This is an optimization exercise on Yosys and OpenROAD, whose aim is small area, a short achievable clock period and few clock cycles, not a production implementation.
At most, simulation tests tie the RTL to the original design; equivalence was not proved.
The series may have gaps, and a smaller design here may also do less where the tests do not look.
Only the layout flow was run in runs 5 to 10; the RTL was not checked for function there.

Run 1, worst path highlighted:
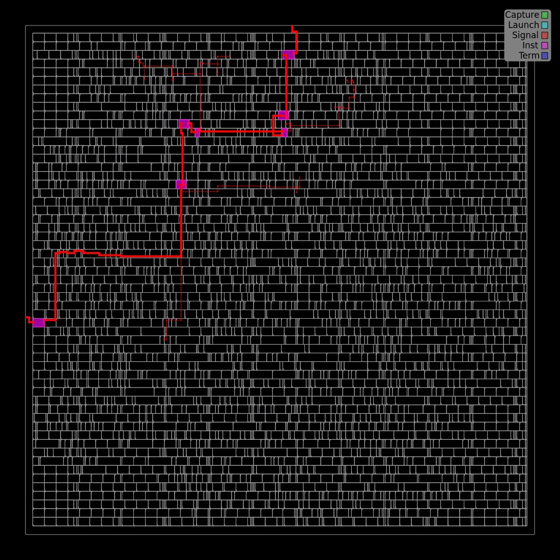
Run 1, zoomed window:
Region (55, 23) to (105, 73) microns. Cells in gray, sequential cells in the stronger gray; small squares are vias.
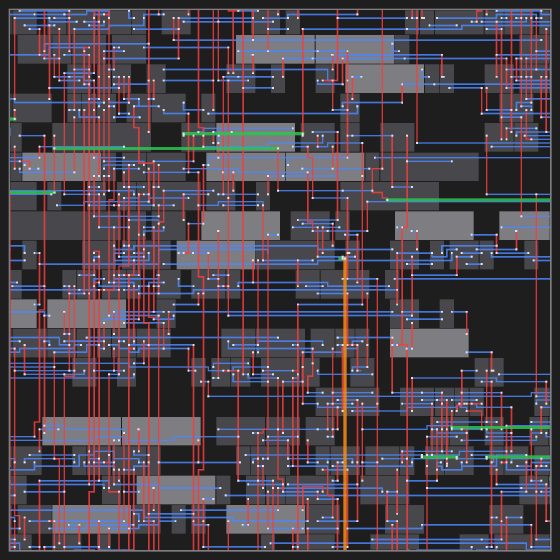
Run 1, cell classes on the final placement:
Drawn at 3 px/micron.
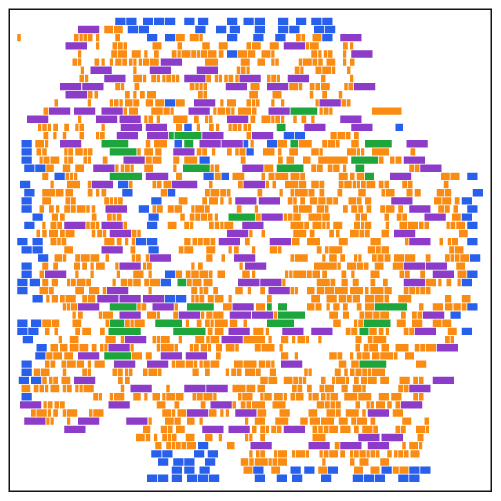
<file path="design/flow/run.sh">
#!/bin/bash
# synth_recipe.tcl (not shown) runs the flow's synth.tcl, then flattens the netlist and writes it again
# the make line also repeats each setting of config.mk as NAME=value (left out here)
make -C /OpenROAD-flow-scripts/flow DESIGN_CONFIG=/design/flow/config.mk WORK_HOME=/design/flow/orfs CLKGATE_MAP_FILE= SYNTH_SCRIPT=/design/flow/synth_recipe.tcl finish
</file>
<file path="design/flow/config.mk">
export PLATFORM = sky130hd
export DESIGN_NAME = DIV
export DESIGN_NICKNAME = DIV
export VERILOG_FILES = /design/flow/design.v
export SDC_FILE = /design/flow/constraint.sdc
export NUM_CORES = 4
export LEC_CHECK = 0
export CAP_MARGIN = 20
export CORE_MARGIN = 2
export CORE_UTILIZATION = 40
export PLACE_DENSITY = 0.6
export SLEW_MARGIN = 20
</file>
<file path="design/flow/constraint.sdc">
create_clock -name core_clock -period 8.0 [get_ports {clock}]
set_input_delay 1.6000 -clock core_clock [delete_from_list [all_inputs] [get_ports {clock}]]
set_output_delay 1.6000 -clock core_clock [all_outputs]
set_load 0.01 [all_outputs]
</file>
<file path="design/flow/design.v">
module DIV(
  input         clock,
  input         reset,
  output        io_in_ready,
  input         io_in_valid,
  input         io_in_bits_ctrl_flow_divw,
  input         io_in_bits_ctrl_flow_div_signed,
  input         io_in_bits_ctrl_flow_flush,
  input  [31:0] io_in_bits_ctrl_data_src1,
  input  [31:0] io_in_bits_ctrl_data_src2,
  input         io_out_ready,
  output        io_out_valid,
  output [31:0] io_out_bits_result_quotient,
  output [31:0] io_out_bits_result_remainder
);
  reg [63:0] dividend;  
  reg [31:0] divisor;  
  reg [31:0] S;  
  reg [1:0] state;  
  wire  _T = state == 2'h1;  
  reg [4:0] count;  
  wire  wrap_wrap = count == 5'h1f;  
  wire [4:0] _wrap_value_T_1 = count + 5'h1;  
  wire  s = _T & wrap_wrap;  
  wire [32:0] _res_div_T_1 = {1'h0,divisor};  
  wire [32:0] res_div = dividend[63:31] - _res_div_T_1;  
  wire [1:0] _GEN_2 = state == 2'h0 ? 2'h1 : state;  
  wire [31:0] _dividend_T_4 = 32'h0 - io_in_bits_ctrl_data_src1;  
  wire [31:0] _dividend_T_5 = io_in_bits_ctrl_flow_div_signed & io_in_bits_ctrl_data_src1[31] ? _dividend_T_4 :
    io_in_bits_ctrl_data_src1;  
  wire [63:0] _dividend_T_6 = {32'h0,_dividend_T_5};  
  wire [31:0] _divisor_T_3 = 32'h0 - io_in_bits_ctrl_data_src2;  
  wire  _S_T_1 = ~res_div[32];  
  wire [31:0] _S_T_3 = {S[31:1],1'h1};  
  wire [31:0] _S_T_5 = {S[31:1],1'h0};  
  wire [31:0] _S_T_6 = ~res_div[32] ? _S_T_3 : _S_T_5;  
  wire [32:0] _S_T_7 = {_S_T_6, 1'h0};  
  wire [32:0] _GEN_6 = count != 5'h1f ? _S_T_7 : {{1'd0}, _S_T_6};  
  wire [63:0] _dividend_T_14 = {res_div,dividend[30:0]};  
  wire [63:0] _dividend_T_15 = _S_T_1 ? _dividend_T_14 : dividend;  
  wire [64:0] _dividend_T_16 = {_dividend_T_15, 1'h0};  
  wire [32:0] _GEN_7 = 2'h1 == state ? _GEN_6 : {{1'd0}, S};  
  wire [64:0] _GEN_8 = 2'h1 == state ? _dividend_T_16 : {{1'd0}, dividend};  
  wire [64:0] _GEN_9 = 2'h0 == state ? {{1'd0}, _dividend_T_6} : _GEN_8;  
  wire [32:0] _GEN_11 = 2'h0 == state ? {{1'd0}, S} : _GEN_7;  
  wire [31:0] negative_s = 32'h0 - S;  
  wire [31:0] negative_r = 32'h0 - dividend[63:32];  
  wire [31:0] _T_13 = S[31] ? negative_s : S;  
  wire [31:0] _T_16 = dividend[63] ? negative_r : dividend[63:32];  
  wire [31:0] _T_18 = S[31] ? S : negative_s;  
  wire [31:0] _T_26 = dividend[63] ? dividend[63:32] : negative_r;  
  wire [1:0] _s_o_T_2 = {io_in_bits_ctrl_data_src1[31],io_in_bits_ctrl_data_src2[31]};  
  wire  _s_o_T_3 = 2'h0 == _s_o_T_2;  
  wire  _s_o_T_4 = 2'h1 == _s_o_T_2;  
  wire  _s_o_T_5 = 2'h2 == _s_o_T_2;  
  wire  _s_o_T_6 = 2'h3 == _s_o_T_2;  
  wire [31:0] _s_o_T_7 = _s_o_T_3 ? _T_13 : 32'h0;  
  wire [31:0] _s_o_T_8 = _s_o_T_4 ? _T_18 : 32'h0;  
  wire [31:0] _s_o_T_9 = _s_o_T_5 ? _T_18 : 32'h0;  
  wire [31:0] _s_o_T_10 = _s_o_T_6 ? _T_13 : 32'h0;  
  wire [31:0] _s_o_T_11 = _s_o_T_7 | _s_o_T_8;  
  wire [31:0] _s_o_T_12 = _s_o_T_11 | _s_o_T_9;  
  wire [31:0] s_o = _s_o_T_12 | _s_o_T_10;  
  wire [31:0] _r_o_T_7 = _s_o_T_3 ? _T_16 : 32'h0;  
  wire [31:0] _r_o_T_8 = _s_o_T_4 ? _T_16 : 32'h0;  
  wire [31:0] _r_o_T_9 = _s_o_T_5 ? _T_26 : 32'h0;  
  wire [31:0] _r_o_T_10 = _s_o_T_6 ? _T_26 : 32'h0;  
  wire [31:0] _r_o_T_11 = _r_o_T_7 | _r_o_T_8;  
  wire [31:0] _r_o_T_12 = _r_o_T_11 | _r_o_T_9;  
  wire [31:0] r_o = _r_o_T_12 | _r_o_T_10;  
  wire [64:0] _GEN_12 = reset ? 65'h0 : _GEN_9;  
  wire [32:0] _GEN_13 = reset ? 33'h0 : _GEN_11;  
  assign io_in_ready = 1'h1;  
  assign io_out_valid = state == 2'h2;  
  assign io_out_bits_result_quotient = io_in_bits_ctrl_flow_div_signed ? s_o : S;  
  assign io_out_bits_result_remainder = io_in_bits_ctrl_flow_div_signed ? r_o : dividend[63:32];  
  always @(posedge clock) begin
    dividend <= _GEN_12[63:0];  
    if (reset) begin  
      divisor <= 32'h0;  
    end else if (2'h0 == state) begin  
      if (io_in_bits_ctrl_flow_div_signed & io_in_bits_ctrl_data_src2[31]) begin  
        divisor <= _divisor_T_3;
      end else begin
        divisor <= io_in_bits_ctrl_data_src2;
      end
    end
    S <= _GEN_13[31:0];  
    if (reset) begin  
      state <= 2'h0;  
    end else if (io_in_valid & ~io_in_bits_ctrl_flow_flush) begin  
      if (state == 2'h2) begin  
        state <= 2'h0;  
      end else if (_T & s) begin  
        state <= 2'h2;  
      end else begin
        state <= _GEN_2;
      end
    end else begin
      state <= 2'h0;  
    end
    if (reset) begin  
      count <= 5'h0;  
    end else if (_T & io_in_valid & ~io_in_bits_ctrl_flow_flush) begin  
      count <= _wrap_value_T_1;  
    end else begin
      count <= 5'h0;  
    end
  end
endmodule
</file>
==> impl_metrics.json, run 1 <==
{
  "timing.slew.headroom": 0.321,
  "dp_cells": 1712,
  "hold_viol": 0,
  "place.detailed.hpwl_microns": 19400,
  "dr.first_iter.drc_count": 545,
  "clkbuf_count": 18,
  "worstPathArrival_ps": 4230,
  "synthesis.area_sq_um": 9760,
  "cts_max_level": 4,
  "dpl_cell_area_sq_um": 11200,
  "worst-path-max-fanout": 17,
  "clkCellAreaFrac": 0.0538,
  "rr_startpoint": "dividend[32]",
  "clkSinkCount": 135,
  "grt_pass1_wl_microns": 43300,
  "worstSetupEndpointType": "output port",
  "vias": 9328,
  "yosys_warnings": 1,
  "fill_cells": 2405,
  "fp.dieH_microns": 160,
  "hp-start": "divisor[31]",
  "antenna_found_initial": 4,
  "holdPathEnd": "divisor[31]",
  "start_util": 0.405,
  "setup-violations-final": 0,
  "nonClkBufAreaFrac": 0.116,
  "ctsHoldBuffers": 0,
  "yosysTopAreaCell": "dfxtp_1",
  "grtUsageTotal": 0.206,
  "worst_setup_path_start_kind": "input pin",
  "dominant_cells": "multi-input gates",
  "pre_cts_slack_ps": 2120,
  "hold_path_class": "register to register",
  "taps": 324,
  "rr_worst_depth": 12,
  "clk_root_buffer_cell": "clkbuf_16",
  "clock_latency_ps": 420,
  "status": "timing/DRC/antenna clean",
  "post_drt_wl_per_cell_microns": 15.1,
  "multi_input_cells": 1057,
  "n_all_buffers": 139,
  "drtPass1Iterations": 5,
  "cts.path.max_buffers": 2,
  "synth-main-ff-cell": "dfxtp_1",
  "synth_edf_count": 0,
  "cp_common_cell": "xor2_1"
}
Testbench counts for the RTL of run 1, summed over its fixed seeds: cycles 54,400.
-- 'worst path highlighted' (at the start) --
setup ws final: 2170 ps
setup TNS: 0 ps
Post-Route Utilization: 0.492
post-layout min period: 5830 ps
Layout Cells excl Fill: 1744

-- 'zoomed window' (at the start) --
orange -> M4
green -> M3
red -> M2
blue -> M1
sequential cells in the window = 18
netlist names of flops here include = divisor (14), dividend (4)
most frequent = nor2_1 (23), inv_1 (19), dfxtp_1 (18)
cells with their middle in the window = 184

-- 'cell classes on the final placement' (at the start) --
purple -> registers  # cells 135, share of their area 24%
green -> clock drivers and dummy loads  # cells 32, share of their area 5.6%
blue -> remaining buffers and delay cells  # cells 139, share of their area 12%
orange -> remaining logic cells  # cells 1114, share of their area 59%
post-route cell area: 11900 sq um
Core Footprint: 24100 sq um
Seq area share: 0.228
number of placement rows: 57

run 1: cell usage in the layout (no fill, tap or decap), drive strengths merged, types with 16 or more instances in the layout:
cell type and n:
clkdlybuf4s50 132, o21ai 98, nand2 144, nor3 40
a211oi 25, nand3 27, ha 38, inv 59
nor4 16, dfxtp 135, nor2 143, xnor2 72
a21o 18, mux2i 38, clkbuf 18, a21oi 170
xor2 65
run 1: worst max-delay path by stage:
stage	startpoint	endpoint	slack (ps)
2_1_floorplan	io_in_bits_ctrl_data_src2[31]	io_out_bits_result_quotient[16]	3610
4_1_cts	io_in_bits_ctrl_data_src1[31]	io_out_bits_result_quotient[10]	2120
5_1_grt	io_in_bits_ctrl_data_src1[31]	io_out_bits_result_quotient[30]	1940
6_report	io_in_bits_ctrl_data_src1[31]	io_out_bits_result_quotient[4]	2170
3_3_place_gp	io_in_bits_ctrl_data_src1[31]	io_out_bits_result_quotient[10]	2160
3_5_place_dp	io_in_bits_ctrl_data_src1[31]	io_out_bits_result_quotient[10]	2120
run 1: through the flow:
stage | hold WS [ps]
floorplan | 418
global placement | 436
detailed placement | 450
CTS | 456
global route | 469
finish | 452
run 1: layer usage:
metal,part of all wire,vias to the layer above,wire length (microns),track usage
li1,-,4832,-,-
met1,0.48,4284,12700,0.291
met2,0.45,184,11700,0.317
met3,0.060,24,1580,0.0540
met4,0.0091,4,239,0.0410
met5,0.00099,-,26,0
run 1: critical path, delay by kind of cell:
kind,cells,cell delay (ps)
buffers and inverters,2,1290
AO/OA/AOI/OAI,1,320
AND/OR/NAND/NOR,1,370
XOR/XNOR,3,660
run 1: kinds of logic after synthesis:
kind of cell	count (synthesis)	share of synthesized area
buffers and inverters	135	0.0566
xor gates and xnor gates	137	0.126
muxes	40	0.0413
DFF	135	0.277
other	1	0.000384
AOI/OAI and AO/OA	384	0.233
and+or+nand+nor	456	0.216
adders and majority gates	39	0.0508
run 1: registers in the layout (all words and copies together), names as in the netlist:
name,cells
count,5
dividend,64
divisor,32
state,2
S,32
==> run 2, diff against run 1 <==
==> design/flow/design.v (replaced) <==
module DIV(
  input         clock,
  input         reset,
  output        io_in_ready,
  input         io_in_valid,
  input         io_in_bits_ctrl_flow_divw,
  input         io_in_bits_ctrl_flow_div_signed,
  input         io_in_bits_ctrl_flow_flush,
  input  [31:0] io_in_bits_ctrl_data_src1,
  input  [31:0] io_in_bits_ctrl_data_src2,
  input         io_out_ready,
  output        io_out_valid,
  output [31:0] io_out_bits_result_quotient,
  output [31:0] io_out_bits_result_remainder
);
  localparam [1:0] S_LOAD = 2'd0, S_ALIGN = 2'd1, S_ITER = 2'd2, S_DONE = 2'd3;
  function [1:0] lz2(input [1:0] v);
    lz2 = {~v[1] & ~v[0], ~v[1]};
  endfunction
  function [2:0] lz4(input [3:0] v);
    reg [1:0] h, l;
    begin
      h = lz2(v[3:2]); l = lz2(v[1:0]);
      lz4 = {h[1] & l[1], h[1], h[1] ? l[0] : h[0]};
    end
  endfunction
  function [3:0] lz8(input [7:0] v);
    reg [2:0] h, l;
    begin
      h = lz4(v[7:4]); l = lz4(v[3:0]);
      lz8 = {h[2] & l[2], h[2], h[2] ? l[1:0] : h[1:0]};
    end
  endfunction
  function [4:0] lz16(input [15:0] v);
    reg [3:0] h, l;
    begin
      h = lz8(v[15:8]); l = lz8(v[7:0]);
      lz16 = {h[3] & l[3], h[3], h[3] ? l[2:0] : h[2:0]};
    end
  endfunction
  function [5:0] lzc32(input [31:0] v);
    reg [4:0] h, l;
    begin
      h = lz16(v[31:16]); l = lz16(v[15:0]);
      lzc32 = (h[4] & l[4]) ? 6'd32 : {1'b0, h[4], h[4] ? l[3:0] : h[3:0]};
    end
  endfunction
  wire [31:0] a  = io_in_bits_ctrl_data_src1;
  wire [31:0] b  = io_in_bits_ctrl_data_src2;
  wire        sg = io_in_bits_ctrl_flow_div_signed;
  wire        go = io_in_valid & ~io_in_bits_ctrl_flow_flush;
  reg  [1:0]  state;
  reg  [32:0] X;       
  reg  [32:0] E;       
  reg  [31:0] Q;       
  reg  [4:0]  cnt;     
  reg         neg_a;   
  reg         neg_q;   
  wire        sa  = sg & a[31];
  wire        sb  = sg & b[31];
  wire        nq  = sa ^ sb;
  wire [31:0] ap  = a ^ {32{sa}};    
  wire [31:0] bp  = b ^ {32{sb}};    
  wire        dz  = (b == 32'd0);
  wire [6:0]  sfull = {1'b0, lzc32(bp)} - {1'b0, lzc32(ap)} + {6'd0, sa};
  wire        short = sfull[6];                
  wire [4:0]  s   = (sfull[5] | sfull[4:0] == 5'd31) ? 5'd31 : sfull[4:0];
  wire [31:0] qdz = (sg & ~a[31]) ? 32'd1 : 32'hffffffff;
  wire        cin  = ~neg_q;
  wire [32:0] T    = X + E + {32'd0, cin};
  wire        tz   = ((X ^ E) == {(X[31:0] | E[31:0]), cin});
  wire        acc  = neg_a ? (T[32] | tz) : ~T[32];
  wire [32:0] Esh  = (E << cnt) | ({33{~neg_q}} & ~({33{1'b1}} << cnt));
  always @(posedge clock) begin
    if (reset) begin
      state <= S_LOAD;
    end else if (!go) begin
      state <= S_LOAD;
    end else begin
      case (state)
        S_LOAD:  state <= (dz | short) ? S_DONE : S_ALIGN;
        S_ALIGN: state <= (neg_q & ~acc) ? S_DONE : S_ITER;
        S_ITER:  state <= (cnt == 5'd0) ? S_DONE : S_ITER;
        default: state <= S_LOAD;
      endcase
    end
  end
  always @(posedge clock) begin
    case (state)
      S_LOAD: begin
        X     <= {sa, a};
        E     <= {b[31] & sg, b} ^ {33{~nq}};
        Q     <= dz ? qdz : 32'd0;
        cnt   <= s;
        neg_a <= sa;
        neg_q <= nq;
      end
      S_ALIGN: begin
        if (neg_q & acc) X <= T;
        Q <= {32{neg_q & acc}};
        E <= Esh;
      end
      S_ITER: begin
        if (acc) X <= T;
        Q   <= {Q[30:0], acc ^ neg_q};
        E   <= {E[32], E[32:1]};
        cnt <= cnt - 5'd1;
      end
      default: ;
    endcase
  end
  assign io_in_ready = 1'b1;
  assign io_out_valid = (state == S_DONE);
  assign io_out_bits_result_quotient = Q;
  assign io_out_bits_result_remainder = X[31:0];
endmodule
--- a/design/flow/config.mk
+++ b/design/flow/config.mk
@@ -7,2 +7,3 @@
 export LEC_CHECK = 0
+export ABC_CLOCK_PERIOD_IN_PS = 2000
 export CAP_MARGIN = 20
@@ -11,2 +12,3 @@
 export PLACE_DENSITY = 0.6
+export SETUP_SLACK_MARGIN = 5
 export SLEW_MARGIN = 20
Run 2, cell classes on the final placement:
Drawn at 3 px/micron.
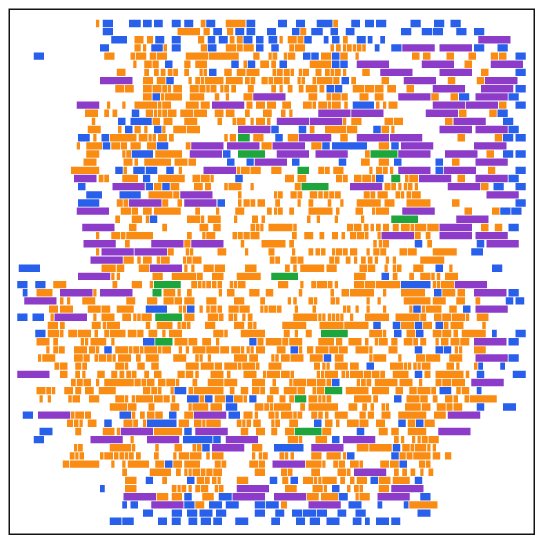
Core Footprint: 28600 sq um
post-route cell area: 15200 sq um
Post-Route Utilization: 0.530
Seq area share: 0.211
number of placement rows: 62

Run 2, port wiring:
Drawn at 3 px/micron.
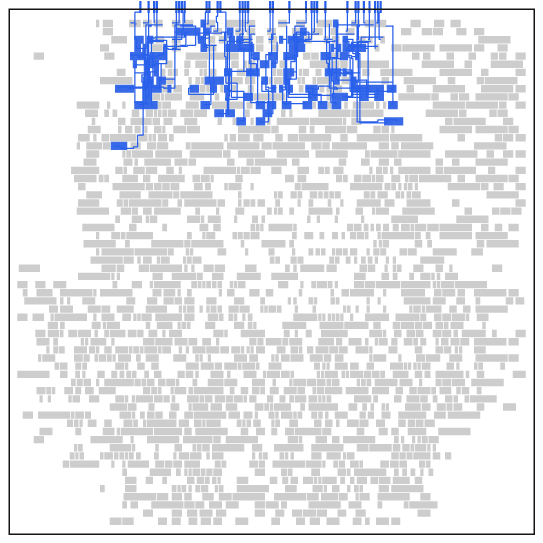
blue -> io_in_bits_ctrl_data_src2  # bits 32, direction input, end cells 107, buffers 34, wire 1710 microns

Run 2, zoomed window:
Region (62, 27) to (112, 77) microns. Cells in gray, sequential cells in the stronger gray; small squares are vias.
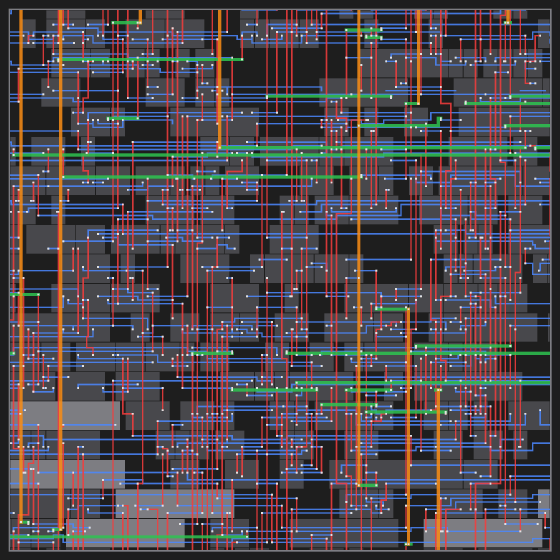
red -> M2
green -> M3
orange -> M4
blue -> M1
sequential cells in the window = 5
most frequent = inv_1 (25), nand2_1 (23), ha_1 (20)
cells with their middle in the window = 189
netlist names of flops here include = X (5)

==> impl_metrics.json, run 2 <==
{
  "whs_ps": 553,
  "slowest_stage": "or4_4",
  "syn-num-nets": 1532,
  "drc": 0,
  "worstPathArrival_ps": 4940,
  "synthesis.area_sq_um": 11600,
  "setup-violations-final": 0,
  "cp.required_ps": 8310,
  "worstSetupEndpointType": "register",
  "globalRouteOverflowTotal": 0,
  "status": "timing/DRC/antenna clean",
  "yosysMostFrequentCell": "nand2_1",
  "rr_startpoint": "neg_q",
  "fill_cells": 2644,
  "post_drt_wl_per_cell_microns": 20.9,
  "fin_skew_ps": 12.6,
  "path_class": "input pin to register",
  "rr_worst_depth": 18,
  "hold_path_class": "register to register",
  "worst_setup_path_start_kind": "input pin",
  "grt_pass1_wl_microns": 60000,
  "hold_viol": 0,
  "r2r-end": "X[2]",
  "clock.fmax_mhz": 216,
  "cts_max_level": 3,
  "yosys_warnings": 1,
  "clock_latency_ps": 370,
  "timing.slew.headroom": 0.418,
  "ys_seq_area_frac": 0.275,
  "netlist-cell-type-count": 81,
  "rsz0062_at_grt": "yes",
  "wirelength_microns": 40000,
  "cpPeakStageDelay_ps": 570,
  "vias": 11100,
  "setup_tns_ps": 0,
  "top_regs": "E (33), X (33), Q (32)",
  "post-route-min-period_ps": 4630,
  "dr.first_iter.drc_count": 1031,
  "ys_ff_latch": 107,
  "mostFrequentLayoutCells": "140 x nand2_1, 108 x buf_4, 105 x edfxtp_1, 89 x inv_1, 81 x nor2_1",
  "gp_congestion": 0.897,
  "cts.path.max_buffers": 2,
  "die_area_sq_um": 30400,
  "hp-start": "Q[25]",
  "portBuffers": 133,
  "drv_slew": 0,
  "place.detailed.hpwl_microns": 27500,
  "path_cells": "buf_2 -> or4_4 -> o22ai_4 -> nand4_1 -> and3_4 -> a32oi_4 -> ha_4 -> inv_2 -> ha_4 -> fa_2 -> a21oi_2 -> nor2_1 -> nor2_2 -> o21bai_1 -> a21oi_1 -> xor2_1 -> o21ai_1 -> a21oi_1",
  "cap_violations": 0,
  "via_per_inst": 5.79,
  "avgSynthCellArea_sq_um": 8.47,
  "die_width_microns": 174,
  "antenna_found_initial": 0,
  "grtUsageTotal": 0.254,
  "setup_ws_ps": 3370,
  "fin_nets": 1685,
  "holdPathEnd": "Q[26]",
  "clk_root_buffer_cell": "clkbuf_16",
  "synth-main-ff-cell": "edfxtp_1",
  "drtPass1Iterations": 5,
  "worst-path-max-fanout": 5,
  "final_common_cell": "nand2_1",
  "pre_cts_slack_ps": 1560,
  "n_antenna_cell": 0,
  "dpl_cell_area_sq_um": 13100,
  "cts-buffers-inserted": 9,
  "synth_top_area_frac": 0.271,
  "synth_edf_count": 105,
  "start_util": 0.406,
  "dp_cells": 1781,
  "yosys-top-cells-count": "145 x nand2_1, 105 x edfxtp_1, 100 x inv_1",
  "clkSinkCount": 107,
  "grt_pass1_vias": 10200,
  "yosysTopAreaCell": "edfxtp_1",
  "fin_cells": 1914,
  "fp.dieH_microns": 174
}
Testbench counts for the RTL of run 2, summed over its fixed seeds: cycles 16,851.
-- run 2: cell count changes after synthesis, moves of 23 or more --
cell | before | now
a21o_1 | 18 | 56
a21oi_1 | 169 | 93
buf_4 | 3 | 35
dfxtp_1 | 135 | 2
edfxtp_1 | 0 | 105
ha_1 | 38 | 86
inv_1 | 57 | 100
nor2_1 | 143 | 96
xnor2_1 | 71 | 48
-- run 2: critical path, delay by kind of cell --
kind / cells / cell delay, ps
adder cells (fa/ha/maj): 3 / 730
AO/OA/AOI/OAI: 7 / 1050
buffers and inverters: 2 / 180
AND/OR/NAND/NOR: 5 / 1200
XOR/XNOR: 1 / 190
-- run 2: kinds of logic (layout without fill, tap and decap cells) --
group	after synthesis	in the layout	share of synthesized area
other cells	1	1	0.000323
flops	107	107	0.275
fa+ha+maj	89	89	0.0977
mux	68	68	0.0816
xor+xnor	93	93	0.0701
buf+inv	227	385	0.0880
simple gates	397	397	0.156
compound gates	390	390	0.231
-- run 2: routing by layer --
metal	vias to the layer above	share of wire	track usage
met5	-	0	0
met3	60	0.056	0.0422
met2	392	0.47	0.408
met1	5395	0.44	0.340
li1	5235	-	-
met4	0	0.032	0.0994
-- run 2: worst max-delay path by stage --
| stage | from | endpoint | slack (ps) |
|---|---|---|---|
| global route | io_in_bits_ctrl_data_src2[9] | state[1] | 3220 |
| global placement | io_in_bits_ctrl_data_src1[31] | cnt[1] | 1610 |
| floorplan | io_in_bits_ctrl_data_src1[27] | cnt[1] | 3400 |
| detailed placement | io_in_bits_ctrl_data_src1[31] | cnt[1] | 1560 |
| finish | io_in_bits_ctrl_data_src2[2] | state[1] | 3370 |
| CTS | io_in_bits_ctrl_data_src1[24] | cnt[0] | 3380 |
-- run 2: what timing repair did --
action	CTS	global route
gates resized for setup	237	112
setup buffers	56	54
setup endpoints to repair	125	117
pin swaps	79	52
hold buffers	0	0
cloned	6	0
-- run 2: layout make-up --
| cell class | count | area, sq um | area share |
|---|---|---|---|
| Clock buffer | 9 | 225 | 0.0149 |
| Clock inverter | 7 | 83.8 | 0.00553 |
| Inverter | 103 | 417 | 0.0275 |
| Multi-Input combinational cell | 1038 | 8250 | 0.544 |
| Sequential cell | 107 | 3200 | 0.211 |
| Tap cell | 384 | 480 | 0.0317 |
| Timing Repair Buffer | 265 | 2500 | 0.165 |
| Timing Repair inverter | 1 | 8.76 | 0.000578 |
Run 2, sequential cells colored by netlist name:
Drawn at 2 px/micron. Other sequential cells in the stronger gray, the rest of the logic in the fainter gray.
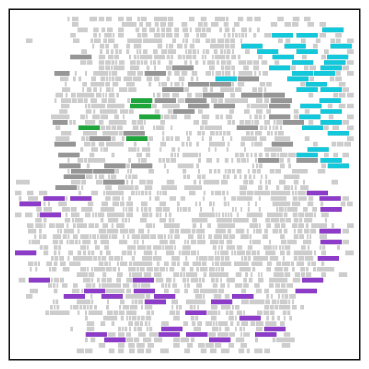

==> run 3, diff against run 2 <==
--- a/design/flow/config.mk
+++ b/design/flow/config.mk
@@ -7,3 +7,2 @@
 export LEC_CHECK = 0
-export ABC_CLOCK_PERIOD_IN_PS = 2000
 export CAP_MARGIN = 20
@@ -12,3 +11,2 @@
 export PLACE_DENSITY = 0.6
-export SETUP_SLACK_MARGIN = 5
 export SLEW_MARGIN = 20
Run 3, sequential cells colored by netlist name:
Drawn at 2 px/micron. Other sequential cells in the stronger gray, the rest of the logic in the fainter gray.
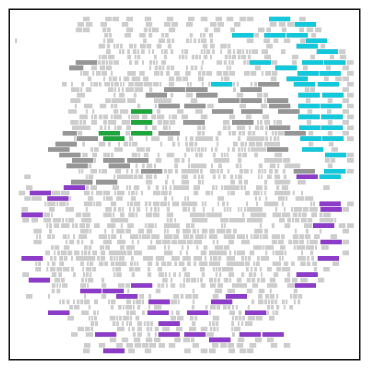
cyan -> Q  # flops 32, where upper right
purple -> X  # flops 33
green -> cnt  # flops 5
register area: 3190 sq um
Seq area share: 0.241

Run 3, zoomed window:
Region (62, 27) to (112, 77) microns. Cells in gray, sequential cells in the stronger gray; small squares are vias.
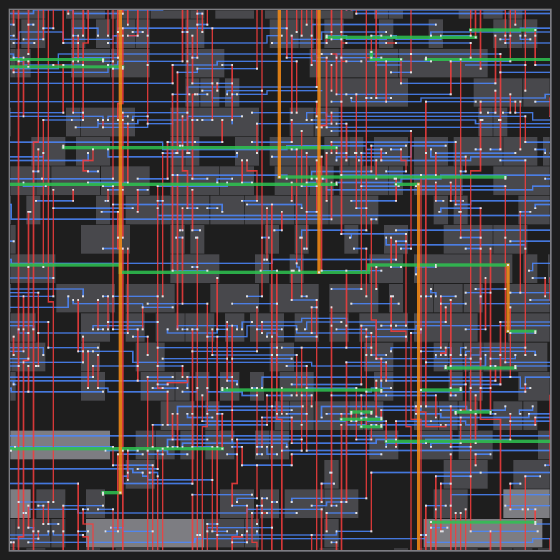
green -> M3
red -> M2
orange -> M4
blue -> M1
sequential cells in the window = 3
most frequent = inv_1 (24), ha_1 (22), nand2_1 (21)
cells with their middle in the window = 166
netlist names of flops here include = X (3)

Run 3, cell classes on the final placement:
Drawn at 3 px/micron.
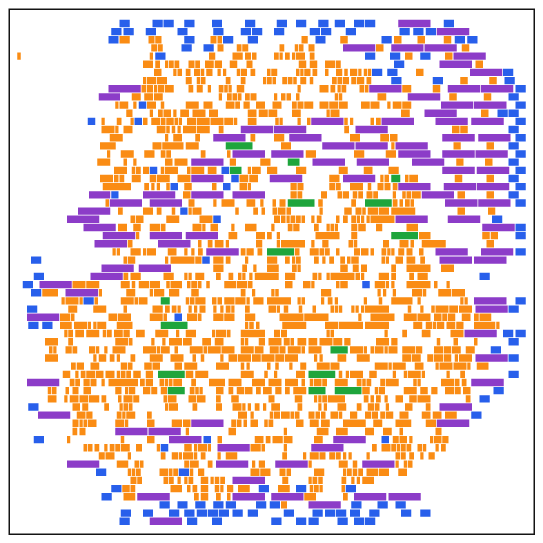
purple -> registers  # cells 107, share of their area 25%
green -> clock drivers and dummy loads  # cells 16, share of their area 2.5%
blue -> remaining buffers and delay cells  # cells 150, share of their area 11%
orange -> remaining logic cells  # cells 1141, share of their area 61%

==> impl_metrics.json, run 3 <==
{
  "status": "timing/DRC/antenna clean",
  "fin_skew_ps": 15.2,
  "path_cells": "clkdlybuf4s50_1 -> nand2_2 -> inv_1 -> nor2_1 -> a2bb2oi_1 -> a21oi_1 -> buf_4 -> a21oi_1 -> a2bb2oi_1 -> o221ai_1 -> a21o_1 -> ha_1 -> ha_1 -> a21o_1 -> a21oi_1 -> o21bai_1 -> a21oi_1 -> xnor2_1 -> or2_2 -> nor2_1 -> a21oi_1",
  "synthToLayoutAreaGrowth_pct": 14.1,
  "yosysMostFrequentCell": "nand2_1",
  "antenna_found_initial": 0,
  "grt_start_max_net_pins": 56,
  "synth_top_area_frac": 0.271,
  "fp.coreArea_sq_um": 28600,
  "async_flop_share": 0,
  "drtAntennaViolNets": 0,
  "start_util": 0.406,
  "netlist-cell-type-count": 81,
  "portBuffers": 133,
  "grt_pass1_vias": 9746,
  "ys_seq_area_frac": 0.275,
  "fin_cells": 1798,
  "clock_latency_ps": 380,
  "drv_slew": 0,
  "ys_ff_latch": 107,
  "fin_nets": 1569,
  "worst-path-max-fanout": 18,
  "setup_ws_ps": 1440,
  "cap_violations": 0,
  "cp_common_cell": "a21oi_1",
  "yosys_warnings": 1,
  "cts_resized": 0,
  "path_class": "input pin to register",
  "globalRouteOverflowTotal": 0,
  "drtPass1Iterations": 6,
  "n_antenna_cell": 0,
  "clkSinkCount": 107,
  "utilization": 0.463,
  "final_common_cell": "nand2_1",
  "slowest_stage": "clkdlybuf4s50_1",
  "via_per_inst": 5.80,
  "hold_path_class": "register to register",
  "wirelength_microns": 35900,
  "worstPathArrival_ps": 6650,
  "dp_cells": 1782,
  "path_buf_inv": 3,
  "setup_tns_ps": 0,
  "worst_setup_path_start_kind": "input pin",
  "drc": 0,
  "tightest_slew_ps": 1100,
  "num_rows": 62,
  "pre_cts_slack_ps": 1120,
  "synthCells": 1372,
  "cts.path.max_buffers": 2,
  "mostFrequentLayoutCells": "145 x nand2_1, 133 x clkdlybuf4s50_1, 105 x edfxtp_1, 99 x inv_1, 96 x nor2_1",
  "gp_congestion": 0.944,
  "dr.first_iter.drc_count": 1139,
  "rr_worst_depth": 16,
  "path_depth": 21,
  "cts_max_level": 3,
  "yosys-top-cells-count": "145 x nand2_1, 105 x edfxtp_1, 100 x inv_1",
  "hold_viol": 0,
  "hold_depth": 1,
  "yosysTopAreaCell": "edfxtp_1",
  "grt_pass1_wl_microns": 55200,
  "clk_root_buffer_cell": "clkbuf_16",
  "rsz0062_at_grt": "no",
  "fin_area_sq_um": 13300,
  "post-route-period-util": 0.820,
  "grtUsageTotal": 0.230,
  "dpl_cell_area_sq_um": 12900,
  "post-route-min-period_ps": 6560,
  "path_clk_slew_ps": 90,
  "timing.slew.headroom": 0.266,
  "ctsHoldBuffers": 0,
  "cpPeakStageDelay_ps": 780,
  "worstSetupEndpointType": "register",
  "clock.fmax_mhz": 152,
  "post_drt_wl_per_cell_microns": 20.0,
  "avgSynthCellArea_sq_um": 8.47,
  "setup-violations-final": 0,
  "path_delay_family": "compound AO/OA/AOI/OAI gates",
  "top_regs": "E (33), X (33), Q (32)",
  "yosys-top-cells-area": "edfxtp_1 27%, ha_1 9.3%, nand2_1 4.7%, a21oi_1 4.0%, mux4_2 3.7%",
  "place.detailed.hpwl_microns": 27000,
  "fill_cells": 2823,
  "drive_gt1_frac": 0.0693,
  "die_width_microns": 174,
  "synthesis.area_sq_um": 11600,
  "post_cts_buffers": 0,
  "syn-num-nets": 1532,
  "synth-main-ff-cell": "edfxtp_1",
  "ioPinCount": 137,
  "whs_ps": 538,
  "synth_edf_count": 105,
  "cp.required_ps": 8090,
  "vias": 10400,
  "fp.dieH_microns": 174,
  "cts-buffers-inserted": 9,
  "cts_tree": "built",
  "die_area_sq_um": 30400
}
run 3: cell types whose count changed in the layout (fill, tap and decap cells not counted), moves of 9 or more:
cell,delta
buf_6,-17
buf_4,-91
ha_1,+15
clkdlybuf4s50_1,+75
inv_1,+10
dlygate4sd2_1,-36
a21oi_2,-9
dlymetal6s2s_1,-14
nor2_1,+15
o21ai_0,+18
buf_2,-10
o21ai_1,-12
a21oi_1,+14
nor2_2,-14
run 3: kinds of logic (layout without fill, tap and decap cells):
logic type,Yosys count,count (layout),synth area share
DFF,107,107,0.275
xor gates and xnor gates,93,93,0.0701
other,1,1,0.000323
and+or+nand+nor,397,397,0.156
muxes,68,68,0.0816
adders and majority gates,89,89,0.0977
AOI/OAI and AO/OA,390,390,0.231
buffers and inverters,227,269,0.0880
run 3: final timing paths:
check | startpoint | end | slack (ps)
max | io_in_bits_ctrl_data_src1[31] | cnt[1] | 1440
max reg2reg | neg_q | X[3] | 3350
min reg2reg | Q[28] | Q[29] | 540
min | Q[28] | Q[29] | 540
run 3: final cells by class:
class | count | area, sq um | area share
sequential | 107 | 3190 | 0.241
tap | 384 | 480 | 0.0362
clock buffer | 9 | 225 | 0.0170
clock inverter | 7 | 88.8 | 0.00670
timing repair buffer | 150 | 1460 | 0.110
inverter | 103 | 387 | 0.0292
multi-input combinational | 1038 | 7430 | 0.560
run 3: routing by layer:
metal | vias up | GRT usage | part of all wire
li1 | 5001 | - | -
met1 | 5022 | 0.317 | 0.45
met2 | 372 | 0.376 | 0.47
met3 | 39 | 0.0271 | 0.054
met4 | 0 | 0.0707 | 0.026
met5 | - | 0 | 0
==> run 4, diff against run 3 <==
--- a/design/flow/config.mk
+++ b/design/flow/config.mk
@@ -7,2 +7,3 @@
 export LEC_CHECK = 0
+export ABC_CLOCK_PERIOD_IN_PS = 3000
 export CAP_MARGIN = 20
@@ -11,2 +12,3 @@
 export PLACE_DENSITY = 0.6
+export SETUP_SLACK_MARGIN = 4.5
 export SLEW_MARGIN = 20
==> impl_metrics.json, run 4 <==
{
  "dr.first_iter.drc_count": 1160,
  "cap_violations": 0,
  "setup_ws_ps": 3350,
  "r2r-end": "X[5]",
  "ys_seq_area_frac": 0.275,
  "drtAntennaViolNets": 0,
  "ctsHoldBuffers": 0,
  "fp.dieH_microns": 174,
  "rr_startpoint": "neg_q",
  "vias": 10800,
  "path_clk_slew_ps": 90,
  "final_common_cell": "nand2_1",
  "fin_skew_ps": 16.4,
  "ioPinCount": 137,
  "whs_ps": 548,
  "worst-path-max-fanout": 3,
  "num_rows": 62,
  "rsz0062_at_grt": "yes",
  "drc": 0,
  "cp.required_ps": 8090,
  "portBuffers": 133,
  "cts_tree": "built",
  "async_flop_share": 0,
  "drive_gt1_frac": 0.188,
  "yosys_warnings": 1,
  "clock.fmax_mhz": 215,
  "globalRouteOverflowTotal": 0,
  "via_per_inst": 5.83,
  "path_class": "input pin to register",
  "die_area_sq_um": 30400,
  "fp.coreArea_sq_um": 28600,
  "hold_path_class": "register to register",
  "grt_pass1_wl_microns": 58400,
  "drtPass1Iterations": 5,
  "clock_latency_ps": 380,
  "worstSetupEndpointType": "register",
  "ys_ff_latch": 107,
  "tightest_slew_ps": 1070,
  "n_antenna_cell": 0,
  "hold_depth": 1,
  "synth-main-ff-cell": "edfxtp_1",
  "yosysMostFrequentCell": "nand2_1",
  "wirelength_microns": 38500,
  "yosysTopAreaCell": "edfxtp_1",
  "post_drt_wl_per_cell_microns": 20.7,
  "pre_cts_slack_ps": 1470,
  "grt_pass1_vias": 10200,
  "avgSynthCellArea_sq_um": 8.47,
  "hold_viol": 0,
  "clkSinkCount": 107,
  "clk_root_buffer_cell": "clkbuf_16",
  "synth_edf_count": 105,
  "dpl_cell_area_sq_um": 13100,
  "regToRegSetupSlack_ps": 4120,
  "status": "timing/DRC/antenna clean",
  "yosys-top-cells-count": "145 x nand2_1, 105 x edfxtp_1, 100 x inv_1",
  "die_width_microns": 174,
  "holdPathEnd": "Q[11]",
  "synthCells": 1372,
  "post-route-period-util": 0.582,
  "syn-num-nets": 1532,
  "synth_top_area_frac": 0.271,
  "worstPathArrival_ps": 4740,
  "setup_tns_ps": 0,
  "timing.slew.headroom": 0.288,
  "top_regs": "E (33), X (33), Q (32)",
  "grtUsageTotal": 0.246,
  "cts-buffers-inserted": 9,
  "setup-violations-final": 0,
  "yosys-top-cells-area": "edfxtp_1 27%, ha_1 9.3%, nand2_1 4.7%, a21oi_1 4.0%, mux4_2 3.7%",
  "worst_setup_path_start_kind": "input pin",
  "netlist-cell-type-count": 81,
  "place.detailed.hpwl_microns": 27200
}
## run 4: cell counts after synthesis
No cell type changed its count.
## run 4: cell type report
cell class                      count  area [sq um]
Multi-Input combinational cell   1039          8040
Timing Repair inverter              1          8.76
Clock buffer                        9           225
Fill cell                        2749         14100
Timing Repair Buffer              211          2050
Clock inverter                      7          81.3
Inverter                          103           405
Tap cell                          384           480
Sequential cell                   107          3190
## run 4: worst max-delay path by stage
stage | startpoint | endpoint | slack, ps | cells past startpoint
after floorplan | io_in_bits_ctrl_data_src1[27] | cnt[1] | 3400 | 18
after global placement | io_in_bits_ctrl_data_src1[31] | cnt[1] | 1590 | 21
after detailed placement | io_in_bits_ctrl_data_src1[31] | cnt[1] | 1470 | 21
after CTS | io_in_bits_ctrl_data_src1[24] | cnt[1] | 3380 | 19
after global routing | io_in_bits_ctrl_flow_div_signed | cnt[0] | 3280 | 20
final | io_in_bits_ctrl_data_src2[0] | cnt[3] | 3350 | 18
## run 4: cells by family after synthesis
kind of cell	synth area share
compound gates	0.231
xor+xnor	0.0701
fa+ha+maj	0.0977
buf+inv	0.0880
flops	0.275
mux	0.0816
other cells	0.000323
simple gates	0.156
## run 4: repair_timing
item / 4_1_cts / 5_1_grt
pin swaps: 63 / 35
gates cloned: 6 / 1
resized for setup: 214 / 55
setup buffers: 49 / 9
setup endpoints to repair: 83 / 73
## run 4: through the flow
step | std cells | utilization
floorplan | 1372 | -
global placement | 1780 | 0.458
detailed placement | 1780 | 0.458
CTS | 1851 | 0.497
global route | 1861 | 0.506
finish | 1861 | 0.506
## run 4: critical path, cell delays in order
cell and delay, ps:
buf_2 130, or4_4 570, o22ai_4 200, nand4_1 170
and3_4 230, a32oi_4 290, ha_4 180, inv_2 40
ha_4 250, a21o_1 120, a21oi_2 60, buf_4 130
buf_4 120, buf_4 120, buf_4 130, xnor2_1 120
nor3_1 200, a21oi_1 60
## run 4: routing by layer
layer | track usage | routed length (microns) | up-vias
met4 | 0.0795 | 1250 | 0
met3 | 0.0486 | 2380 | 66
met1 | 0.328 | 17000 | 5267
li1 | - | - | 5146
met2 | 0.399 | 17800 | 365
met5 | 0 | 0 | -
Run 4, port wiring:
Drawn at 3 px/micron.
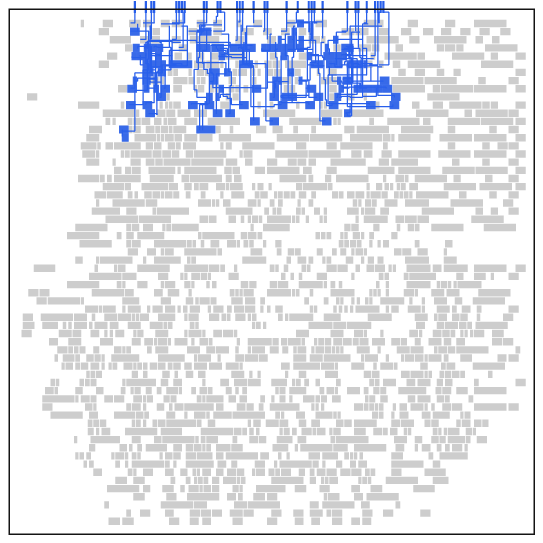
blue -> io_in_bits_ctrl_data_src2  # bits 32, direction input, end cells 108, buffers 32, wire 1790 microns

Run 4, cell classes on the final placement:
Drawn at 3 px/micron.
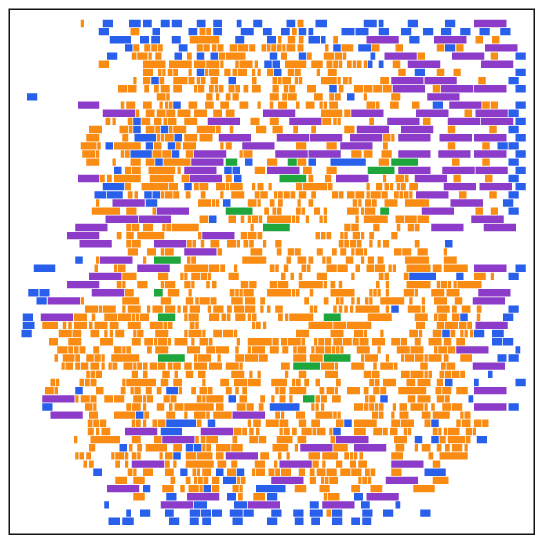
green -> clock drivers and dummy loads  # cells 16, share of their area 2.2%
purple -> registers  # cells 107, share of their area 23%
blue -> remaining buffers and delay cells  # cells 211, share of their area 15%
orange -> remaining logic cells  # cells 1143, share of their area 60%
Seq area share: 0.220
Post-Route Utilization: 0.506
post-route cell area: 14500 sq um

Run 4, worst path highlighted:
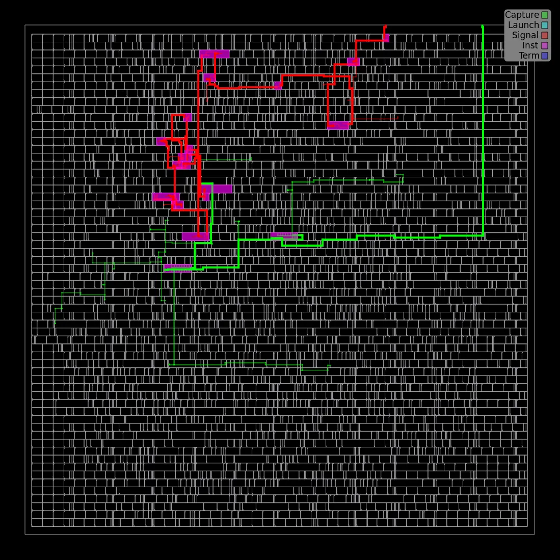
post-layout min period: 4650 ps
Layout Cells excl Fill: 1861

==> run 5, diff against run 4 <==
--- a/design/flow/design.v
+++ b/design/flow/design.v
@@ -64,4 +64,7 @@
   wire        dz  = (b == 32'd0);
-  wire [6:0]  sfull = {1'b0, lzc32(bp)} - {1'b0, lzc32(ap)} + {6'd0, sa};
-  wire        short = sfull[6];                
+  wire [5:0]  lza = lzc32(ap);
+  wire [5:0]  lzb = lzc32(bp);
+  wire        short = sa ? (lza > lzb + 6'd1) : (lza > lzb);    
+  reg  [5:0]  la, lb;
+  wire [6:0]  sfull = {1'b0, lb} - {1'b0, la} + {6'd0, neg_a};
   wire [4:0]  s   = (sfull[5] | sfull[4:0] == 5'd31) ? 5'd31 : sfull[4:0];
@@ -72,3 +75,3 @@
   wire        acc  = neg_a ? (T[32] | tz) : ~T[32];
-  wire [32:0] Esh  = (E << cnt) | ({33{~neg_q}} & ~({33{1'b1}} << cnt));
+  wire [32:0] Esh  = (E << s) | ({33{~neg_q}} & ~({33{1'b1}} << s));
   always @(posedge clock) begin
@@ -93,3 +96,4 @@
         Q     <= dz ? qdz : 32'd0;
-        cnt   <= s;
+        la    <= lza;
+        lb    <= lzb;
         neg_a <= sa;
@@ -101,2 +105,3 @@
         E <= Esh;
+        cnt <= s;
       end
Run 5, zoomed window:
Region (67, 30) to (117, 80) microns. Cells in gray, sequential cells in the stronger gray; small squares are vias.
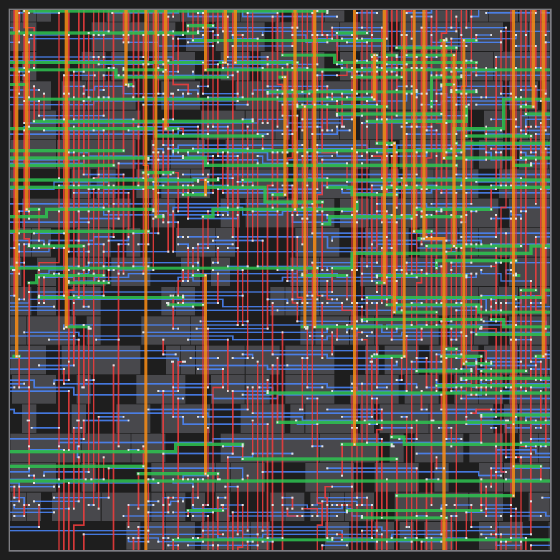
green -> M3
blue -> M1
red -> M2
orange -> M4
sequential cells in the window = 0
cells with their middle in the window = 211
most frequent = inv_1 (24), ha_1 (20), buf_4 (17)

Run 5, sequential cells colored by netlist name:
Drawn at 2 px/micron. Other sequential cells in the stronger gray, the rest of the logic in the fainter gray.
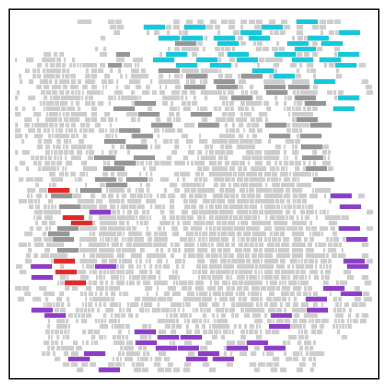
purple -> X  # flops 33
cyan -> Q  # flops 32
red -> la  # flops 6
Seq area share: 0.189
Post-Route Utilization: 0.593
register area: 3550 sq um

Run 5, cell classes on the final placement:
Drawn at 2 px/micron.
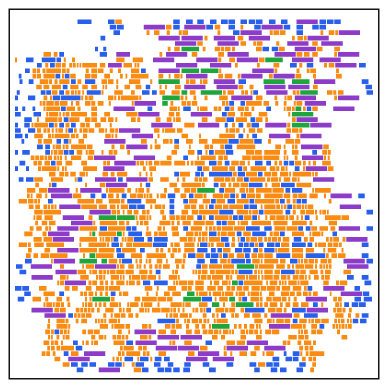
purple -> registers  # cells 119, share of their area 19%
orange -> remaining logic cells  # cells 1355, share of their area 59%
green -> clock drivers and dummy loads  # cells 32, share of their area 3.5%
blue -> remaining buffers and delay cells  # cells 336, share of their area 18%

==> impl_metrics.json, run 5 <==
{
  "syn-num-nets": 1763,
  "clk_root_buffer_cell": "clkbuf_16",
  "met2_usage": 0.475,
  "rsz0062_at_grt": "yes",
  "grt_util_met1": 0.440,
  "yosys_warnings": 1,
  "hold_depth": 1,
  "ys_ff_latch": 119,
  "grtUsageTotal": 0.321,
  "portBuffers": 133,
  "dr.first_iter.drc_count": 2002,
  "clock_latency_ps": 450,
  "post_drt_wl_per_cell_microns": 25.8,
  "met3_usage": 0.0681,
  "drv_slew": 0,
  "fin_cells": 2244,
  "path_clk_slew_ps": 60,
  "yosysTopAreaCell": "edfxtp_1",
  "worstPathArrival_ps": 4810,
  "synth_compound_area_frac": 0.265,
  "drtPass1Iterations": 10,
  "worst-path-max-fanout": 5,
  "async_flop_share": 0,
  "globalRouteOverflowTotal": 0,
  "path_class": "input pin to register",
  "dp_cells": 2024,
  "via_per_inst": 6.56,
  "netlist-cell-type-count": 94,
  "gp_congestion": 0.981,
  "n_antenna_cell": 0,
  "top_regs": "E (33), X (33), Q (32)",
  "fin_area_sq_um": 18800,
  "synth_top_area_frac": 0.271,
  "fin_skew_ps": 12.6,
  "pre_cts_slack_ps": 1520,
  "final_common_cell": "buf_4",
  "die_area_sq_um": 33900,
  "mostFrequentLayoutCells": "139 x buf_4, 117 x edfxtp_1, 110 x a21oi_1, 101 x inv_1, 101 x nand2_1",
  "holdPathEnd": "cnt[0]",
  "fill_cells": 2693,
  "setup-violations-final": 0,
  "drive_gt1_frac": 0.324,
  "fp.coreArea_sq_um": 31700,
  "synth-main-ff-cell": "edfxtp_1",
  "post-route-min-period_ps": 4500,
  "yosys.area_share.adder": 0.0953,
  "vias": 14700,
  "cts_tree": "built",
  "post_cts_buffers": 110,
  "status": "timing/DRC/antenna clean",
  "fp.dieH_microns": 184,
  "synth_top_family_by_area": "compound AO/OA/AOI/OAI gates",
  "dpl_cell_area_sq_um": 14600,
  "worst_setup_path_start_kind": "input pin",
  "clkSinkCount": 119,
  "yosysMostFrequentCell": "a21oi_1",
  "yosys-top-cells-area": "edfxtp_1 27%, ha_1 9.1%, a21oi_1 6.4%, o21ai_0 4.2%, nand2_1 3.4%",
  "hold_viol": 0,
  "synthCells": 1595,
  "cap_violations": 0,
  "tightest_slew_ps": 1030,
  "fin_nets": 1997,
  "gr-max-usage-layer": "met2",
  "cts-buffers-inserted": 17,
  "cts_max_level": 4,
  "grt_pass1_wl_microns": 81900,
  "grt_start_max_net_pins": 58,
  "ioPinCount": 137,
  "r2r-end": "X[16]",
  "ctsHoldBuffers": 0,
  "setup_tns_ps": 0,
  "synthesis.area_sq_um": 13000,
  "worstSetupEndpointType": "register",
  "synth_xor_area_frac": 0.0664,
  "hold_path_class": "register to register",
  "wirelength_microns": 57900,
  "antenna_found_initial": 0,
  "synth_simple_gate_area_share": 0.172,
  "synthToLayoutAreaGrowth_pct": 45.0,
  "rr_startpoint": "E[8]",
  "grt_pass1_vias": 13400,
  "avgSynthCellArea_sq_um": 8.13,
  "ys_seq_area_frac": 0.274,
  "post-route-period-util": 0.563,
  "num_rows": 65,
  "cp.required_ps": 8310,
  "hp-start": "cnt[0]",
  "yosys-top-cells-count": "166 x a21oi_1, 118 x nand2_1, 117 x edfxtp_1",
  "synth.area.mux_share": 0.0444,
  "regToRegSetupSlack_ps": 3780,
  "drtAntennaViolNets": 0,
  "cts_resized": 366,
  "clock.fmax_mhz": 222,
  "synth_edf_count": 117,
  "rr_worst_depth": 14,
  "drc": 0,
  "timing.slew.headroom": 0.312,
  "place.detailed.hpwl_microns": 36400,
  "setup_ws_ps": 3500,
  "die_width_microns": 184
}
## run 5: cell count changes in the layout (fill, tap and decap cells not counted), sizes merged, moves of 12 or more
cell           previous run  this run
dlygate4sd2              29        12
nand2                   147       121
edfxtp                  105       117
a21o                     56        18
o21ai                    72       117
mux4                     19         2
a22oi                     5        19
a21oi                    94       167
inv                     106       120
clkdlybuf4s50            69        87
buf                      93       217
nor3                     31        56
## run 5: logic make-up after synthesis
kind of cell               after synthesis
other                                    1
DFF                                    119
buffers and inverters                  243
AOI/OAI and AO/OA                      534
and+or+nand+nor                        455
adders and majority gates               97
muxes                                   51
xor gates and xnor gates                95
## run 5: critical path, stage by stage
cell      delay [ps]
buf_4            140
nor4_4           300
nand2_2          100
o21ai_4           90
nand2b_4          80
or4_4            550
a31o_4           260
ha_4             270
inv_4             30
ha_4             200
nor2b_4          120
o21a_1           160
o21a_1           160
o21ai_1          130
nand2b_1          80
a21oi_2          160
o22ai_2          120
o21ai_2          160
a21oi_1           70
## run 5: worst max-delay path by stage
| stage | cells past startpoint | to | startpoint |
|---|---|---|---|
| floorplan | 18 | state[1] | io_in_bits_ctrl_flow_div_signed |
| global placement | 19 | state[1] | io_in_bits_ctrl_data_src1[31] |
| detailed placement | 19 | state[1] | io_in_bits_ctrl_data_src1[31] |
| CTS | 22 | state[1] | io_in_bits_ctrl_flow_div_signed |
| global route | 18 | state[1] | io_in_bits_ctrl_data_src1[10] |
| finish | 19 | state[1] | io_in_bits_ctrl_data_src2[12] |
## run 5: area by class of cell
| cell class | count | area (sq um) | area share |
|---|---|---|---|
| inverter | 114 | 440 | 0.0234 |
| clock inverter | 15 | 216 | 0.0115 |
| multi-input combinational | 1241 | 10300 | 0.551 |
| sequential | 119 | 3550 | 0.189 |
| timing repair buffer | 336 | 3300 | 0.176 |
| clock buffer | 17 | 425 | 0.0226 |
| tap | 402 | 503 | 0.0268 |
## run 5: per-layer routing
metal | vias to the layer above | routed length (microns)
met2 | 1043 | 24800
li1 | 6362 | -
met5 | - | 0
met4 | 0 | 3330
met3 | 270 | 6360
met1 | 7040 | 23400
Run 5, port wiring:
Drawn at 3 px/micron.
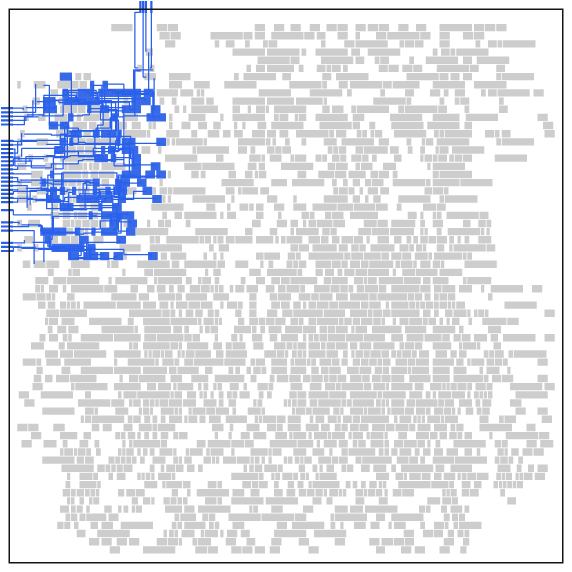

==> run 6, diff against run 5 <==
--- a/design/flow/config.mk
+++ b/design/flow/config.mk
@@ -7,3 +7,3 @@
 export LEC_CHECK = 0
-export ABC_CLOCK_PERIOD_IN_PS = 3000
+export ABC_CLOCK_PERIOD_IN_PS = 3500
 export CAP_MARGIN = 20
@@ -12,3 +12,3 @@
 export PLACE_DENSITY = 0.6
-export SETUP_SLACK_MARGIN = 4.5
+export SETUP_SLACK_MARGIN = 4.7
 export SLEW_MARGIN = 20
Run 6, port wiring:
Drawn at 3 px/micron.
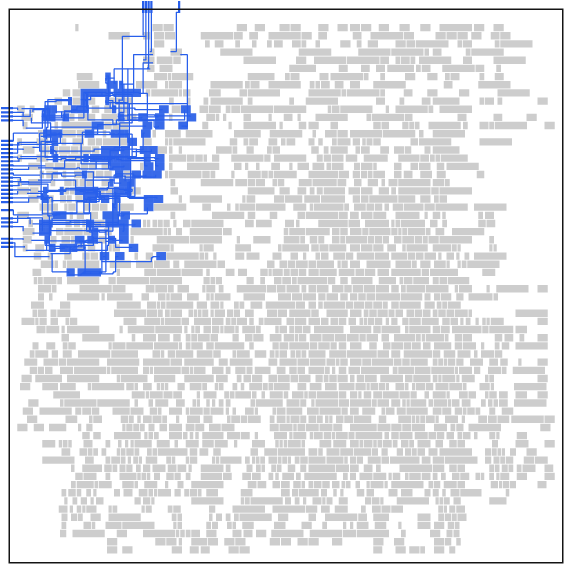
port bufs: 133
# IOs: 137

Run 6, worst path highlighted:
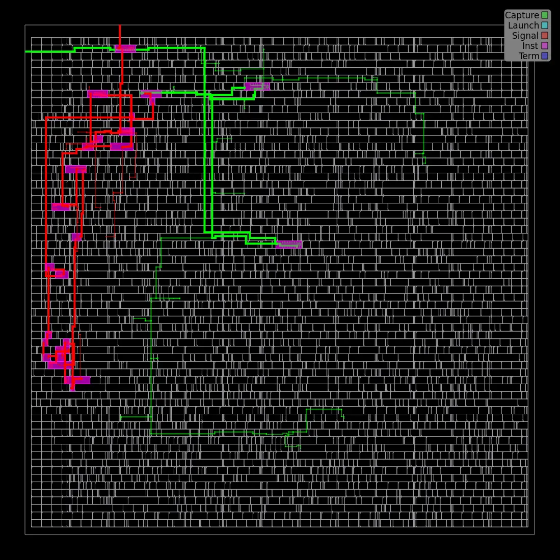
Layout Cells excl Fill: 2311
Post-Route Utilization: 0.617
post-layout min period: 4550 ps
setup ws final: 3450 ps

==> impl_metrics.json, run 6 <==
{
  "ys_seq_area_frac": 0.274,
  "worstSetupEndpointType": "register",
  "clk_root_buffer_cell": "clkbuf_16",
  "cts_max_level": 4,
  "clkSinkCount": 119,
  "drv_slew": 0,
  "post-route-period-util": 0.569,
  "clock.fmax_mhz": 220,
  "hold_depth": 1,
  "via_per_inst": 6.70,
  "ctsHoldBuffers": 0,
  "grt_pass1_vias": 13900,
  "cts_tree": "built",
  "place.detailed.hpwl_microns": 35700,
  "grt_pass1_wl_microns": 84900,
  "die_area_sq_um": 33900,
  "dr.first_iter.drc_count": 2344,
  "timing.slew.headroom": 0.0815,
  "async_flop_share": 0,
  "hp-start": "cnt[0]",
  "worst_setup_path_start_kind": "input pin",
  "fp.coreArea_sq_um": 31700,
  "dp_cells": 2022,
  "setup-violations-final": 0,
  "syn-num-nets": 1763,
  "path_cells": "buf_12 -> buf_8 -> and2_4 -> buf_12 -> mux2i_4 -> nor2_4 -> a211o_4 -> a211oi_4 -> a21oi_2 -> inv_2 -> ha_4 -> inv_4 -> ha_4 -> nor2b_4 -> o21a_1 -> o21a_1 -> o21ai_1 -> nand2b_1 -> a21oi_2 -> o22ai_2 -> o21ai_1 -> a21oi_1",
  "vias": 15500,
  "fin_skew_ps": 10.8,
  "status": "timing/DRC/antenna clean",
  "antenna_found_initial": 0,
  "clock_latency_ps": 450,
  "rr_startpoint": "E[10]",
  "tightest_slew_ps": 1370,
  "avgSynthCellArea_sq_um": 8.13,
  "path_clk_slew_ps": 60,
  "wirelength_microns": 62100,
  "drtAntennaViolNets": 0,
  "die_width_microns": 184,
  "setup_tns_ps": 0,
  "hold_viol": 0,
  "hold_path_class": "register to register",
  "drc": 0,
  "slowest_stage": "a211o_4",
  "post_drt_wl_per_cell_microns": 26.9,
  "cts-buffers-inserted": 17,
  "whs_ps": 616,
  "fp.dieH_microns": 184,
  "synth-main-ff-cell": "edfxtp_1",
  "register_area_sq_um": 3550,
  "ys_ff_latch": 119,
  "yosysMostFrequentCell": "a21oi_1",
  "top_regs": "E (33), X (33), Q (32)",
  "multiInputGateArea_sq_um": 10600,
  "yosys_warnings": 1,
  "regToRegSetupSlack_ps": 3680,
  "yosys-top-cells-count": "166 x a21oi_1, 118 x nand2_1, 117 x edfxtp_1",
  "fin_nets": 2063,
  "r2r-end": "X[16]",
  "worstPathArrival_ps": 4870,
  "grt_start_max_net_pins": 65,
  "synthCells": 1595,
  "num_rows": 65,
  "holdPathEnd": "cnt[0]",
  "rr_worst_depth": 17,
  "mostFrequentLayoutCells": "186 x buf_4, 117 x edfxtp_1, 102 x inv_1, 102 x a21oi_1, 97 x nand2_1",
  "pre_cts_slack_ps": 1450,
  "start_util": 0.409,
  "synthToLayoutAreaGrowth_pct": 51.0,
  "rsz0062_at_grt": "yes",
  "netlist-cell-type-count": 94,
  "final_common_cell": "buf_4",
  "synth_edf_count": 117,
  "drive_gt1_frac": 0.363,
  "path_class": "input pin to register",
  "yosysTopAreaCell": "edfxtp_1",
  "cpPeakStageDelay_ps": 370,
  "cp.required_ps": 8310
}
Run 6, sequential cells colored by netlist name:
Drawn at 2 px/micron. Other sequential cells in the stronger gray, the rest of the logic in the fainter gray.
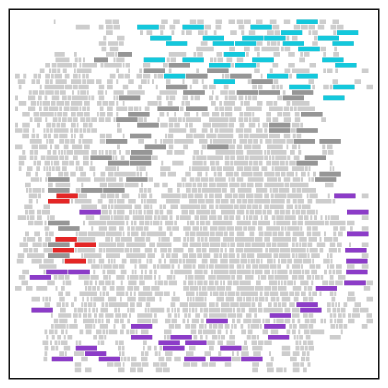
purple -> X  # flops 33
red -> la  # flops 6
cyan -> Q  # flops 32
not colored = 48
Seq area share: 0.182

run 6: changes by cell type in the layout (fill, tap and decap cells not counted), sizes merged, moves of 2 or more:
cell / delta
bufinv: -3
clkdlybuf4s50: -4
buf: +64
inv: -4
clkinv: +6
clkdlybuf4s15: +5
clkinvlp: +2
run 6: cells by family after synthesis:
| family | after synthesis | share of synthesized area |
|---|---|---|
| simple gates | 455 | 0.172 |
| xor+xnor | 95 | 0.0664 |
| mux | 51 | 0.0444 |
| other cells | 1 | 0.000289 |
| flops | 119 | 0.274 |
| buf+inv | 243 | 0.0828 |
| fa+ha+maj | 97 | 0.0953 |
| compound gates | 534 | 0.265 |
run 6: timing repair:
action,CTS,global route
setup buffers,173,66
cloned,16,1
setup endpoints to repair,121,116
pin swaps,140,109
resized for setup,478,158
run 6: cell type report:
class	instances	share of cell area
Tap cell	402	0.0257
Multi-Input combinational cell	1241	0.542
Timing Repair inverter	1	0.000447
Clock buffer	17	0.0217
Antenna cell	1	0.000128
Sequential cell	119	0.182
Clock inverter	15	0.00652
Timing Repair Buffer	401	0.199
Inverter	114	0.0229
run 6: worst max-delay path: cells and delay by family:
kind                       cells  cell delay [ps]
AOI/OAI and AO/OA             10             1660
adders and majority gates      2              400
and+or+nand+nor                4              460
muxes                          1              250
buffers and inverters          5              490
run 6: per-stage QoR:
| step | area (sq um) | utilization |
|---|---|---|
| floorplan | 13300 | - |
| global placement | 14600 | 0.461 |
| detailed placement | 14600 | 0.461 |
| CTS | 18500 | 0.582 |
| global route | 19600 | 0.617 |
| finish | 19600 | 0.617 |
run 6: per-layer routing:
metal,up-vias,global-route usage,part of all wire
met5,-,0,0
met1,7353,0.435,0.38
li1,6503,-,-
met3,369,0.104,0.13
met2,1253,0.488,0.42
met4,0,0.178,0.070
run 6: worst max-delay path by stage:
stage                                          startpoint  endpoint  cells after the start
after floorplan           io_in_bits_ctrl_flow_div_signed  state[1]                     18
after global placement      io_in_bits_ctrl_data_src1[31]  state[1]                     18
after detailed placement    io_in_bits_ctrl_data_src1[31]  state[1]                     18
after CTS                 io_in_bits_ctrl_flow_div_signed  state[1]                     19
after global routing        io_in_bits_ctrl_data_src1[30]  state[1]                     17
final                     io_in_bits_ctrl_flow_div_signed  state[1]                     22
==> run 7, diff against run 6 <==
--- a/design/flow/design.v
+++ b/design/flow/design.v
@@ -61,3 +61,3 @@
   wire        nq  = sa ^ sb;
-  wire [31:0] ap  = a ^ {32{sa}};    
+  wire [31:0] ap  = sa ? {~a[30:0], 1'b1} : a;
   wire [31:0] bp  = b ^ {32{sb}};    
@@ -66,5 +66,5 @@
   wire [5:0]  lzb = lzc32(bp);
-  wire        short = sa ? (lza > lzb + 6'd1) : (lza > lzb);    
+  wire        short = (lza > lzb);    
   reg  [5:0]  la, lb;
-  wire [6:0]  sfull = {1'b0, lb} - {1'b0, la} + {6'd0, neg_a};
+  wire [6:0]  sfull = {1'b0, lb} - {1'b0, la};
   wire [4:0]  s   = (sfull[5] | sfull[4:0] == 5'd31) ? 5'd31 : sfull[4:0];
--- a/design/flow/config.mk
+++ b/design/flow/config.mk
@@ -7,3 +7,3 @@
 export LEC_CHECK = 0
-export ABC_CLOCK_PERIOD_IN_PS = 3500
+export ABC_CLOCK_PERIOD_IN_PS = 3000
 export CAP_MARGIN = 20
@@ -12,3 +12,3 @@
 export PLACE_DENSITY = 0.6
-export SETUP_SLACK_MARGIN = 4.7
+export SETUP_SLACK_MARGIN = 4.0
 export SLEW_MARGIN = 20
==> impl_metrics.json, run 7 <==
{
  "status": "timing/DRC/antenna clean",
  "drtPass1Iterations": 6,
  "met3_usage": 0.0417,
  "wirelength_microns": 48700,
  "met1_length_microns": 20900,
  "drc": 0,
  "setup_tns_ps": 0,
  "place.detailed.hpwl_microns": 34400,
  "post-route-min-period_ps": 4600,
  "grt_start_max_net_pins": 54,
  "cap_violations": 0,
  "fin_nets": 1763,
  "clkSinkCount": 119,
  "synth_top_area_frac": 0.279,
  "n_antenna_cell": 0,
  "worst_setup_path_start_kind": "input pin",
  "path_clk_slew_ps": 60,
  "async_flop_share": 0,
  "fin_skew_ps": 18.3,
  "synth_compound_area_frac": 0.256,
  "hold_depth": 1,
  "post_drt_wl_per_cell_microns": 24.1,
  "synthCells": 1492,
  "synth_top_family_by_area": "compound AO/OA/AOI/OAI gates",
  "yosysTopAreaCell": "edfxtp_1",
  "wl_met3_microns": 4170,
  "grt_util_met1": 0.400,
  "clk_root_buffer_cell": "clkbuf_16",
  "worstSetupEndpointType": "register",
  "vias": 12700,
  "synth-main-ff-cell": "edfxtp_1",
  "netlist-cell-type-count": 85,
  "ys_ff_latch": 119,
  "dp_cells": 1915,
  "cts_tree": "built",
  "wl_met2_microns": 22100,
  "synth_edf_count": 117,
  "yosysMostFrequentCell": "nand2_1",
  "gr-max-usage-layer": "met2",
  "routed.top_layer": "met4",
  "grt_pass1_vias": 11600,
  "cts_max_level": 4,
  "die_width_microns": 181,
  "yosys-top-cells-area": "edfxtp_1 28%, ha_1 8.2%, nand2_1 3.9%, mux2i_1 3.9%, a21oi_1 3.7%",
  "ioPinCount": 137,
  "drv_slew": 0,
  "yosys_warnings": 1,
  "dr.first_iter.drc_count": 1461,
  "yosys-top-cells-count": "131 x nand2_1, 117 x edfxtp_1, 111 x inv_1",
  "via_per_inst": 6.28,
  "num_rows": 64,
  "final_common_cell": "nand2_1",
  "synth_simple_gate_area_share": 0.148,
  "synthesis.area_sq_um": 12600,
  "dpl_cell_area_sq_um": 14000,
  "ys_seq_area_frac": 0.282,
  "die_area_sq_um": 32900,
  "cp.required_ps": 8330,
  "fill_cells": 2889,
  "gp_congestion": 0.942,
  "post-route-period-util": 0.575,
  "rr_worst_depth": 20,
  "antenna_found_initial": 0,
  "worstPathArrival_ps": 4930,
  "synth.area.mux_share": 0.0685,
  "portBuffers": 133,
  "grt_pass1_wl_microns": 71400,
  "syn-num-nets": 1649,
  "setup-violations-final": 0,
  "met2_usage": 0.442,
  "start_util": 0.408,
  "synthToLayoutAreaGrowth_pct": 25.3,
  "fp.dieH_microns": 181,
  "drtAntennaViolNets": 0,
  "avgSynthCellArea_sq_um": 8.44,
  "rsz0062_at_grt": "yes",
  "grtUsageTotal": 0.282,
  "worst-path-max-fanout": 9
}
-- run 7: changes by cell type in the layout (fill, tap and decap cells not counted), sizes merged, moves of 12 or more --
cell / previous run / this run
a21o: 18 / 58
clkdlybuf4s50: 83 / 101
dlymetal6s2s: 5 / 24
nor3: 56 / 32
mux2i: 27 / 49
buf: 281 / 84
o21ai: 117 / 79
clkdlybuf4s15: 12 / 0
a21oi: 167 / 97
-- run 7: cell families after synthesis --
family | Yosys count
buffers and inverters | 240
other | 1
multiplexers | 77
flip-flops | 119
adder cells (fa/ha/maj) | 86
AO/OA/AOI/OAI | 461
AND/OR/NAND/NOR | 407
XOR/XNOR | 101
-- run 7: through the flow --
stage	hold slack (ps)	util	setup slack (ps)
global route	565	0.512	3250
global placement	525	0.455	1690
detailed placement	531	0.455	1660
floorplan	533	-	3390
finish	551	0.512	3400
CTS	550	0.490	3330
-- run 7: area by class of cell --
type | count | area, sq um | area share
inverter | 113 | 438 | 0.0278
clock buffer | 17 | 425 | 0.0270
sequential | 119 | 3550 | 0.225
tap | 396 | 495 | 0.0314
multi-input combinational | 1136 | 8480 | 0.538
timing repair buffer | 219 | 2230 | 0.141
clock inverter | 15 | 156 | 0.00991
-- run 7: what timing repair did --
item	in CTS	in global routing
hold buffers	0	0
gates cloned	7	6
pin swaps	24	29
setup endpoints to repair	86	87
setup buffers	23	32
gates resized for setup	74	76
-- run 7: critical path, stage by stage --
cell and delay, ps:
buf_2 200, nand2_8 110, clkinvlp_4 110, buf_12 150
or3_4 340, o32ai_4 280, nand2_2 160, nor2_4 140
o21ai_4 80, o22ai_4 250, ha_4 240, nor2b_2 140
o21a_1 170, o21a_1 170, o21ai_1 130, nand2b_1 90
a21oi_2 160, o21ai_2 110, a21oi_2 210, nor2_1 60
-- run 7: worst paths after layout --
check / end / slack [ps] / from
min: Q[10] / 550 / Q[9]
max: state[1] / 3400 / io_in_bits_ctrl_data_src1[31]
min reg2reg: Q[10] / 550 / Q[9]
max reg2reg: Q[8] / 3900 / neg_q
Run 7, cell classes on the final placement:
Drawn at 2 px/micron.
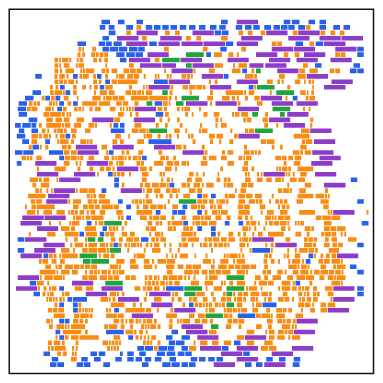
Seq area share: 0.225
post-route cell area: 15800 sq um
Core Footprint: 30800 sq um

Run 7, worst path highlighted:
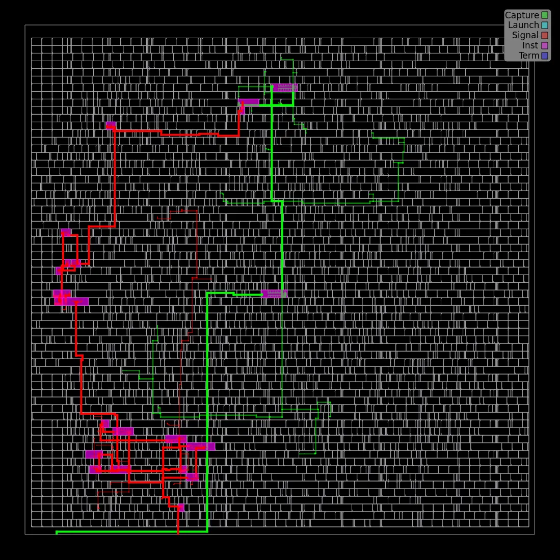
Post-Route Utilization: 0.512
Layout Cells excl Fill: 2015
setup ws final: 3400 ps

Run 7, port wiring:
Drawn at 3 px/micron.
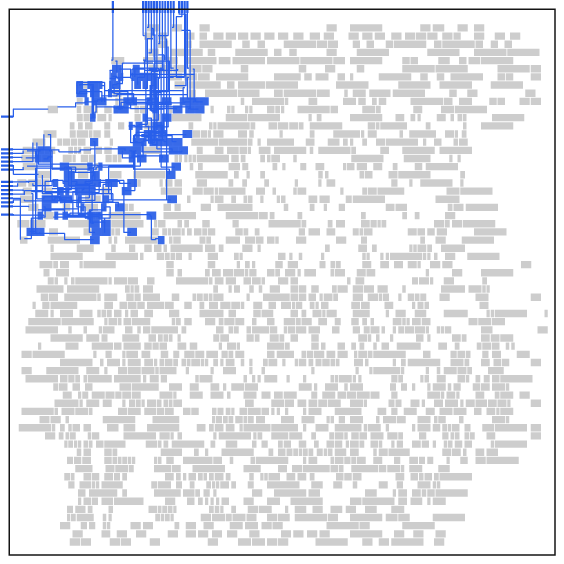
blue -> io_in_bits_ctrl_data_src2  # bits 32, direction input, end cells 109, buffers 32, wire 2280 microns

Run 7, zoomed window:
Region (66, 29) to (116, 79) microns. Cells in gray, sequential cells in the stronger gray; small squares are vias.
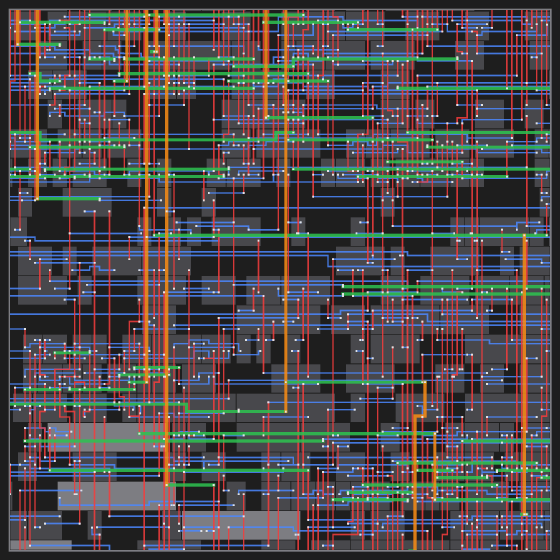

==> run 8, diff against run 7 <==
--- a/design/flow/design.v
+++ b/design/flow/design.v
@@ -72,4 +72,20 @@
   wire        cin  = ~neg_q;
-  wire [32:0] T    = X + E + {32'd0, cin};
-  wire        tz   = ((X ^ E) == {(X[31:0] | E[31:0]), cin});
+  wire [32:0] ap_p = X ^ E;
+  wire [32:0] ap_g = X & E;
+  reg  [32:0] pg_g, pg_p;
+  reg  [32:0] cg, cp;
+  integer k, d;
+  always @(*) begin
+    pg_g = {ap_g[32:1], ap_g[0] | (ap_p[0] & cin)};
+    pg_p = {ap_p[32:1], 1'b0};
+    for (d = 1; d < 33; d = d * 2) begin
+      cg = pg_g; cp = pg_p;
+      for (k = d; k < 33; k = k + 1) begin
+        pg_g[k] = cg[k] | (cp[k] & cg[k-d]);
+        pg_p[k] = cp[k] & cp[k-d];
+      end
+    end
+  end
+  wire [32:0] T    = ap_p ^ {pg_g[31:0], cin};
+  wire        tz   = &(ap_p ~^ {(X[31:0] | E[31:0]), cin});
   wire        acc  = neg_a ? (T[32] | tz) : ~T[32];
Run 8, zoomed window:
Region (66, 30) to (116, 80) microns. Cells in gray, sequential cells in the stronger gray; small squares are vias.
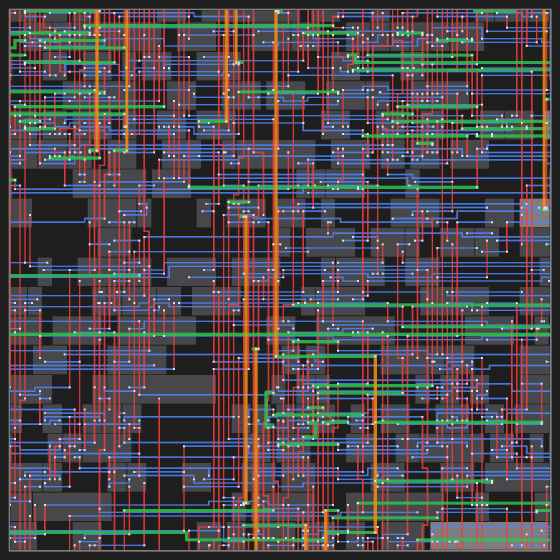

Run 8, worst path highlighted:
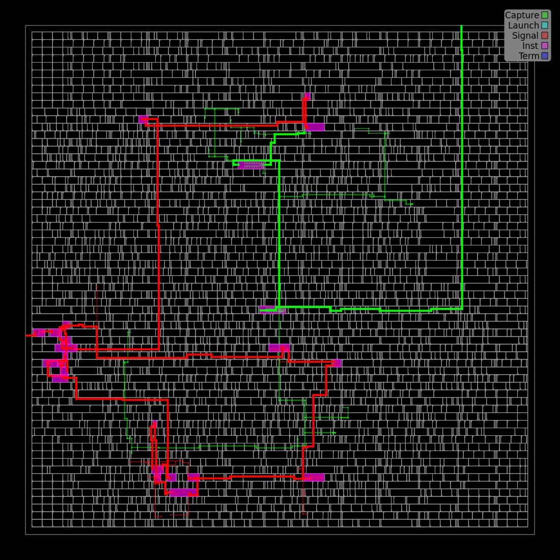
Post-Route Utilization: 0.514
Layout Cells excl Fill: 2026
post-layout min period: 4690 ps

==> impl_metrics.json, run 8 <==
{
  "status": "timing/DRC/antenna clean",
  "fin_area_sq_um": 16100,
  "pre_cts_slack_ps": 1440,
  "netlist-cell-type-count": 90,
  "cts.path.max_buffers": 2,
  "post_drt_wl_per_cell_microns": 24.2,
  "yosys-top-cells-area": "edfxtp_1 28%, ha_1 8.1%, xnor2_1 5.2%, a21oi_1 4.7%, o21ai_0 4.1%",
  "synthCells": 1499,
  "via_per_inst": 6.30,
  "worst-path-max-fanout": 5,
  "syn-num-nets": 1656,
  "cts-buffers-inserted": 17,
  "fp.dieH_microns": 182,
  "multiInputGateArea_sq_um": 8630,
  "clock_latency_ps": 440,
  "routed.top_layer": "met4",
  "setup_ws_ps": 3310,
  "synth_xor_area_frac": 0.0699,
  "worstPathArrival_ps": 4980,
  "cp.required_ps": 8290,
  "fp.coreArea_sq_um": 31300,
  "portBuffers": 133,
  "ioPinCount": 137,
  "wl_met3_microns": 4230,
  "cap_violations": 0,
  "dr.first_iter.drc_count": 1390,
  "ys_seq_area_frac": 0.281,
  "clkSinkCount": 119,
  "synth_top_area_frac": 0.278,
  "grt_pass1_vias": 11800,
  "globalRouteOverflowTotal": 0,
  "vias": 12800,
  "worstSetupEndpointType": "register",
  "synth_edf_count": 117,
  "clock.fmax_mhz": 213,
  "grtUsageTotal": 0.286,
  "gp_congestion": 0.983
}
Run 8, port wiring:
Drawn at 3 px/micron.
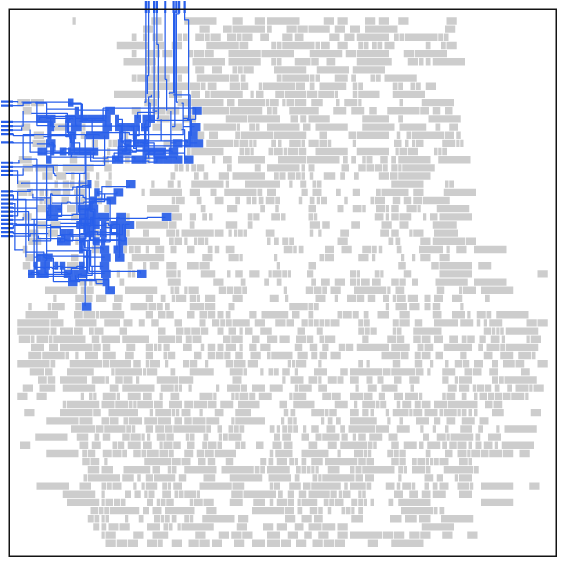
blue -> io_in_bits_ctrl_data_src2  # bits 32, direction input, end cells 118, buffers 32, wire 2380 microns

## run 8: cell types whose count changed after synthesis, sizes merged, moves of 24 or more
cell   change
nor2      -32
a21oi     +25
o21ai     +33
a21o      -38
xor2      -24
xnor2     +24
## run 8: path summary, 6_finish.rpt
kind | from | endpoint | cells after the start
worst max-delay path | io_in_bits_ctrl_data_src1[31] | state[1] | 21
worst min-delay path | cnt[4] | state[0] | 2
worst max register to register | neg_q | X[5] | 20
worst min register to register | cnt[4] | state[0] | 2
## run 8: cell families (layout without fill, tap and decap cells)
| kind of cell | after synthesis | after routing |
|---|---|---|
| compound gates | 474 | 474 |
| simple gates | 390 | 395 |
| buf+inv | 248 | 368 |
| flops | 119 | 119 |
| xor+xnor | 101 | 101 |
| fa+ha+maj | 86 | 86 |
| mux | 80 | 80 |
| other cells | 1 | 1 |
## run 8: repair_timing
| item | CTS | global route |
|---|---|---|
| gates resized for setup | 98 | 86 |
| hold buffers | 0 | 0 |
| pin swaps | 28 | 30 |
| endpoints found under the hold margin | 0 | 0 |
| gates cloned | 10 | 2 |
| setup buffers | 29 | 36 |
| endpoints found under the setup margin | 78 | 78 |
## run 8: worst max-delay path: stages
cell	delay [ps]
buf_6	90
buf_6	130
nand2_8	60
clkinvlp_4	150
buf_12	170
or3_4	350
o32ai_4	320
nand2_2	140
nor2_1	140
or3_4	160
o31a_1	240
ha_2	230
nor2b_4	40
o21a_1	170
o21a_1	160
o21ai_1	130
nand2b_1	90
a21oi_2	190
a31oi_4	70
o21ai_2	230
a21oi_1	100
## run 8: layer usage
layer,GRT usage,vias to the layer above
met4,0.0966,0
li1,-,5764
met5,0,-
met3,0.0509,107
met2,0.439,699
met1,0.406,6194
## run 8: area by class of cell
class                   count  share of cell area
repair inverters            1            0.000467
clock inverters            13              0.0127
flip-flops and latches    119               0.221
clock buffers              18              0.0267
inverters                 111              0.0267
multi-input cells        1137               0.536
repair buffers            225               0.145
well taps                 402              0.0313
==> run 9, diff against run 8 <==
--- a/design/flow/design.v
+++ b/design/flow/design.v
@@ -15,3 +15,4 @@
 );
-  localparam [1:0] S_LOAD = 2'd0, S_ALIGN = 2'd1, S_ITER = 2'd2, S_DONE = 2'd3;
+  localparam [2:0] S_LOAD = 3'd0, S_ALIGN = 3'd1, S_ITER = 3'd2,
+                   S_RESTORE = 3'd3, S_DONE = 3'd4;
   function [1:0] lz2(input [1:0] v);
@@ -51,3 +52,4 @@
   wire        go = io_in_valid & ~io_in_bits_ctrl_flow_flush;
-  reg  [1:0]  state;
+  reg  [2:0]  state;
+  reg         done;    
   reg  [32:0] X;       
@@ -56,2 +58,3 @@
   reg  [4:0]  cnt;     
+  reg  [5:0]  la, lb;  
   reg         neg_a;   
@@ -62,32 +65,21 @@
   wire [31:0] ap  = sa ? {~a[30:0], 1'b1} : a;
-  wire [31:0] bp  = b ^ {32{sb}};    
-  wire        dz  = (b == 32'd0);
+  wire [31:0] bp  = b ^ {32{sb}};
   wire [5:0]  lza = lzc32(ap);
   wire [5:0]  lzb = lzc32(bp);
-  wire        short = (lza > lzb);    
-  reg  [5:0]  la, lb;
+  wire        dz  = (b == 32'd0);
+  wire [31:0] sm1 = ap  | {1'b0, ap[31:1]};
+  wire [31:0] sm2 = sm1 | {2'b0, sm1[31:2]};
+  wire [31:0] sm4 = sm2 | {4'b0, sm2[31:4]};
+  wire [31:0] sm8 = sm4 | {8'b0, sm4[31:8]};
+  wire [31:0] sma = sm8 | {16'b0, sm8[31:16]};
+  wire        short = |(bp & ~sma);
+  wire [31:0] qdz = (sg & ~a[31]) ? 32'd1 : 32'hffffffff;
   wire [6:0]  sfull = {1'b0, lb} - {1'b0, la};
   wire [4:0]  s   = (sfull[5] | sfull[4:0] == 5'd31) ? 5'd31 : sfull[4:0];
-  wire [31:0] qdz = (sg & ~a[31]) ? 32'd1 : 32'hffffffff;
-  wire        cin  = ~neg_q;
-  wire [32:0] ap_p = X ^ E;
-  wire [32:0] ap_g = X & E;
-  reg  [32:0] pg_g, pg_p;
-  reg  [32:0] cg, cp;
-  integer k, d;
-  always @(*) begin
-    pg_g = {ap_g[32:1], ap_g[0] | (ap_p[0] & cin)};
-    pg_p = {ap_p[32:1], 1'b0};
-    for (d = 1; d < 33; d = d * 2) begin
-      cg = pg_g; cp = pg_p;
-      for (k = d; k < 33; k = k + 1) begin
-        pg_g[k] = cg[k] | (cp[k] & cg[k-d]);
-        pg_p[k] = cp[k] & cp[k-d];
-      end
-    end
-  end
-  wire [32:0] T    = ap_p ^ {pg_g[31:0], cin};
-  wire        tz   = &(ap_p ~^ {(X[31:0] | E[31:0]), cin});
-  wire        acc  = neg_a ? (T[32] | tz) : ~T[32];
-  wire [32:0] Esh  = (E << s) | ({33{~neg_q}} & ~({33{1'b1}} << s));
+  wire [32:0] Esh = (E << s) ^ {33{~neg_q}};
+  wire        cin = ~neg_q;
+  wire [33:0] T1  = {X, 1'b1} + {E, cin};
+  wire [32:0] T   = T1[33:1];
+  wire        tz  = &((X ^ E) ~^ {X[31:0] | E[31:0], cin});
+  wire        acc = neg_a ? (T[32] | tz) : ~T[32];
   always @(posedge clock) begin
@@ -95,10 +87,28 @@
       state <= S_LOAD;
+      done  <= 1'b0;
     end else if (!go) begin
       state <= S_LOAD;
+      done  <= 1'b0;
     end else begin
       case (state)
-        S_LOAD:  state <= (dz | short) ? S_DONE : S_ALIGN;
-        S_ALIGN: state <= (neg_q & ~acc) ? S_DONE : S_ITER;
-        S_ITER:  state <= (cnt == 5'd0) ? S_DONE : S_ITER;
-        default: state <= S_LOAD;
+        S_LOAD: begin
+          state <= (dz | short) ? S_DONE : S_ALIGN;
+          done  <= dz | short;
+        end
+        S_ALIGN: begin
+          state <= (neg_q & ~acc) ? S_RESTORE : S_ITER;
+          done  <= 1'b0;
+        end
+        S_ITER: begin
+          state <= (cnt == 5'd0) ? S_DONE : S_ITER;
+          done  <= (cnt == 5'd0);
+        end
+        S_RESTORE: begin
+          state <= S_DONE;
+          done  <= 1'b1;
+        end
+        default: begin
+          state <= S_LOAD;
+          done  <= 1'b0;
+        end
       endcase
@@ -110,3 +120,3 @@
         X     <= {sa, a};
-        E     <= {b[31] & sg, b} ^ {33{~nq}};
+        E     <= {sb, b};
         Q     <= dz ? qdz : 32'd0;
@@ -119,4 +129,4 @@
         if (neg_q & acc) X <= T;
-        Q <= {32{neg_q & acc}};
-        E <= Esh;
+        Q   <= {32{neg_q}};
+        E   <= Esh;
         cnt <= s;
@@ -129,2 +139,5 @@
       end
+      S_RESTORE: begin
+        Q   <= 32'd0;
+      end
       default: ;
@@ -133,3 +146,3 @@
   assign io_in_ready = 1'b1;
-  assign io_out_valid = (state == S_DONE);
+  assign io_out_valid = done;
   assign io_out_bits_result_quotient = Q;
Run 9, worst path highlighted:
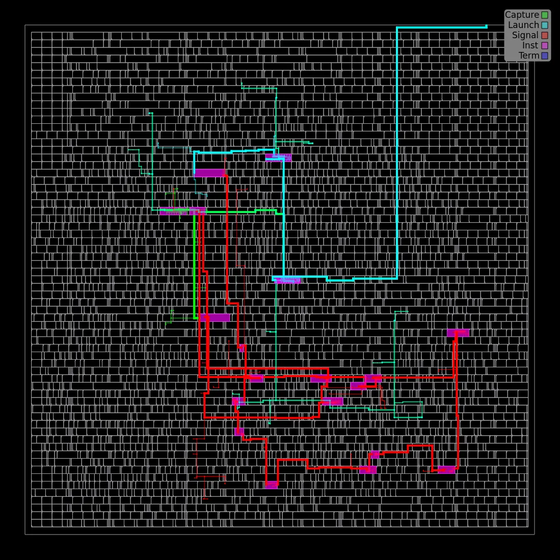
post-layout min period: 3980 ps
setup ws final: 4020 ps
Layout Cells excl Fill: 2033
Post-Route Utilization: 0.482

Run 9, cell classes on the final placement:
Drawn at 2 px/micron.
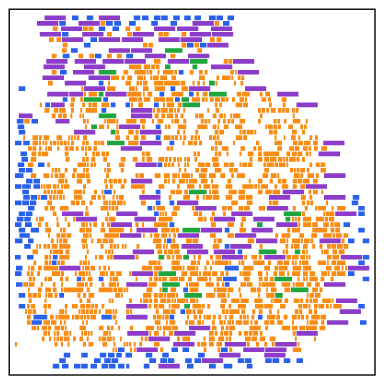
blue -> remaining buffers and delay cells  # cells 176, share of their area 12%
green -> clock drivers and dummy loads  # cells 32, share of their area 3.8%
purple -> registers  # cells 121, share of their area 25%
orange -> remaining logic cells  # cells 1302, share of their area 60%

==> impl_metrics.json, run 9 <==
{
  "status": "timing/DRC/antenna clean",
  "path_clk_slew_ps": 70,
  "drc": 0,
  "yosysMostFrequentCell": "nor2_1",
  "num_rows": 65,
  "async_flop_share": 0,
  "cp.required_ps": 8210,
  "synth-main-ff-cell": "edfxtp_1",
  "fp.dieH_microns": 182,
  "hp-start": "Q[5]",
  "tightest_slew_ps": 913,
  "gp_congestion": 0.941,
  "avgSynthCellArea_sq_um": 8.08,
  "synthToLayoutAreaGrowth_pct": 19.2,
  "setup_tns_ps": 0,
  "syn-num-nets": 1716,
  "n_antenna_cell": 0,
  "synthCells": 1570,
  "vias": 12800,
  "die_area_sq_um": 33200,
  "hold_viol": 0,
  "post_drt_wl_per_cell_microns": 24.0,
  "portBuffers": 133,
  "synth_edf_count": 117,
  "synth_xor_area_frac": 0.0593,
  "yosys-top-cells-area": "edfxtp_1 28%, ha_1 7.1%, a21oi_1 4.7%, xnor2_1 4.6%, o21ai_0 4.0%",
  "fill_cells": 3089,
  "synth.area.mux_share": 0.0385,
  "fp.coreArea_sq_um": 31400,
  "whs_ps": 541,
  "globalRouteOverflowTotal": 0,
  "fin_nets": 1764,
  "cts_max_level": 4,
  "cts.path.max_buffers": 2,
  "ys_seq_area_frac": 0.283,
  "worstSetupEndpointType": "register",
  "fin_skew_ps": 9.48,
  "clock_latency_ps": 440,
  "dr.first_iter.drc_count": 1671,
  "via_per_inst": 6.32,
  "worst_setup_path_start_kind": "register",
  "worstPathArrival_ps": 4180,
  "path_class": "register to register",
  "grt_start_max_net_pins": 56,
  "rr_startpoint": "E[2]",
  "clkSinkCount": 121,
  "die_width_microns": 182,
  "synth_top_family_by_area": "compound AO/OA/AOI/OAI gates",
  "cts-buffers-inserted": 17,
  "final_common_cell": "clkdlybuf4s50_1",
  "clk_root_buffer_cell": "clkbuf_16",
  "yosys-top-cells-count": "120 x nor2_1, 119 x a21oi_1, 117 x edfxtp_1",
  "synthesis.area_sq_um": 12700,
  "synth_compound_area_frac": 0.269,
  "post-route-period-util": 0.497,
  "crit_start": "E[2]",
  "drtAntennaViolNets": 0,
  "mostFrequentLayoutCells": "120 x clkdlybuf4s50_1, 117 x edfxtp_1, 116 x a21oi_1, 114 x nor2_1, 102 x inv_1",
  "grt_pass1_wl_microns": 72000,
  "yosys.area_share.adder": 0.0757,
  "synth_simple_gate_area_share": 0.183,
  "netlist-cell-type-count": 92,
  "worst-path-max-fanout": 9,
  "drive_gt1_frac": 0.111,
  "drv_slew": 0,
  "top_regs": "E (33), X (33), Q (32)",
  "drtPass1Iterations": 5,
  "ys_ff_latch": 121,
  "dp_cells": 1971,
  "start_util": 0.404,
  "grt_pass1_vias": 11900,
  "ioPinCount": 137,
  "cts_tree": "built",
  "regToRegSetupSlack_ps": 4020,
  "setup-violations-final": 0,
  "hold_path_class": "register to register",
  "wirelength_microns": 48800,
  "synth_top_area_frac": 0.277,
  "multiInputGateArea_sq_um": 8350,
  "grtUsageTotal": 0.288
}
Run 9, sequential cells colored by netlist name:
Drawn at 2 px/micron. Other sequential cells in the stronger gray, the rest of the logic in the fainter gray.
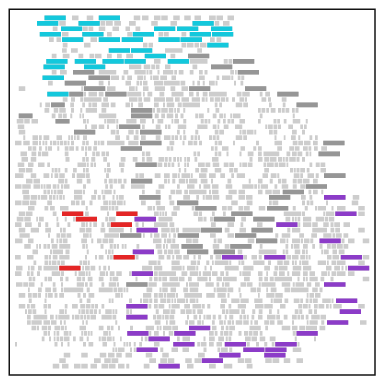
Seq area share: 0.237
register area: 3590 sq um

[run 9: cell types whose count changed in the layout (fill, tap and decap cells not counted), moves of 20 or more]
cell / previous run / this run
nand3_1: 41 / 69
a22oi_1: 7 / 35
clkdlybuf4s50_1: 100 / 120
nor2_1: 75 / 114
buf_4: 71 / 37
a21o_1: 20 / 56
[run 9: final timing paths]
path,endpoint,depth (start not counted)
worst min register to register,Q[6],1
worst max register to register,X[0],15
worst max-delay path,X[0],15
worst min-delay path,Q[6],1
[run 9: what timing repair did]
action | CTS | global route
cloned | 3 | 1
gates resized for setup | 53 | 62
hold buffers | 0 | 0
setup buffers | 8 | 18
setup endpoints to repair | 99 | 103
pin swaps | 4 | 4
[run 9: stage by stage]
| step | cell area, sq um | setup slack (ps) |
|---|---|---|
| 3_3_place_gp | 13900 | 1940 |
| 2_1_floorplan | 12700 | 4190 |
| 4_1_cts | 14700 | 3870 |
| 6_report | 15100 | 4020 |
| 3_5_place_dp | 13900 | 1980 |
| 5_1_grt | 15100 | 3890 |
[run 9: final cells by class]
class | instances | area share
Multi-Input combinational cell | 1195 | 0.552
Sequential cell | 121 | 0.237
Timing Repair Buffer | 176 | 0.113
Tap cell | 402 | 0.0332
Clock buffer | 17 | 0.0281
Inverter | 106 | 0.0268
Clock inverter | 15 | 0.00868
Timing Repair inverter | 1 | 0.000496
[run 9: kinds of logic (layout without fill, tap and decap cells)]
logic type               after synthesis  count (layout)
multiplexers                          46              47
AO/OA/AOI/OAI                        516             518
XOR/XNOR                              85              85
AND/OR/NAND/NOR                      469             469
buffers and inverters                257             315
adder cells (fa/ha/maj)               75              75
other                                  1               1
flip-flops                           121             121
[run 9: worst max-delay path: stages (launching register included)]
cell and delay (ps):
edfxtp_1 430, inv_1 150, ha_1 450, a21o_1 150
a21oi_1 90, a21oi_2 240, nor2_4 80, o311ai_2 220
buf_4 190, o21ai_4 80, o31ai_4 330, xnor2_2 180
mux2_4 400, ha_2 270, o221a_4 330, buf_12 150
[run 9: routing by layer]
layer,track usage,share of wire,up-vias
li1,-,-,5865
met1,0.397,0.42,6208
met2,0.445,0.45,670
met3,0.0507,0.095,104
met4,0.125,0.041,0
met5,0,0,-
Run 9, zoomed window:
Region (66, 30) to (116, 80) microns. Cells in gray, sequential cells in the stronger gray; small squares are vias.
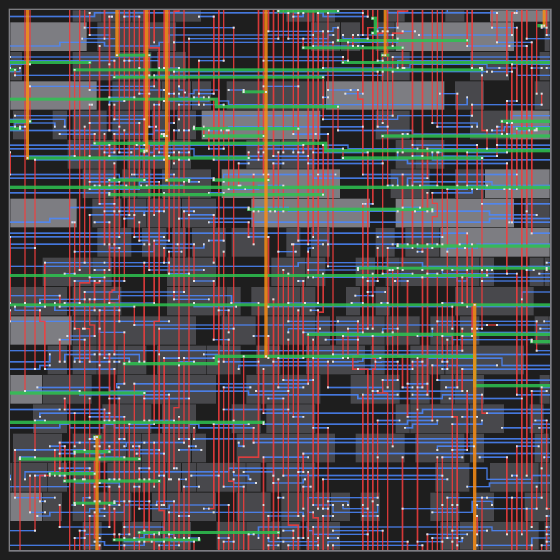

==> run 10, diff against run 9 <==
--- a/design/flow/config.mk
+++ b/design/flow/config.mk
@@ -10,4 +10,4 @@
 export CORE_MARGIN = 2
-export CORE_UTILIZATION = 40
-export PLACE_DENSITY = 0.6
+export CORE_UTILIZATION = 65
+export PLACE_DENSITY = 0.75
 export SETUP_SLACK_MARGIN = 4.0
Run 10, zoomed window:
Region (47, 18) to (97, 68) microns. Cells in gray, sequential cells in the stronger gray; small squares are vias.
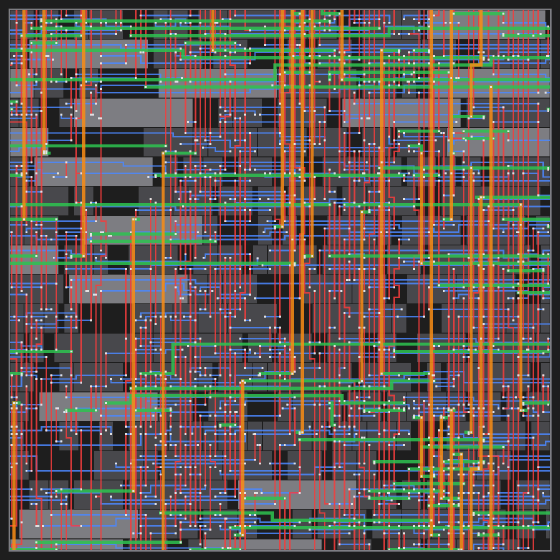
blue -> M1
orange -> M4
green -> M3
red -> M2
cells with their middle in the window = 220
sequential cells in the window = 13
netlist names of flops here include = X (8), E (3)
most frequent = inv_1 (34), ha_1 (26), xnor2_1 (21)

Run 10, sequential cells colored by netlist name:
Drawn at 2 px/micron. Other sequential cells in the stronger gray, the rest of the logic in the fainter gray.
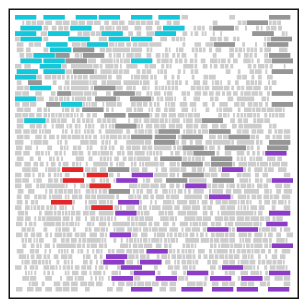
cyan -> Q  # flops 32, where upper left
purple -> X  # flops 33
red -> la  # flops 6, where middle left
not colored = 50

==> impl_metrics.json, run 10 <==
{
  "fp.dieH_microns": 144,
  "yosysMostFrequentCell": "nor2_1",
  "final_common_cell": "clkdlybuf4s50_1",
  "drv_slew": 0,
  "hold_path_class": "register to register",
  "async_flop_share": 0,
  "drc": 0,
  "worst_setup_path_start_kind": "register",
  "cts_tree": "built",
  "worstSetupEndpointType": "register",
  "gp_congestion": 1.02,
  "antenna_found_initial": 1,
  "grt_pass1_vias": 11700,
  "yosys-top-cells-count": "120 x nor2_1, 119 x a21oi_1, 117 x edfxtp_1",
  "num_rows": 51,
  "top_regs": "E (33), X (33), Q (32)",
  "path_cells": "ha_2 -> nand3_1 -> mux2_2 -> nand2_4 -> a21oi_1 -> a211o_1 -> and3_4 -> o32ai_2 -> mux2i_1 -> a221o_1",
  "synth_top_area_frac": 0.277,
  "yosys-top-cells-area": "edfxtp_1 28%, ha_1 7.1%, a21oi_1 4.7%, xnor2_1 4.6%, o21ai_0 4.0%",
  "via_per_inst": 7.10,
  "dr.first_iter.drc_count": 2125,
  "status": "timing/DRC/antenna clean",
  "hold_viol": 0,
  "die_area_sq_um": 20700,
  "vias": 13400,
  "wirelength_microns": 46200,
  "start_util": 0.656,
  "dpl_cell_area_sq_um": 13700,
  "path_clk_slew_ps": 70,
  "synthCells": 1570,
  "cpPeakStageDelay_ps": 590,
  "clock.fmax_mhz": 252,
  "cts.path.max_buffers": 2,
  "grtUsageTotal": 0.430,
  "drive_gt1_frac": 0.101,
  "drtPass1Iterations": 6,
  "whs_ps": 551,
  "worst-path-max-fanout": 28,
  "pre_cts_slack_ps": 2190,
  "grt_start_max_net_pins": 67,
  "netlist-cell-type-count": 92,
  "clock_latency_ps": 430,
  "die_width_microns": 144,
  "mostFrequentLayoutCells": "119 x clkdlybuf4s50_1, 117 x edfxtp_1, 117 x a21oi_1, 112 x nor2_1, 104 x inv_1",
  "timing.slew.headroom": 0.203,
  "cp.required_ps": 8180,
  "yosysTopAreaCell": "edfxtp_1",
  "slowest_stage": "ha_2",
  "place.detailed.hpwl_microns": 32300,
  "worstPathArrival_ps": 4150,
  "rsz0062_at_grt": "yes",
  "post_drt_wl_per_cell_microns": 24.5,
  "cap_violations": 0,
  "cts_max_level": 4,
  "yosys_warnings": 1,
  "synthToLayoutAreaGrowth_pct": 17.1,
  "n_antenna_cell": 0,
  "fin_area_sq_um": 14900,
  "portBuffers": 133,
  "drtAntennaViolNets": 0,
  "path_class": "register to register",
  "tightest_slew_ps": 1190,
  "grt_pass1_wl_microns": 67000,
  "clkSinkCount": 121,
  "fin_skew_ps": 12.0,
  "post-route-period-util": 0.496,
  "syn-num-nets": 1716,
  "synth-main-ff-cell": "edfxtp_1",
  "ys_ff_latch": 121,
  "setup-violations-final": 0,
  "fp.coreArea_sq_um": 19300,
  "globalRouteOverflowTotal": 0,
  "synth_edf_count": 117,
  "dp_cells": 1829,
  "setup_tns_ps": 0,
  "avgSynthCellArea_sq_um": 8.08,
  "fin_nets": 1755,
  "fill_cells": 1392,
  "cts-buffers-inserted": 17
}
Run 10, worst path highlighted:
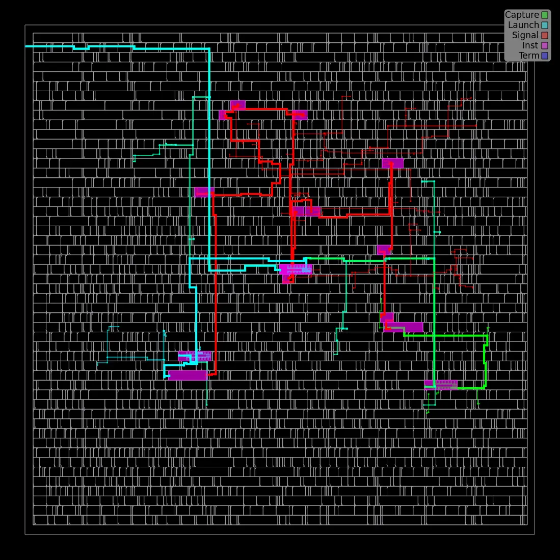
setup ws final: 4030 ps
Post-Route Utilization: 0.769
Layout Cells excl Fill: 1887
post-layout min period: 3970 ps

run 10: cell count changes in the layout (fill, tap and decap cells not counted), sizes merged:
cell,delta
dlygate4sd2,-1
buf,-11
o221a,+1
nand2,+1
clkinvlp,-6
inv,+2
clkdlybuf4s18,-1
bufinv,+1
clkbuf,+1
clkdlybuf4s50,-1
clkinv,+2
dlymetal6s2s,+3
run 10: area by class of cell:
| type | instances | area (sq um) | area share |
|---|---|---|---|
| well taps | 265 | 332 | 0.0223 |
| clock buffers | 17 | 425 | 0.0286 |
| inverters | 106 | 398 | 0.0268 |
| repair buffers | 166 | 1590 | 0.107 |
| flip-flops and latches | 121 | 3590 | 0.242 |
| clock inverters | 15 | 176 | 0.0119 |
| multi-input cells | 1197 | 8350 | 0.562 |
run 10: cells by family (layout without fill, tap and decap cells):
family,Yosys count,after routing,share of synthesized area
other cells,1,1,0.000296
buf+inv,257,304,0.0907
simple gates,469,470,0.183
xor+xnor,85,85,0.0593
fa+ha+maj,75,75,0.0757
flops,121,121,0.283
compound gates,516,519,0.269
mux,46,47,0.0385
run 10: timing repair:
item / CTS / global route
setup endpoints to repair: 105 / 102
cloned: 3 / 2
resized for setup: 41 / 58
pin swaps: 3 / 6
hold buffers: 0 / 0
buffers inserted: 5 / 16
run 10: final timing paths:
| kind | startpoint | to | slack [ps] | cells after the start |
|---|---|---|---|---|
| max | la[0] | E[23] | 4030 | 10 |
| min reg2reg | Q[27] | Q[28] | 550 | 1 |
| min | Q[27] | Q[28] | 550 | 1 |
| max reg2reg | la[0] | E[23] | 4030 | 10 |
run 10: critical path, delay by kind of cell (launching register included):
family / cells / cell delay (ps)
simple gates: 3 / 900
flops: 1 / 430
mux: 2 / 650
compound gates: 4 / 1140
fa+ha+maj: 1 / 590
run 10: layer usage:
layer / wire (microns) / global-route usage / vias to the layer above
met2: 19900 / 0.649 / 1150
met1: 16500 / 0.563 / 6132
li1: - / - / 5855
met5: 15 / 0 / -
met3: 6620 / 0.104 / 252
met4: 3140 / 0.244 / 2
Run 10, cell classes on the final placement:
Drawn at 3 px/micron.
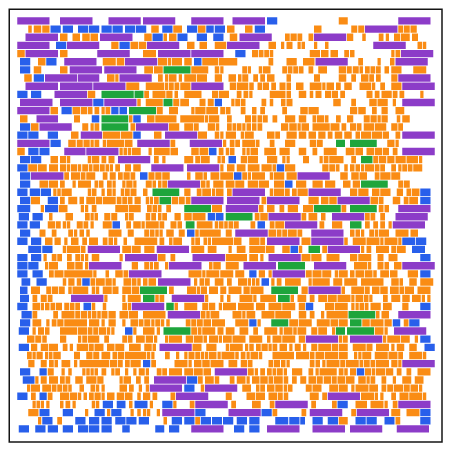

==> run 11, diff against run 10 <==
--- a/design/flow/design.v
+++ b/design/flow/design.v
@@ -84,2 +84,4 @@
   wire        acc = neg_a ? (T[32] | tz) : ~T[32];
+  wire        stp = (state == S_ALIGN) ? neg_q : (state != S_LOAD);
+  wire        xen = acc & stp;
   always @(posedge clock) begin
@@ -117,2 +119,4 @@
   always @(posedge clock) begin
+    la <= lza;
+    lb <= lzb;
     case (state)
@@ -122,4 +126,2 @@
         Q     <= dz ? qdz : 32'd0;
-        la    <= lza;
-        lb    <= lzb;
         neg_a <= sa;
@@ -128,3 +130,3 @@
       S_ALIGN: begin
-        if (neg_q & acc) X <= T;
+        if (xen) X <= T;
         Q   <= {32{neg_q}};
@@ -133,4 +135,9 @@
       end
-      S_ITER: begin
-        if (acc) X <= T;
+      S_RESTORE: begin
+        Q   <= 32'd0;
+        E   <= {E[32], E[32:1]};
+        cnt <= cnt - 5'd1;
+      end
+      default: begin
+        if (xen) X <= T;
         Q   <= {Q[30:0], acc ^ neg_q};
@@ -139,6 +146,2 @@
       end
-      S_RESTORE: begin
-        Q   <= 32'd0;
-      end
-      default: ;
     endcase
--- a/design/flow/config.mk
+++ b/design/flow/config.mk
@@ -10,4 +10,4 @@
 export CORE_MARGIN = 2
-export CORE_UTILIZATION = 65
-export PLACE_DENSITY = 0.75
+export CORE_UTILIZATION = 40
+export PLACE_DENSITY = 0.6
 export SETUP_SLACK_MARGIN = 4.0
Run 11, cell classes on the final placement:
Drawn at 3 px/micron.
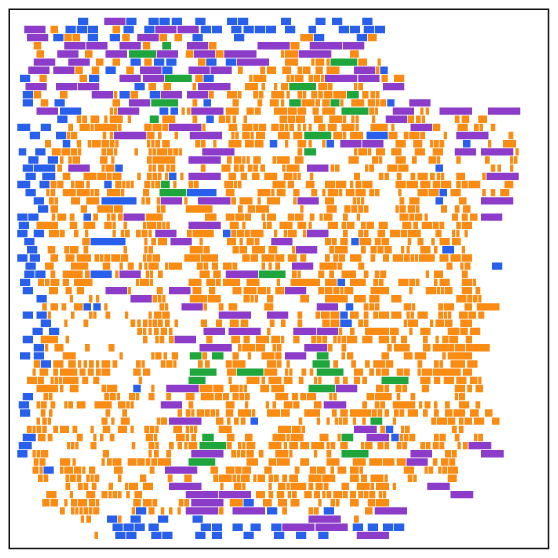
orange -> remaining logic cells  # cells 1379, share of their area 64%
green -> clock drivers and dummy loads  # cells 32, share of their area 4.1%
purple -> registers  # cells 121, share of their area 20%
blue -> remaining buffers and delay cells  # cells 170, share of their area 12%

Run 11, port wiring:
Drawn at 3 px/micron.
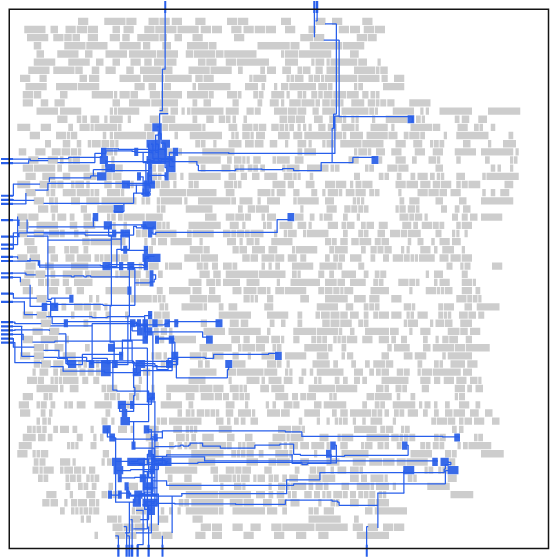
blue -> io_in_bits_ctrl_data_src2  # bits 32, direction input, end cells 123, buffers 32, wire 3360 microns

Run 11, sequential cells colored by netlist name:
Drawn at 2 px/micron. Other sequential cells in the stronger gray, the rest of the logic in the fainter gray.
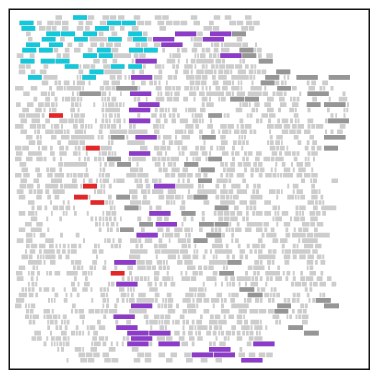
register area: 2840 sq um
Post-Route Utilization: 0.489
Seq area share: 0.191

==> impl_metrics.json, run 11 <==
{
  "status": "timing/DRC/antenna clean",
  "num_rows": 64,
  "synth_edf_count": 41,
  "worst-path-max-fanout": 28,
  "mostFrequentLayoutCells": "167 x nand2_1, 125 x clkdlybuf4s50_1, 114 x o21ai_0, 113 x a21oi_1, 111 x inv_1",
  "synthesis.area_sq_um": 12300,
  "final_common_cell": "nand2_1",
  "yosys-top-cells-area": "dfxtp_1 13%, edfxtp_1 10%, ha_1 7.2%, nand2_1 5.3%, a21oi_1 4.7%",
  "hold_viol": 0,
  "hp-start": "Q[1]",
  "die_area_sq_um": 32100,
  "fin_nets": 1833,
  "rsz0062_at_grt": "yes",
  "vias": 13200,
  "n_antenna_cell": 0,
  "fp.coreArea_sq_um": 30400,
  "async_flop_share": 0,
  "drc": 0,
  "cts.path.max_buffers": 2,
  "wl_met3_microns": 4130,
  "ys_ff_latch": 121,
  "hold_depth": 1,
  "ioPinCount": 137,
  "rr_worst_depth": 11,
  "worst_setup_path_start_kind": "register",
  "clk_root_buffer_cell": "clkbuf_16",
  "drv_slew": 0,
  "synthCells": 1632,
  "yosys_warnings": 1,
  "avgSynthCellArea_sq_um": 7.52,
  "timing.slew.headroom": 0.311,
  "holdPathEnd": "Q[2]",
  "post-route-min-period_ps": 3930,
  "grt_pass1_wl_microns": 71600,
  "yosysMostFrequentCell": "nand2_1",
  "wl_met2_microns": 21500,
  "yosys-top-cells-count": "174 x nand2_1, 116 x a21oi_1, 116 x o21ai_0",
  "setup-violations-final": 0,
  "fp.dieH_microns": 179,
  "clock_latency_ps": 450,
  "yosysTopAreaCell": "dfxtp_1",
  "dr.first_iter.drc_count": 1567,
  "rr_startpoint": "la[0]",
  "die_width_microns": 179,
  "tightest_slew_ps": 1030,
  "setup_tns_ps": 0,
  "synth_top_area_frac": 0.130,
  "drtPass1Iterations": 8,
  "portBuffers": 133,
  "antenna_found_initial": 0,
  "wirelength_microns": 48400,
  "clock.fmax_mhz": 255,
  "grt_start_max_net_pins": 69,
  "hold_path_class": "register to register",
  "fin_skew_ps": 11.1,
  "ys_seq_area_frac": 0.231,
  "synth-main-ff-cell": "dfxtp_1",
  "clkSinkCount": 121,
  "cp.required_ps": 8340,
  "cts_tree": "built",
  "post-route-period-util": 0.491,
  "netlist-cell-type-count": 97,
  "synthToLayoutAreaGrowth_pct": 21.1,
  "post_drt_wl_per_cell_microns": 23.1,
  "worstSetupEndpointType": "register",
  "path_clk_slew_ps": 70,
  "regToRegSetupSlack_ps": 4070,
  "place.detailed.hpwl_microns": 36800,
  "grtUsageTotal": 0.297,
  "grt_pass1_vias": 12000,
  "drive_gt1_frac": 0.104,
  "cts-buffers-inserted": 17
}
Testbench counts for the RTL of run 11, summed over its fixed seeds: cycles 16,913.
[run 11: cells by family (layout without fill, tap and decap cells)]
family	count (synthesis)	count (layout)	synth area share
compound gates	539	539	0.295
simple gates	505	506	0.195
buf+inv	248	317	0.0889
flops	121	121	0.231
xor+xnor	82	82	0.0591
fa+ha+maj	73	73	0.0756
mux	63	63	0.0554
other cells	1	1	0.000305
[run 11: worst max-delay path: stages, from the launching register on]
cell,delay (ps)
dfxtp_1,360
ha_4,490
inv_1,220
or4_4,580
nand2b_4,200
nand2_2,460
nand2_1,260
o221a_2,370
mux2i_1,280
xnor2_1,170
nand3_1,110
a32o_1,280
[run 11: timing repair]
action,4_1_cts,5_1_grt
gates resized for setup,53,60
cloned,3,0
buffers inserted,9,9
pin swaps,7,7
setup endpoints to repair,112,120
[run 11: through the flow]
stage          worst slack [ps]  hold slack, ps  instances  cell area (sq um)
6_report                   4070             449       2098              14900
5_1_grt                    3980             460       2098              14900
4_1_cts                    4010             451       2089              14600
3_5_place_dp               2070             436       2045              13600
3_3_place_gp               2020             432       2044              13600
2_1_floorplan              4030             478       1632              12300
[run 11: metal layers]
layer  track usage  up-vias
li1              -     6055
met1         0.414     6349
met2         0.461      647
met3        0.0403      108
met4         0.118        0
met5             0        -
[run 11: final cells by class]
cell class	count	area [sq um]
fill	3051	15600
tap	396	495
inverter	115	440
clock buffer	17	425
timing repair buffer	170	1750
clock inverter	15	169
multi-input combinational	1264	8750
sequential	121	2840
[run 11: worst max-delay path by stage]
stage | startpoint | end | slack [ps] | depth (start not counted)
final | la[0] | E[30] | 4070 | 11
after floorplan | E[6] | X[0] | 4030 | 13
after detailed placement | io_in_bits_ctrl_flow_div_signed | state[0] | 2070 | 14
after global placement | io_in_bits_ctrl_flow_div_signed | state[0] | 2020 | 14
after global routing | la[4] | E[21] | 3980 | 12
after CTS | la[0] | E[23] | 4010 | 11

==> layout pictures side by side <==
Sequential cells colored by netlist name.
Drawn at 2 px/micron. Other sequential cells in the stronger gray, the rest of the logic in the fainter gray.
(a)
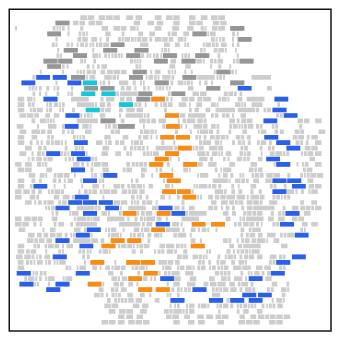
(b)
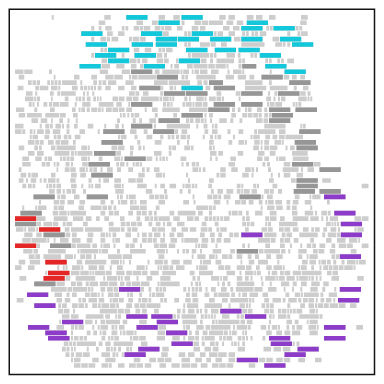
(c)
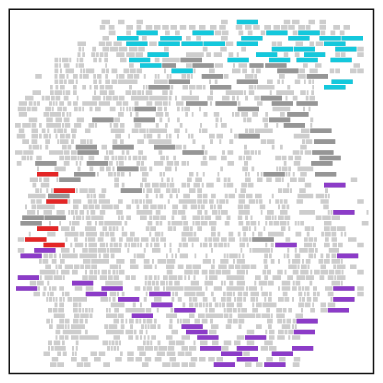
(d)
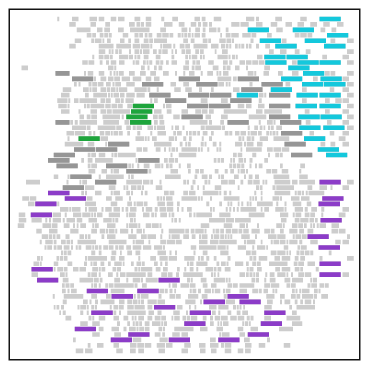
For run 4, see (d).
For run 1, see (a).
For run 8, see (b).
For run 7, see (c).
- smallest die: (a)


## Gallery

Port wiring.
image #1
Drawn at 3 px/micron.
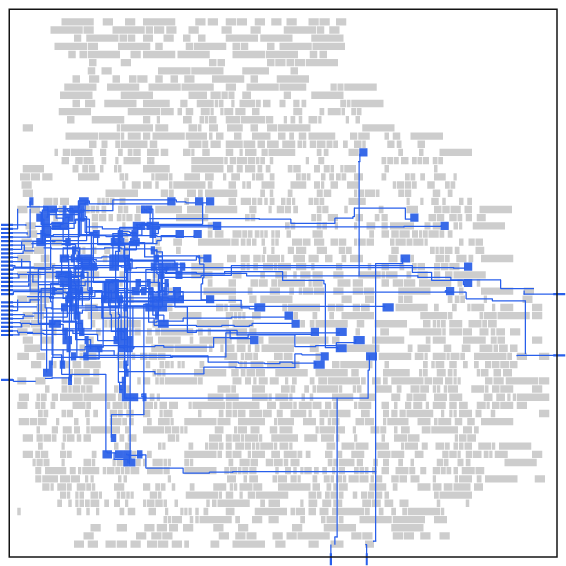
image #2
Drawn at 4 px/micron.
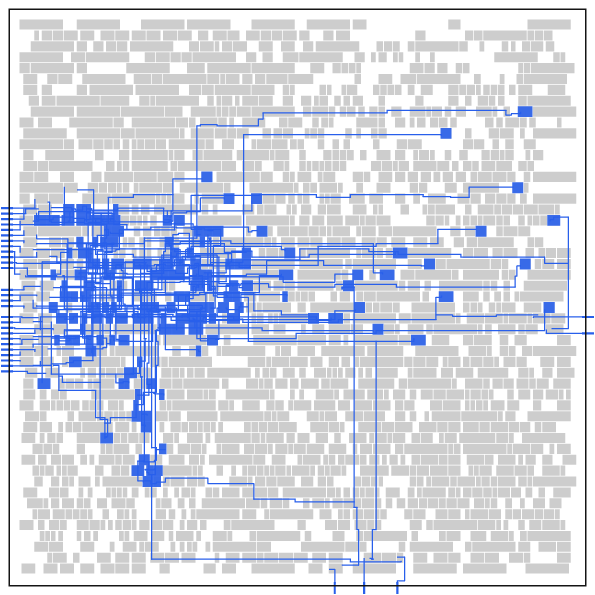
image #3
Drawn at 3 px/micron.
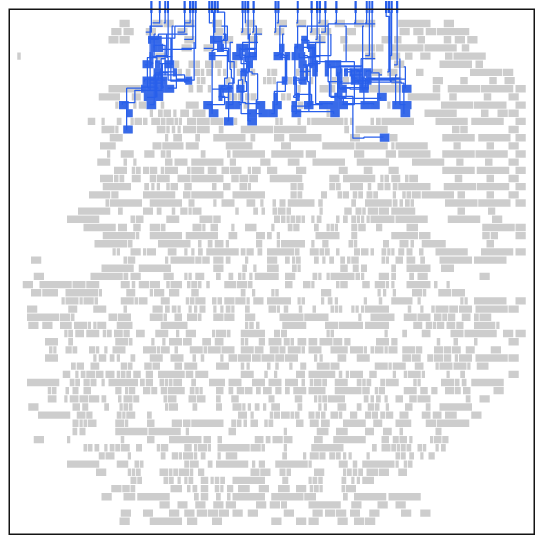
image #4
Drawn at 4 px/micron.
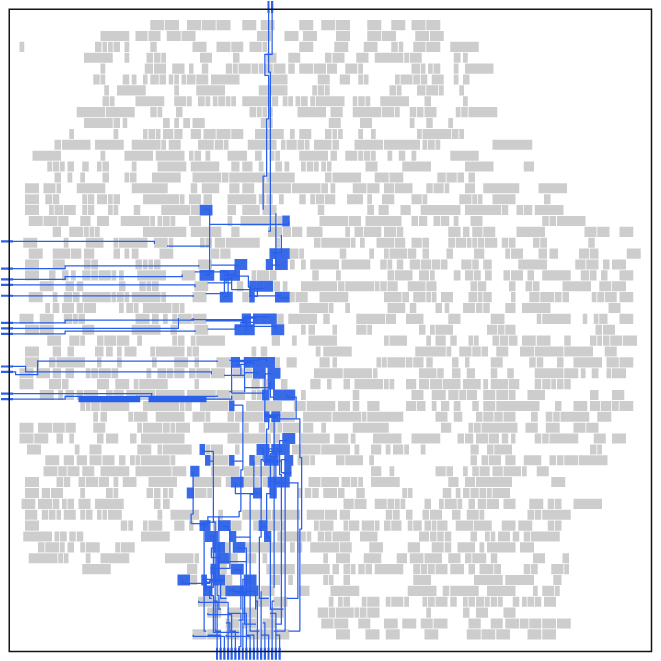
For run 10, see image #2.
For run 1, see image #4.
For run 9, see image #1.
For run 3, see image #3.
Of these, smallest die: image #2

port drivers added, routing unchanged:
The flow's constraints put no driver on any port. The routed layouts listed below were extracted and timed again, unchanged, in two steps.
Step 1 (the two cells are an assumption about what drives the block):
set clk [get_ports {clock}]
set_driving_cell -lib_cell sky130_fd_sc_hd__clkbuf_16 $clk
set_driving_cell -lib_cell sky130_fd_sc_hd__buf_2 [delete_from_list [all_inputs] $clk]
Step 2 adds t to the input delays and takes it off the output delays; t is the mean of the earliest and latest rising clock arrival at the registers after step 1. Input paths then give back, and output paths get back, about the clock's delay inside the block.
a / b / c = ideal / step 1 / step 2; a / b = the first two.
run | t, ns | setup WS [ns] | hold WS [ns] | worst register clock-pin slew, ns
run 1 | 0.464 | 2.165 / 2.143 / 2.143 | 0.452 / 0.452 / 0.452 | 0.06 / 0.06
run 2 | 0.418 | 3.366 / 3.390 / 2.972 | 0.553 / 0.553 / 0.553 | 0.09 / 0.09
run 3 | 0.419 | 1.436 / 1.464 / 1.045 | 0.538 / 0.538 / 0.538 | 0.09 / 0.09
run 4 | 0.418 | 3.346 / 3.371 / 2.953 | 0.548 / 0.548 / 0.548 | 0.10 / 0.10
run 5 | 0.498 | 3.497 / 3.505 / 3.007 | 0.613 / 0.613 / 0.613 | 0.07 / 0.07
run 6 | 0.492 | 3.448 / 3.436 / 2.944 | 0.616 / 0.616 / 0.616 | 0.07 / 0.07
run 7 | 0.490 | 3.397 / 3.418 / 2.928 | 0.551 / 0.551 / 0.551 | 0.08 / 0.08
run 8 | 0.485 | 3.311 / 3.332 / 2.847 | 0.600 / 0.600 / 0.600 | 0.06 / 0.06
run 9 | 0.489 | 4.024 / 4.024 / 3.598 | 0.541 / 0.541 / 0.541 | 0.07 / 0.07
run 10 | 0.476 | 4.034 / 4.034 / 3.587 | 0.551 / 0.551 / 0.551 | 0.07 / 0.07
run 11 | 0.490 | 4.074 / 4.074 / 3.650 | 0.449 / 0.449 / 0.449 | 0.07 / 0.07
After both steps setup and hold are still met in every run listed. The setup slack of run 6, which loses most, moves by -0.012 ns with the drivers and by -0.504 ns with both steps.
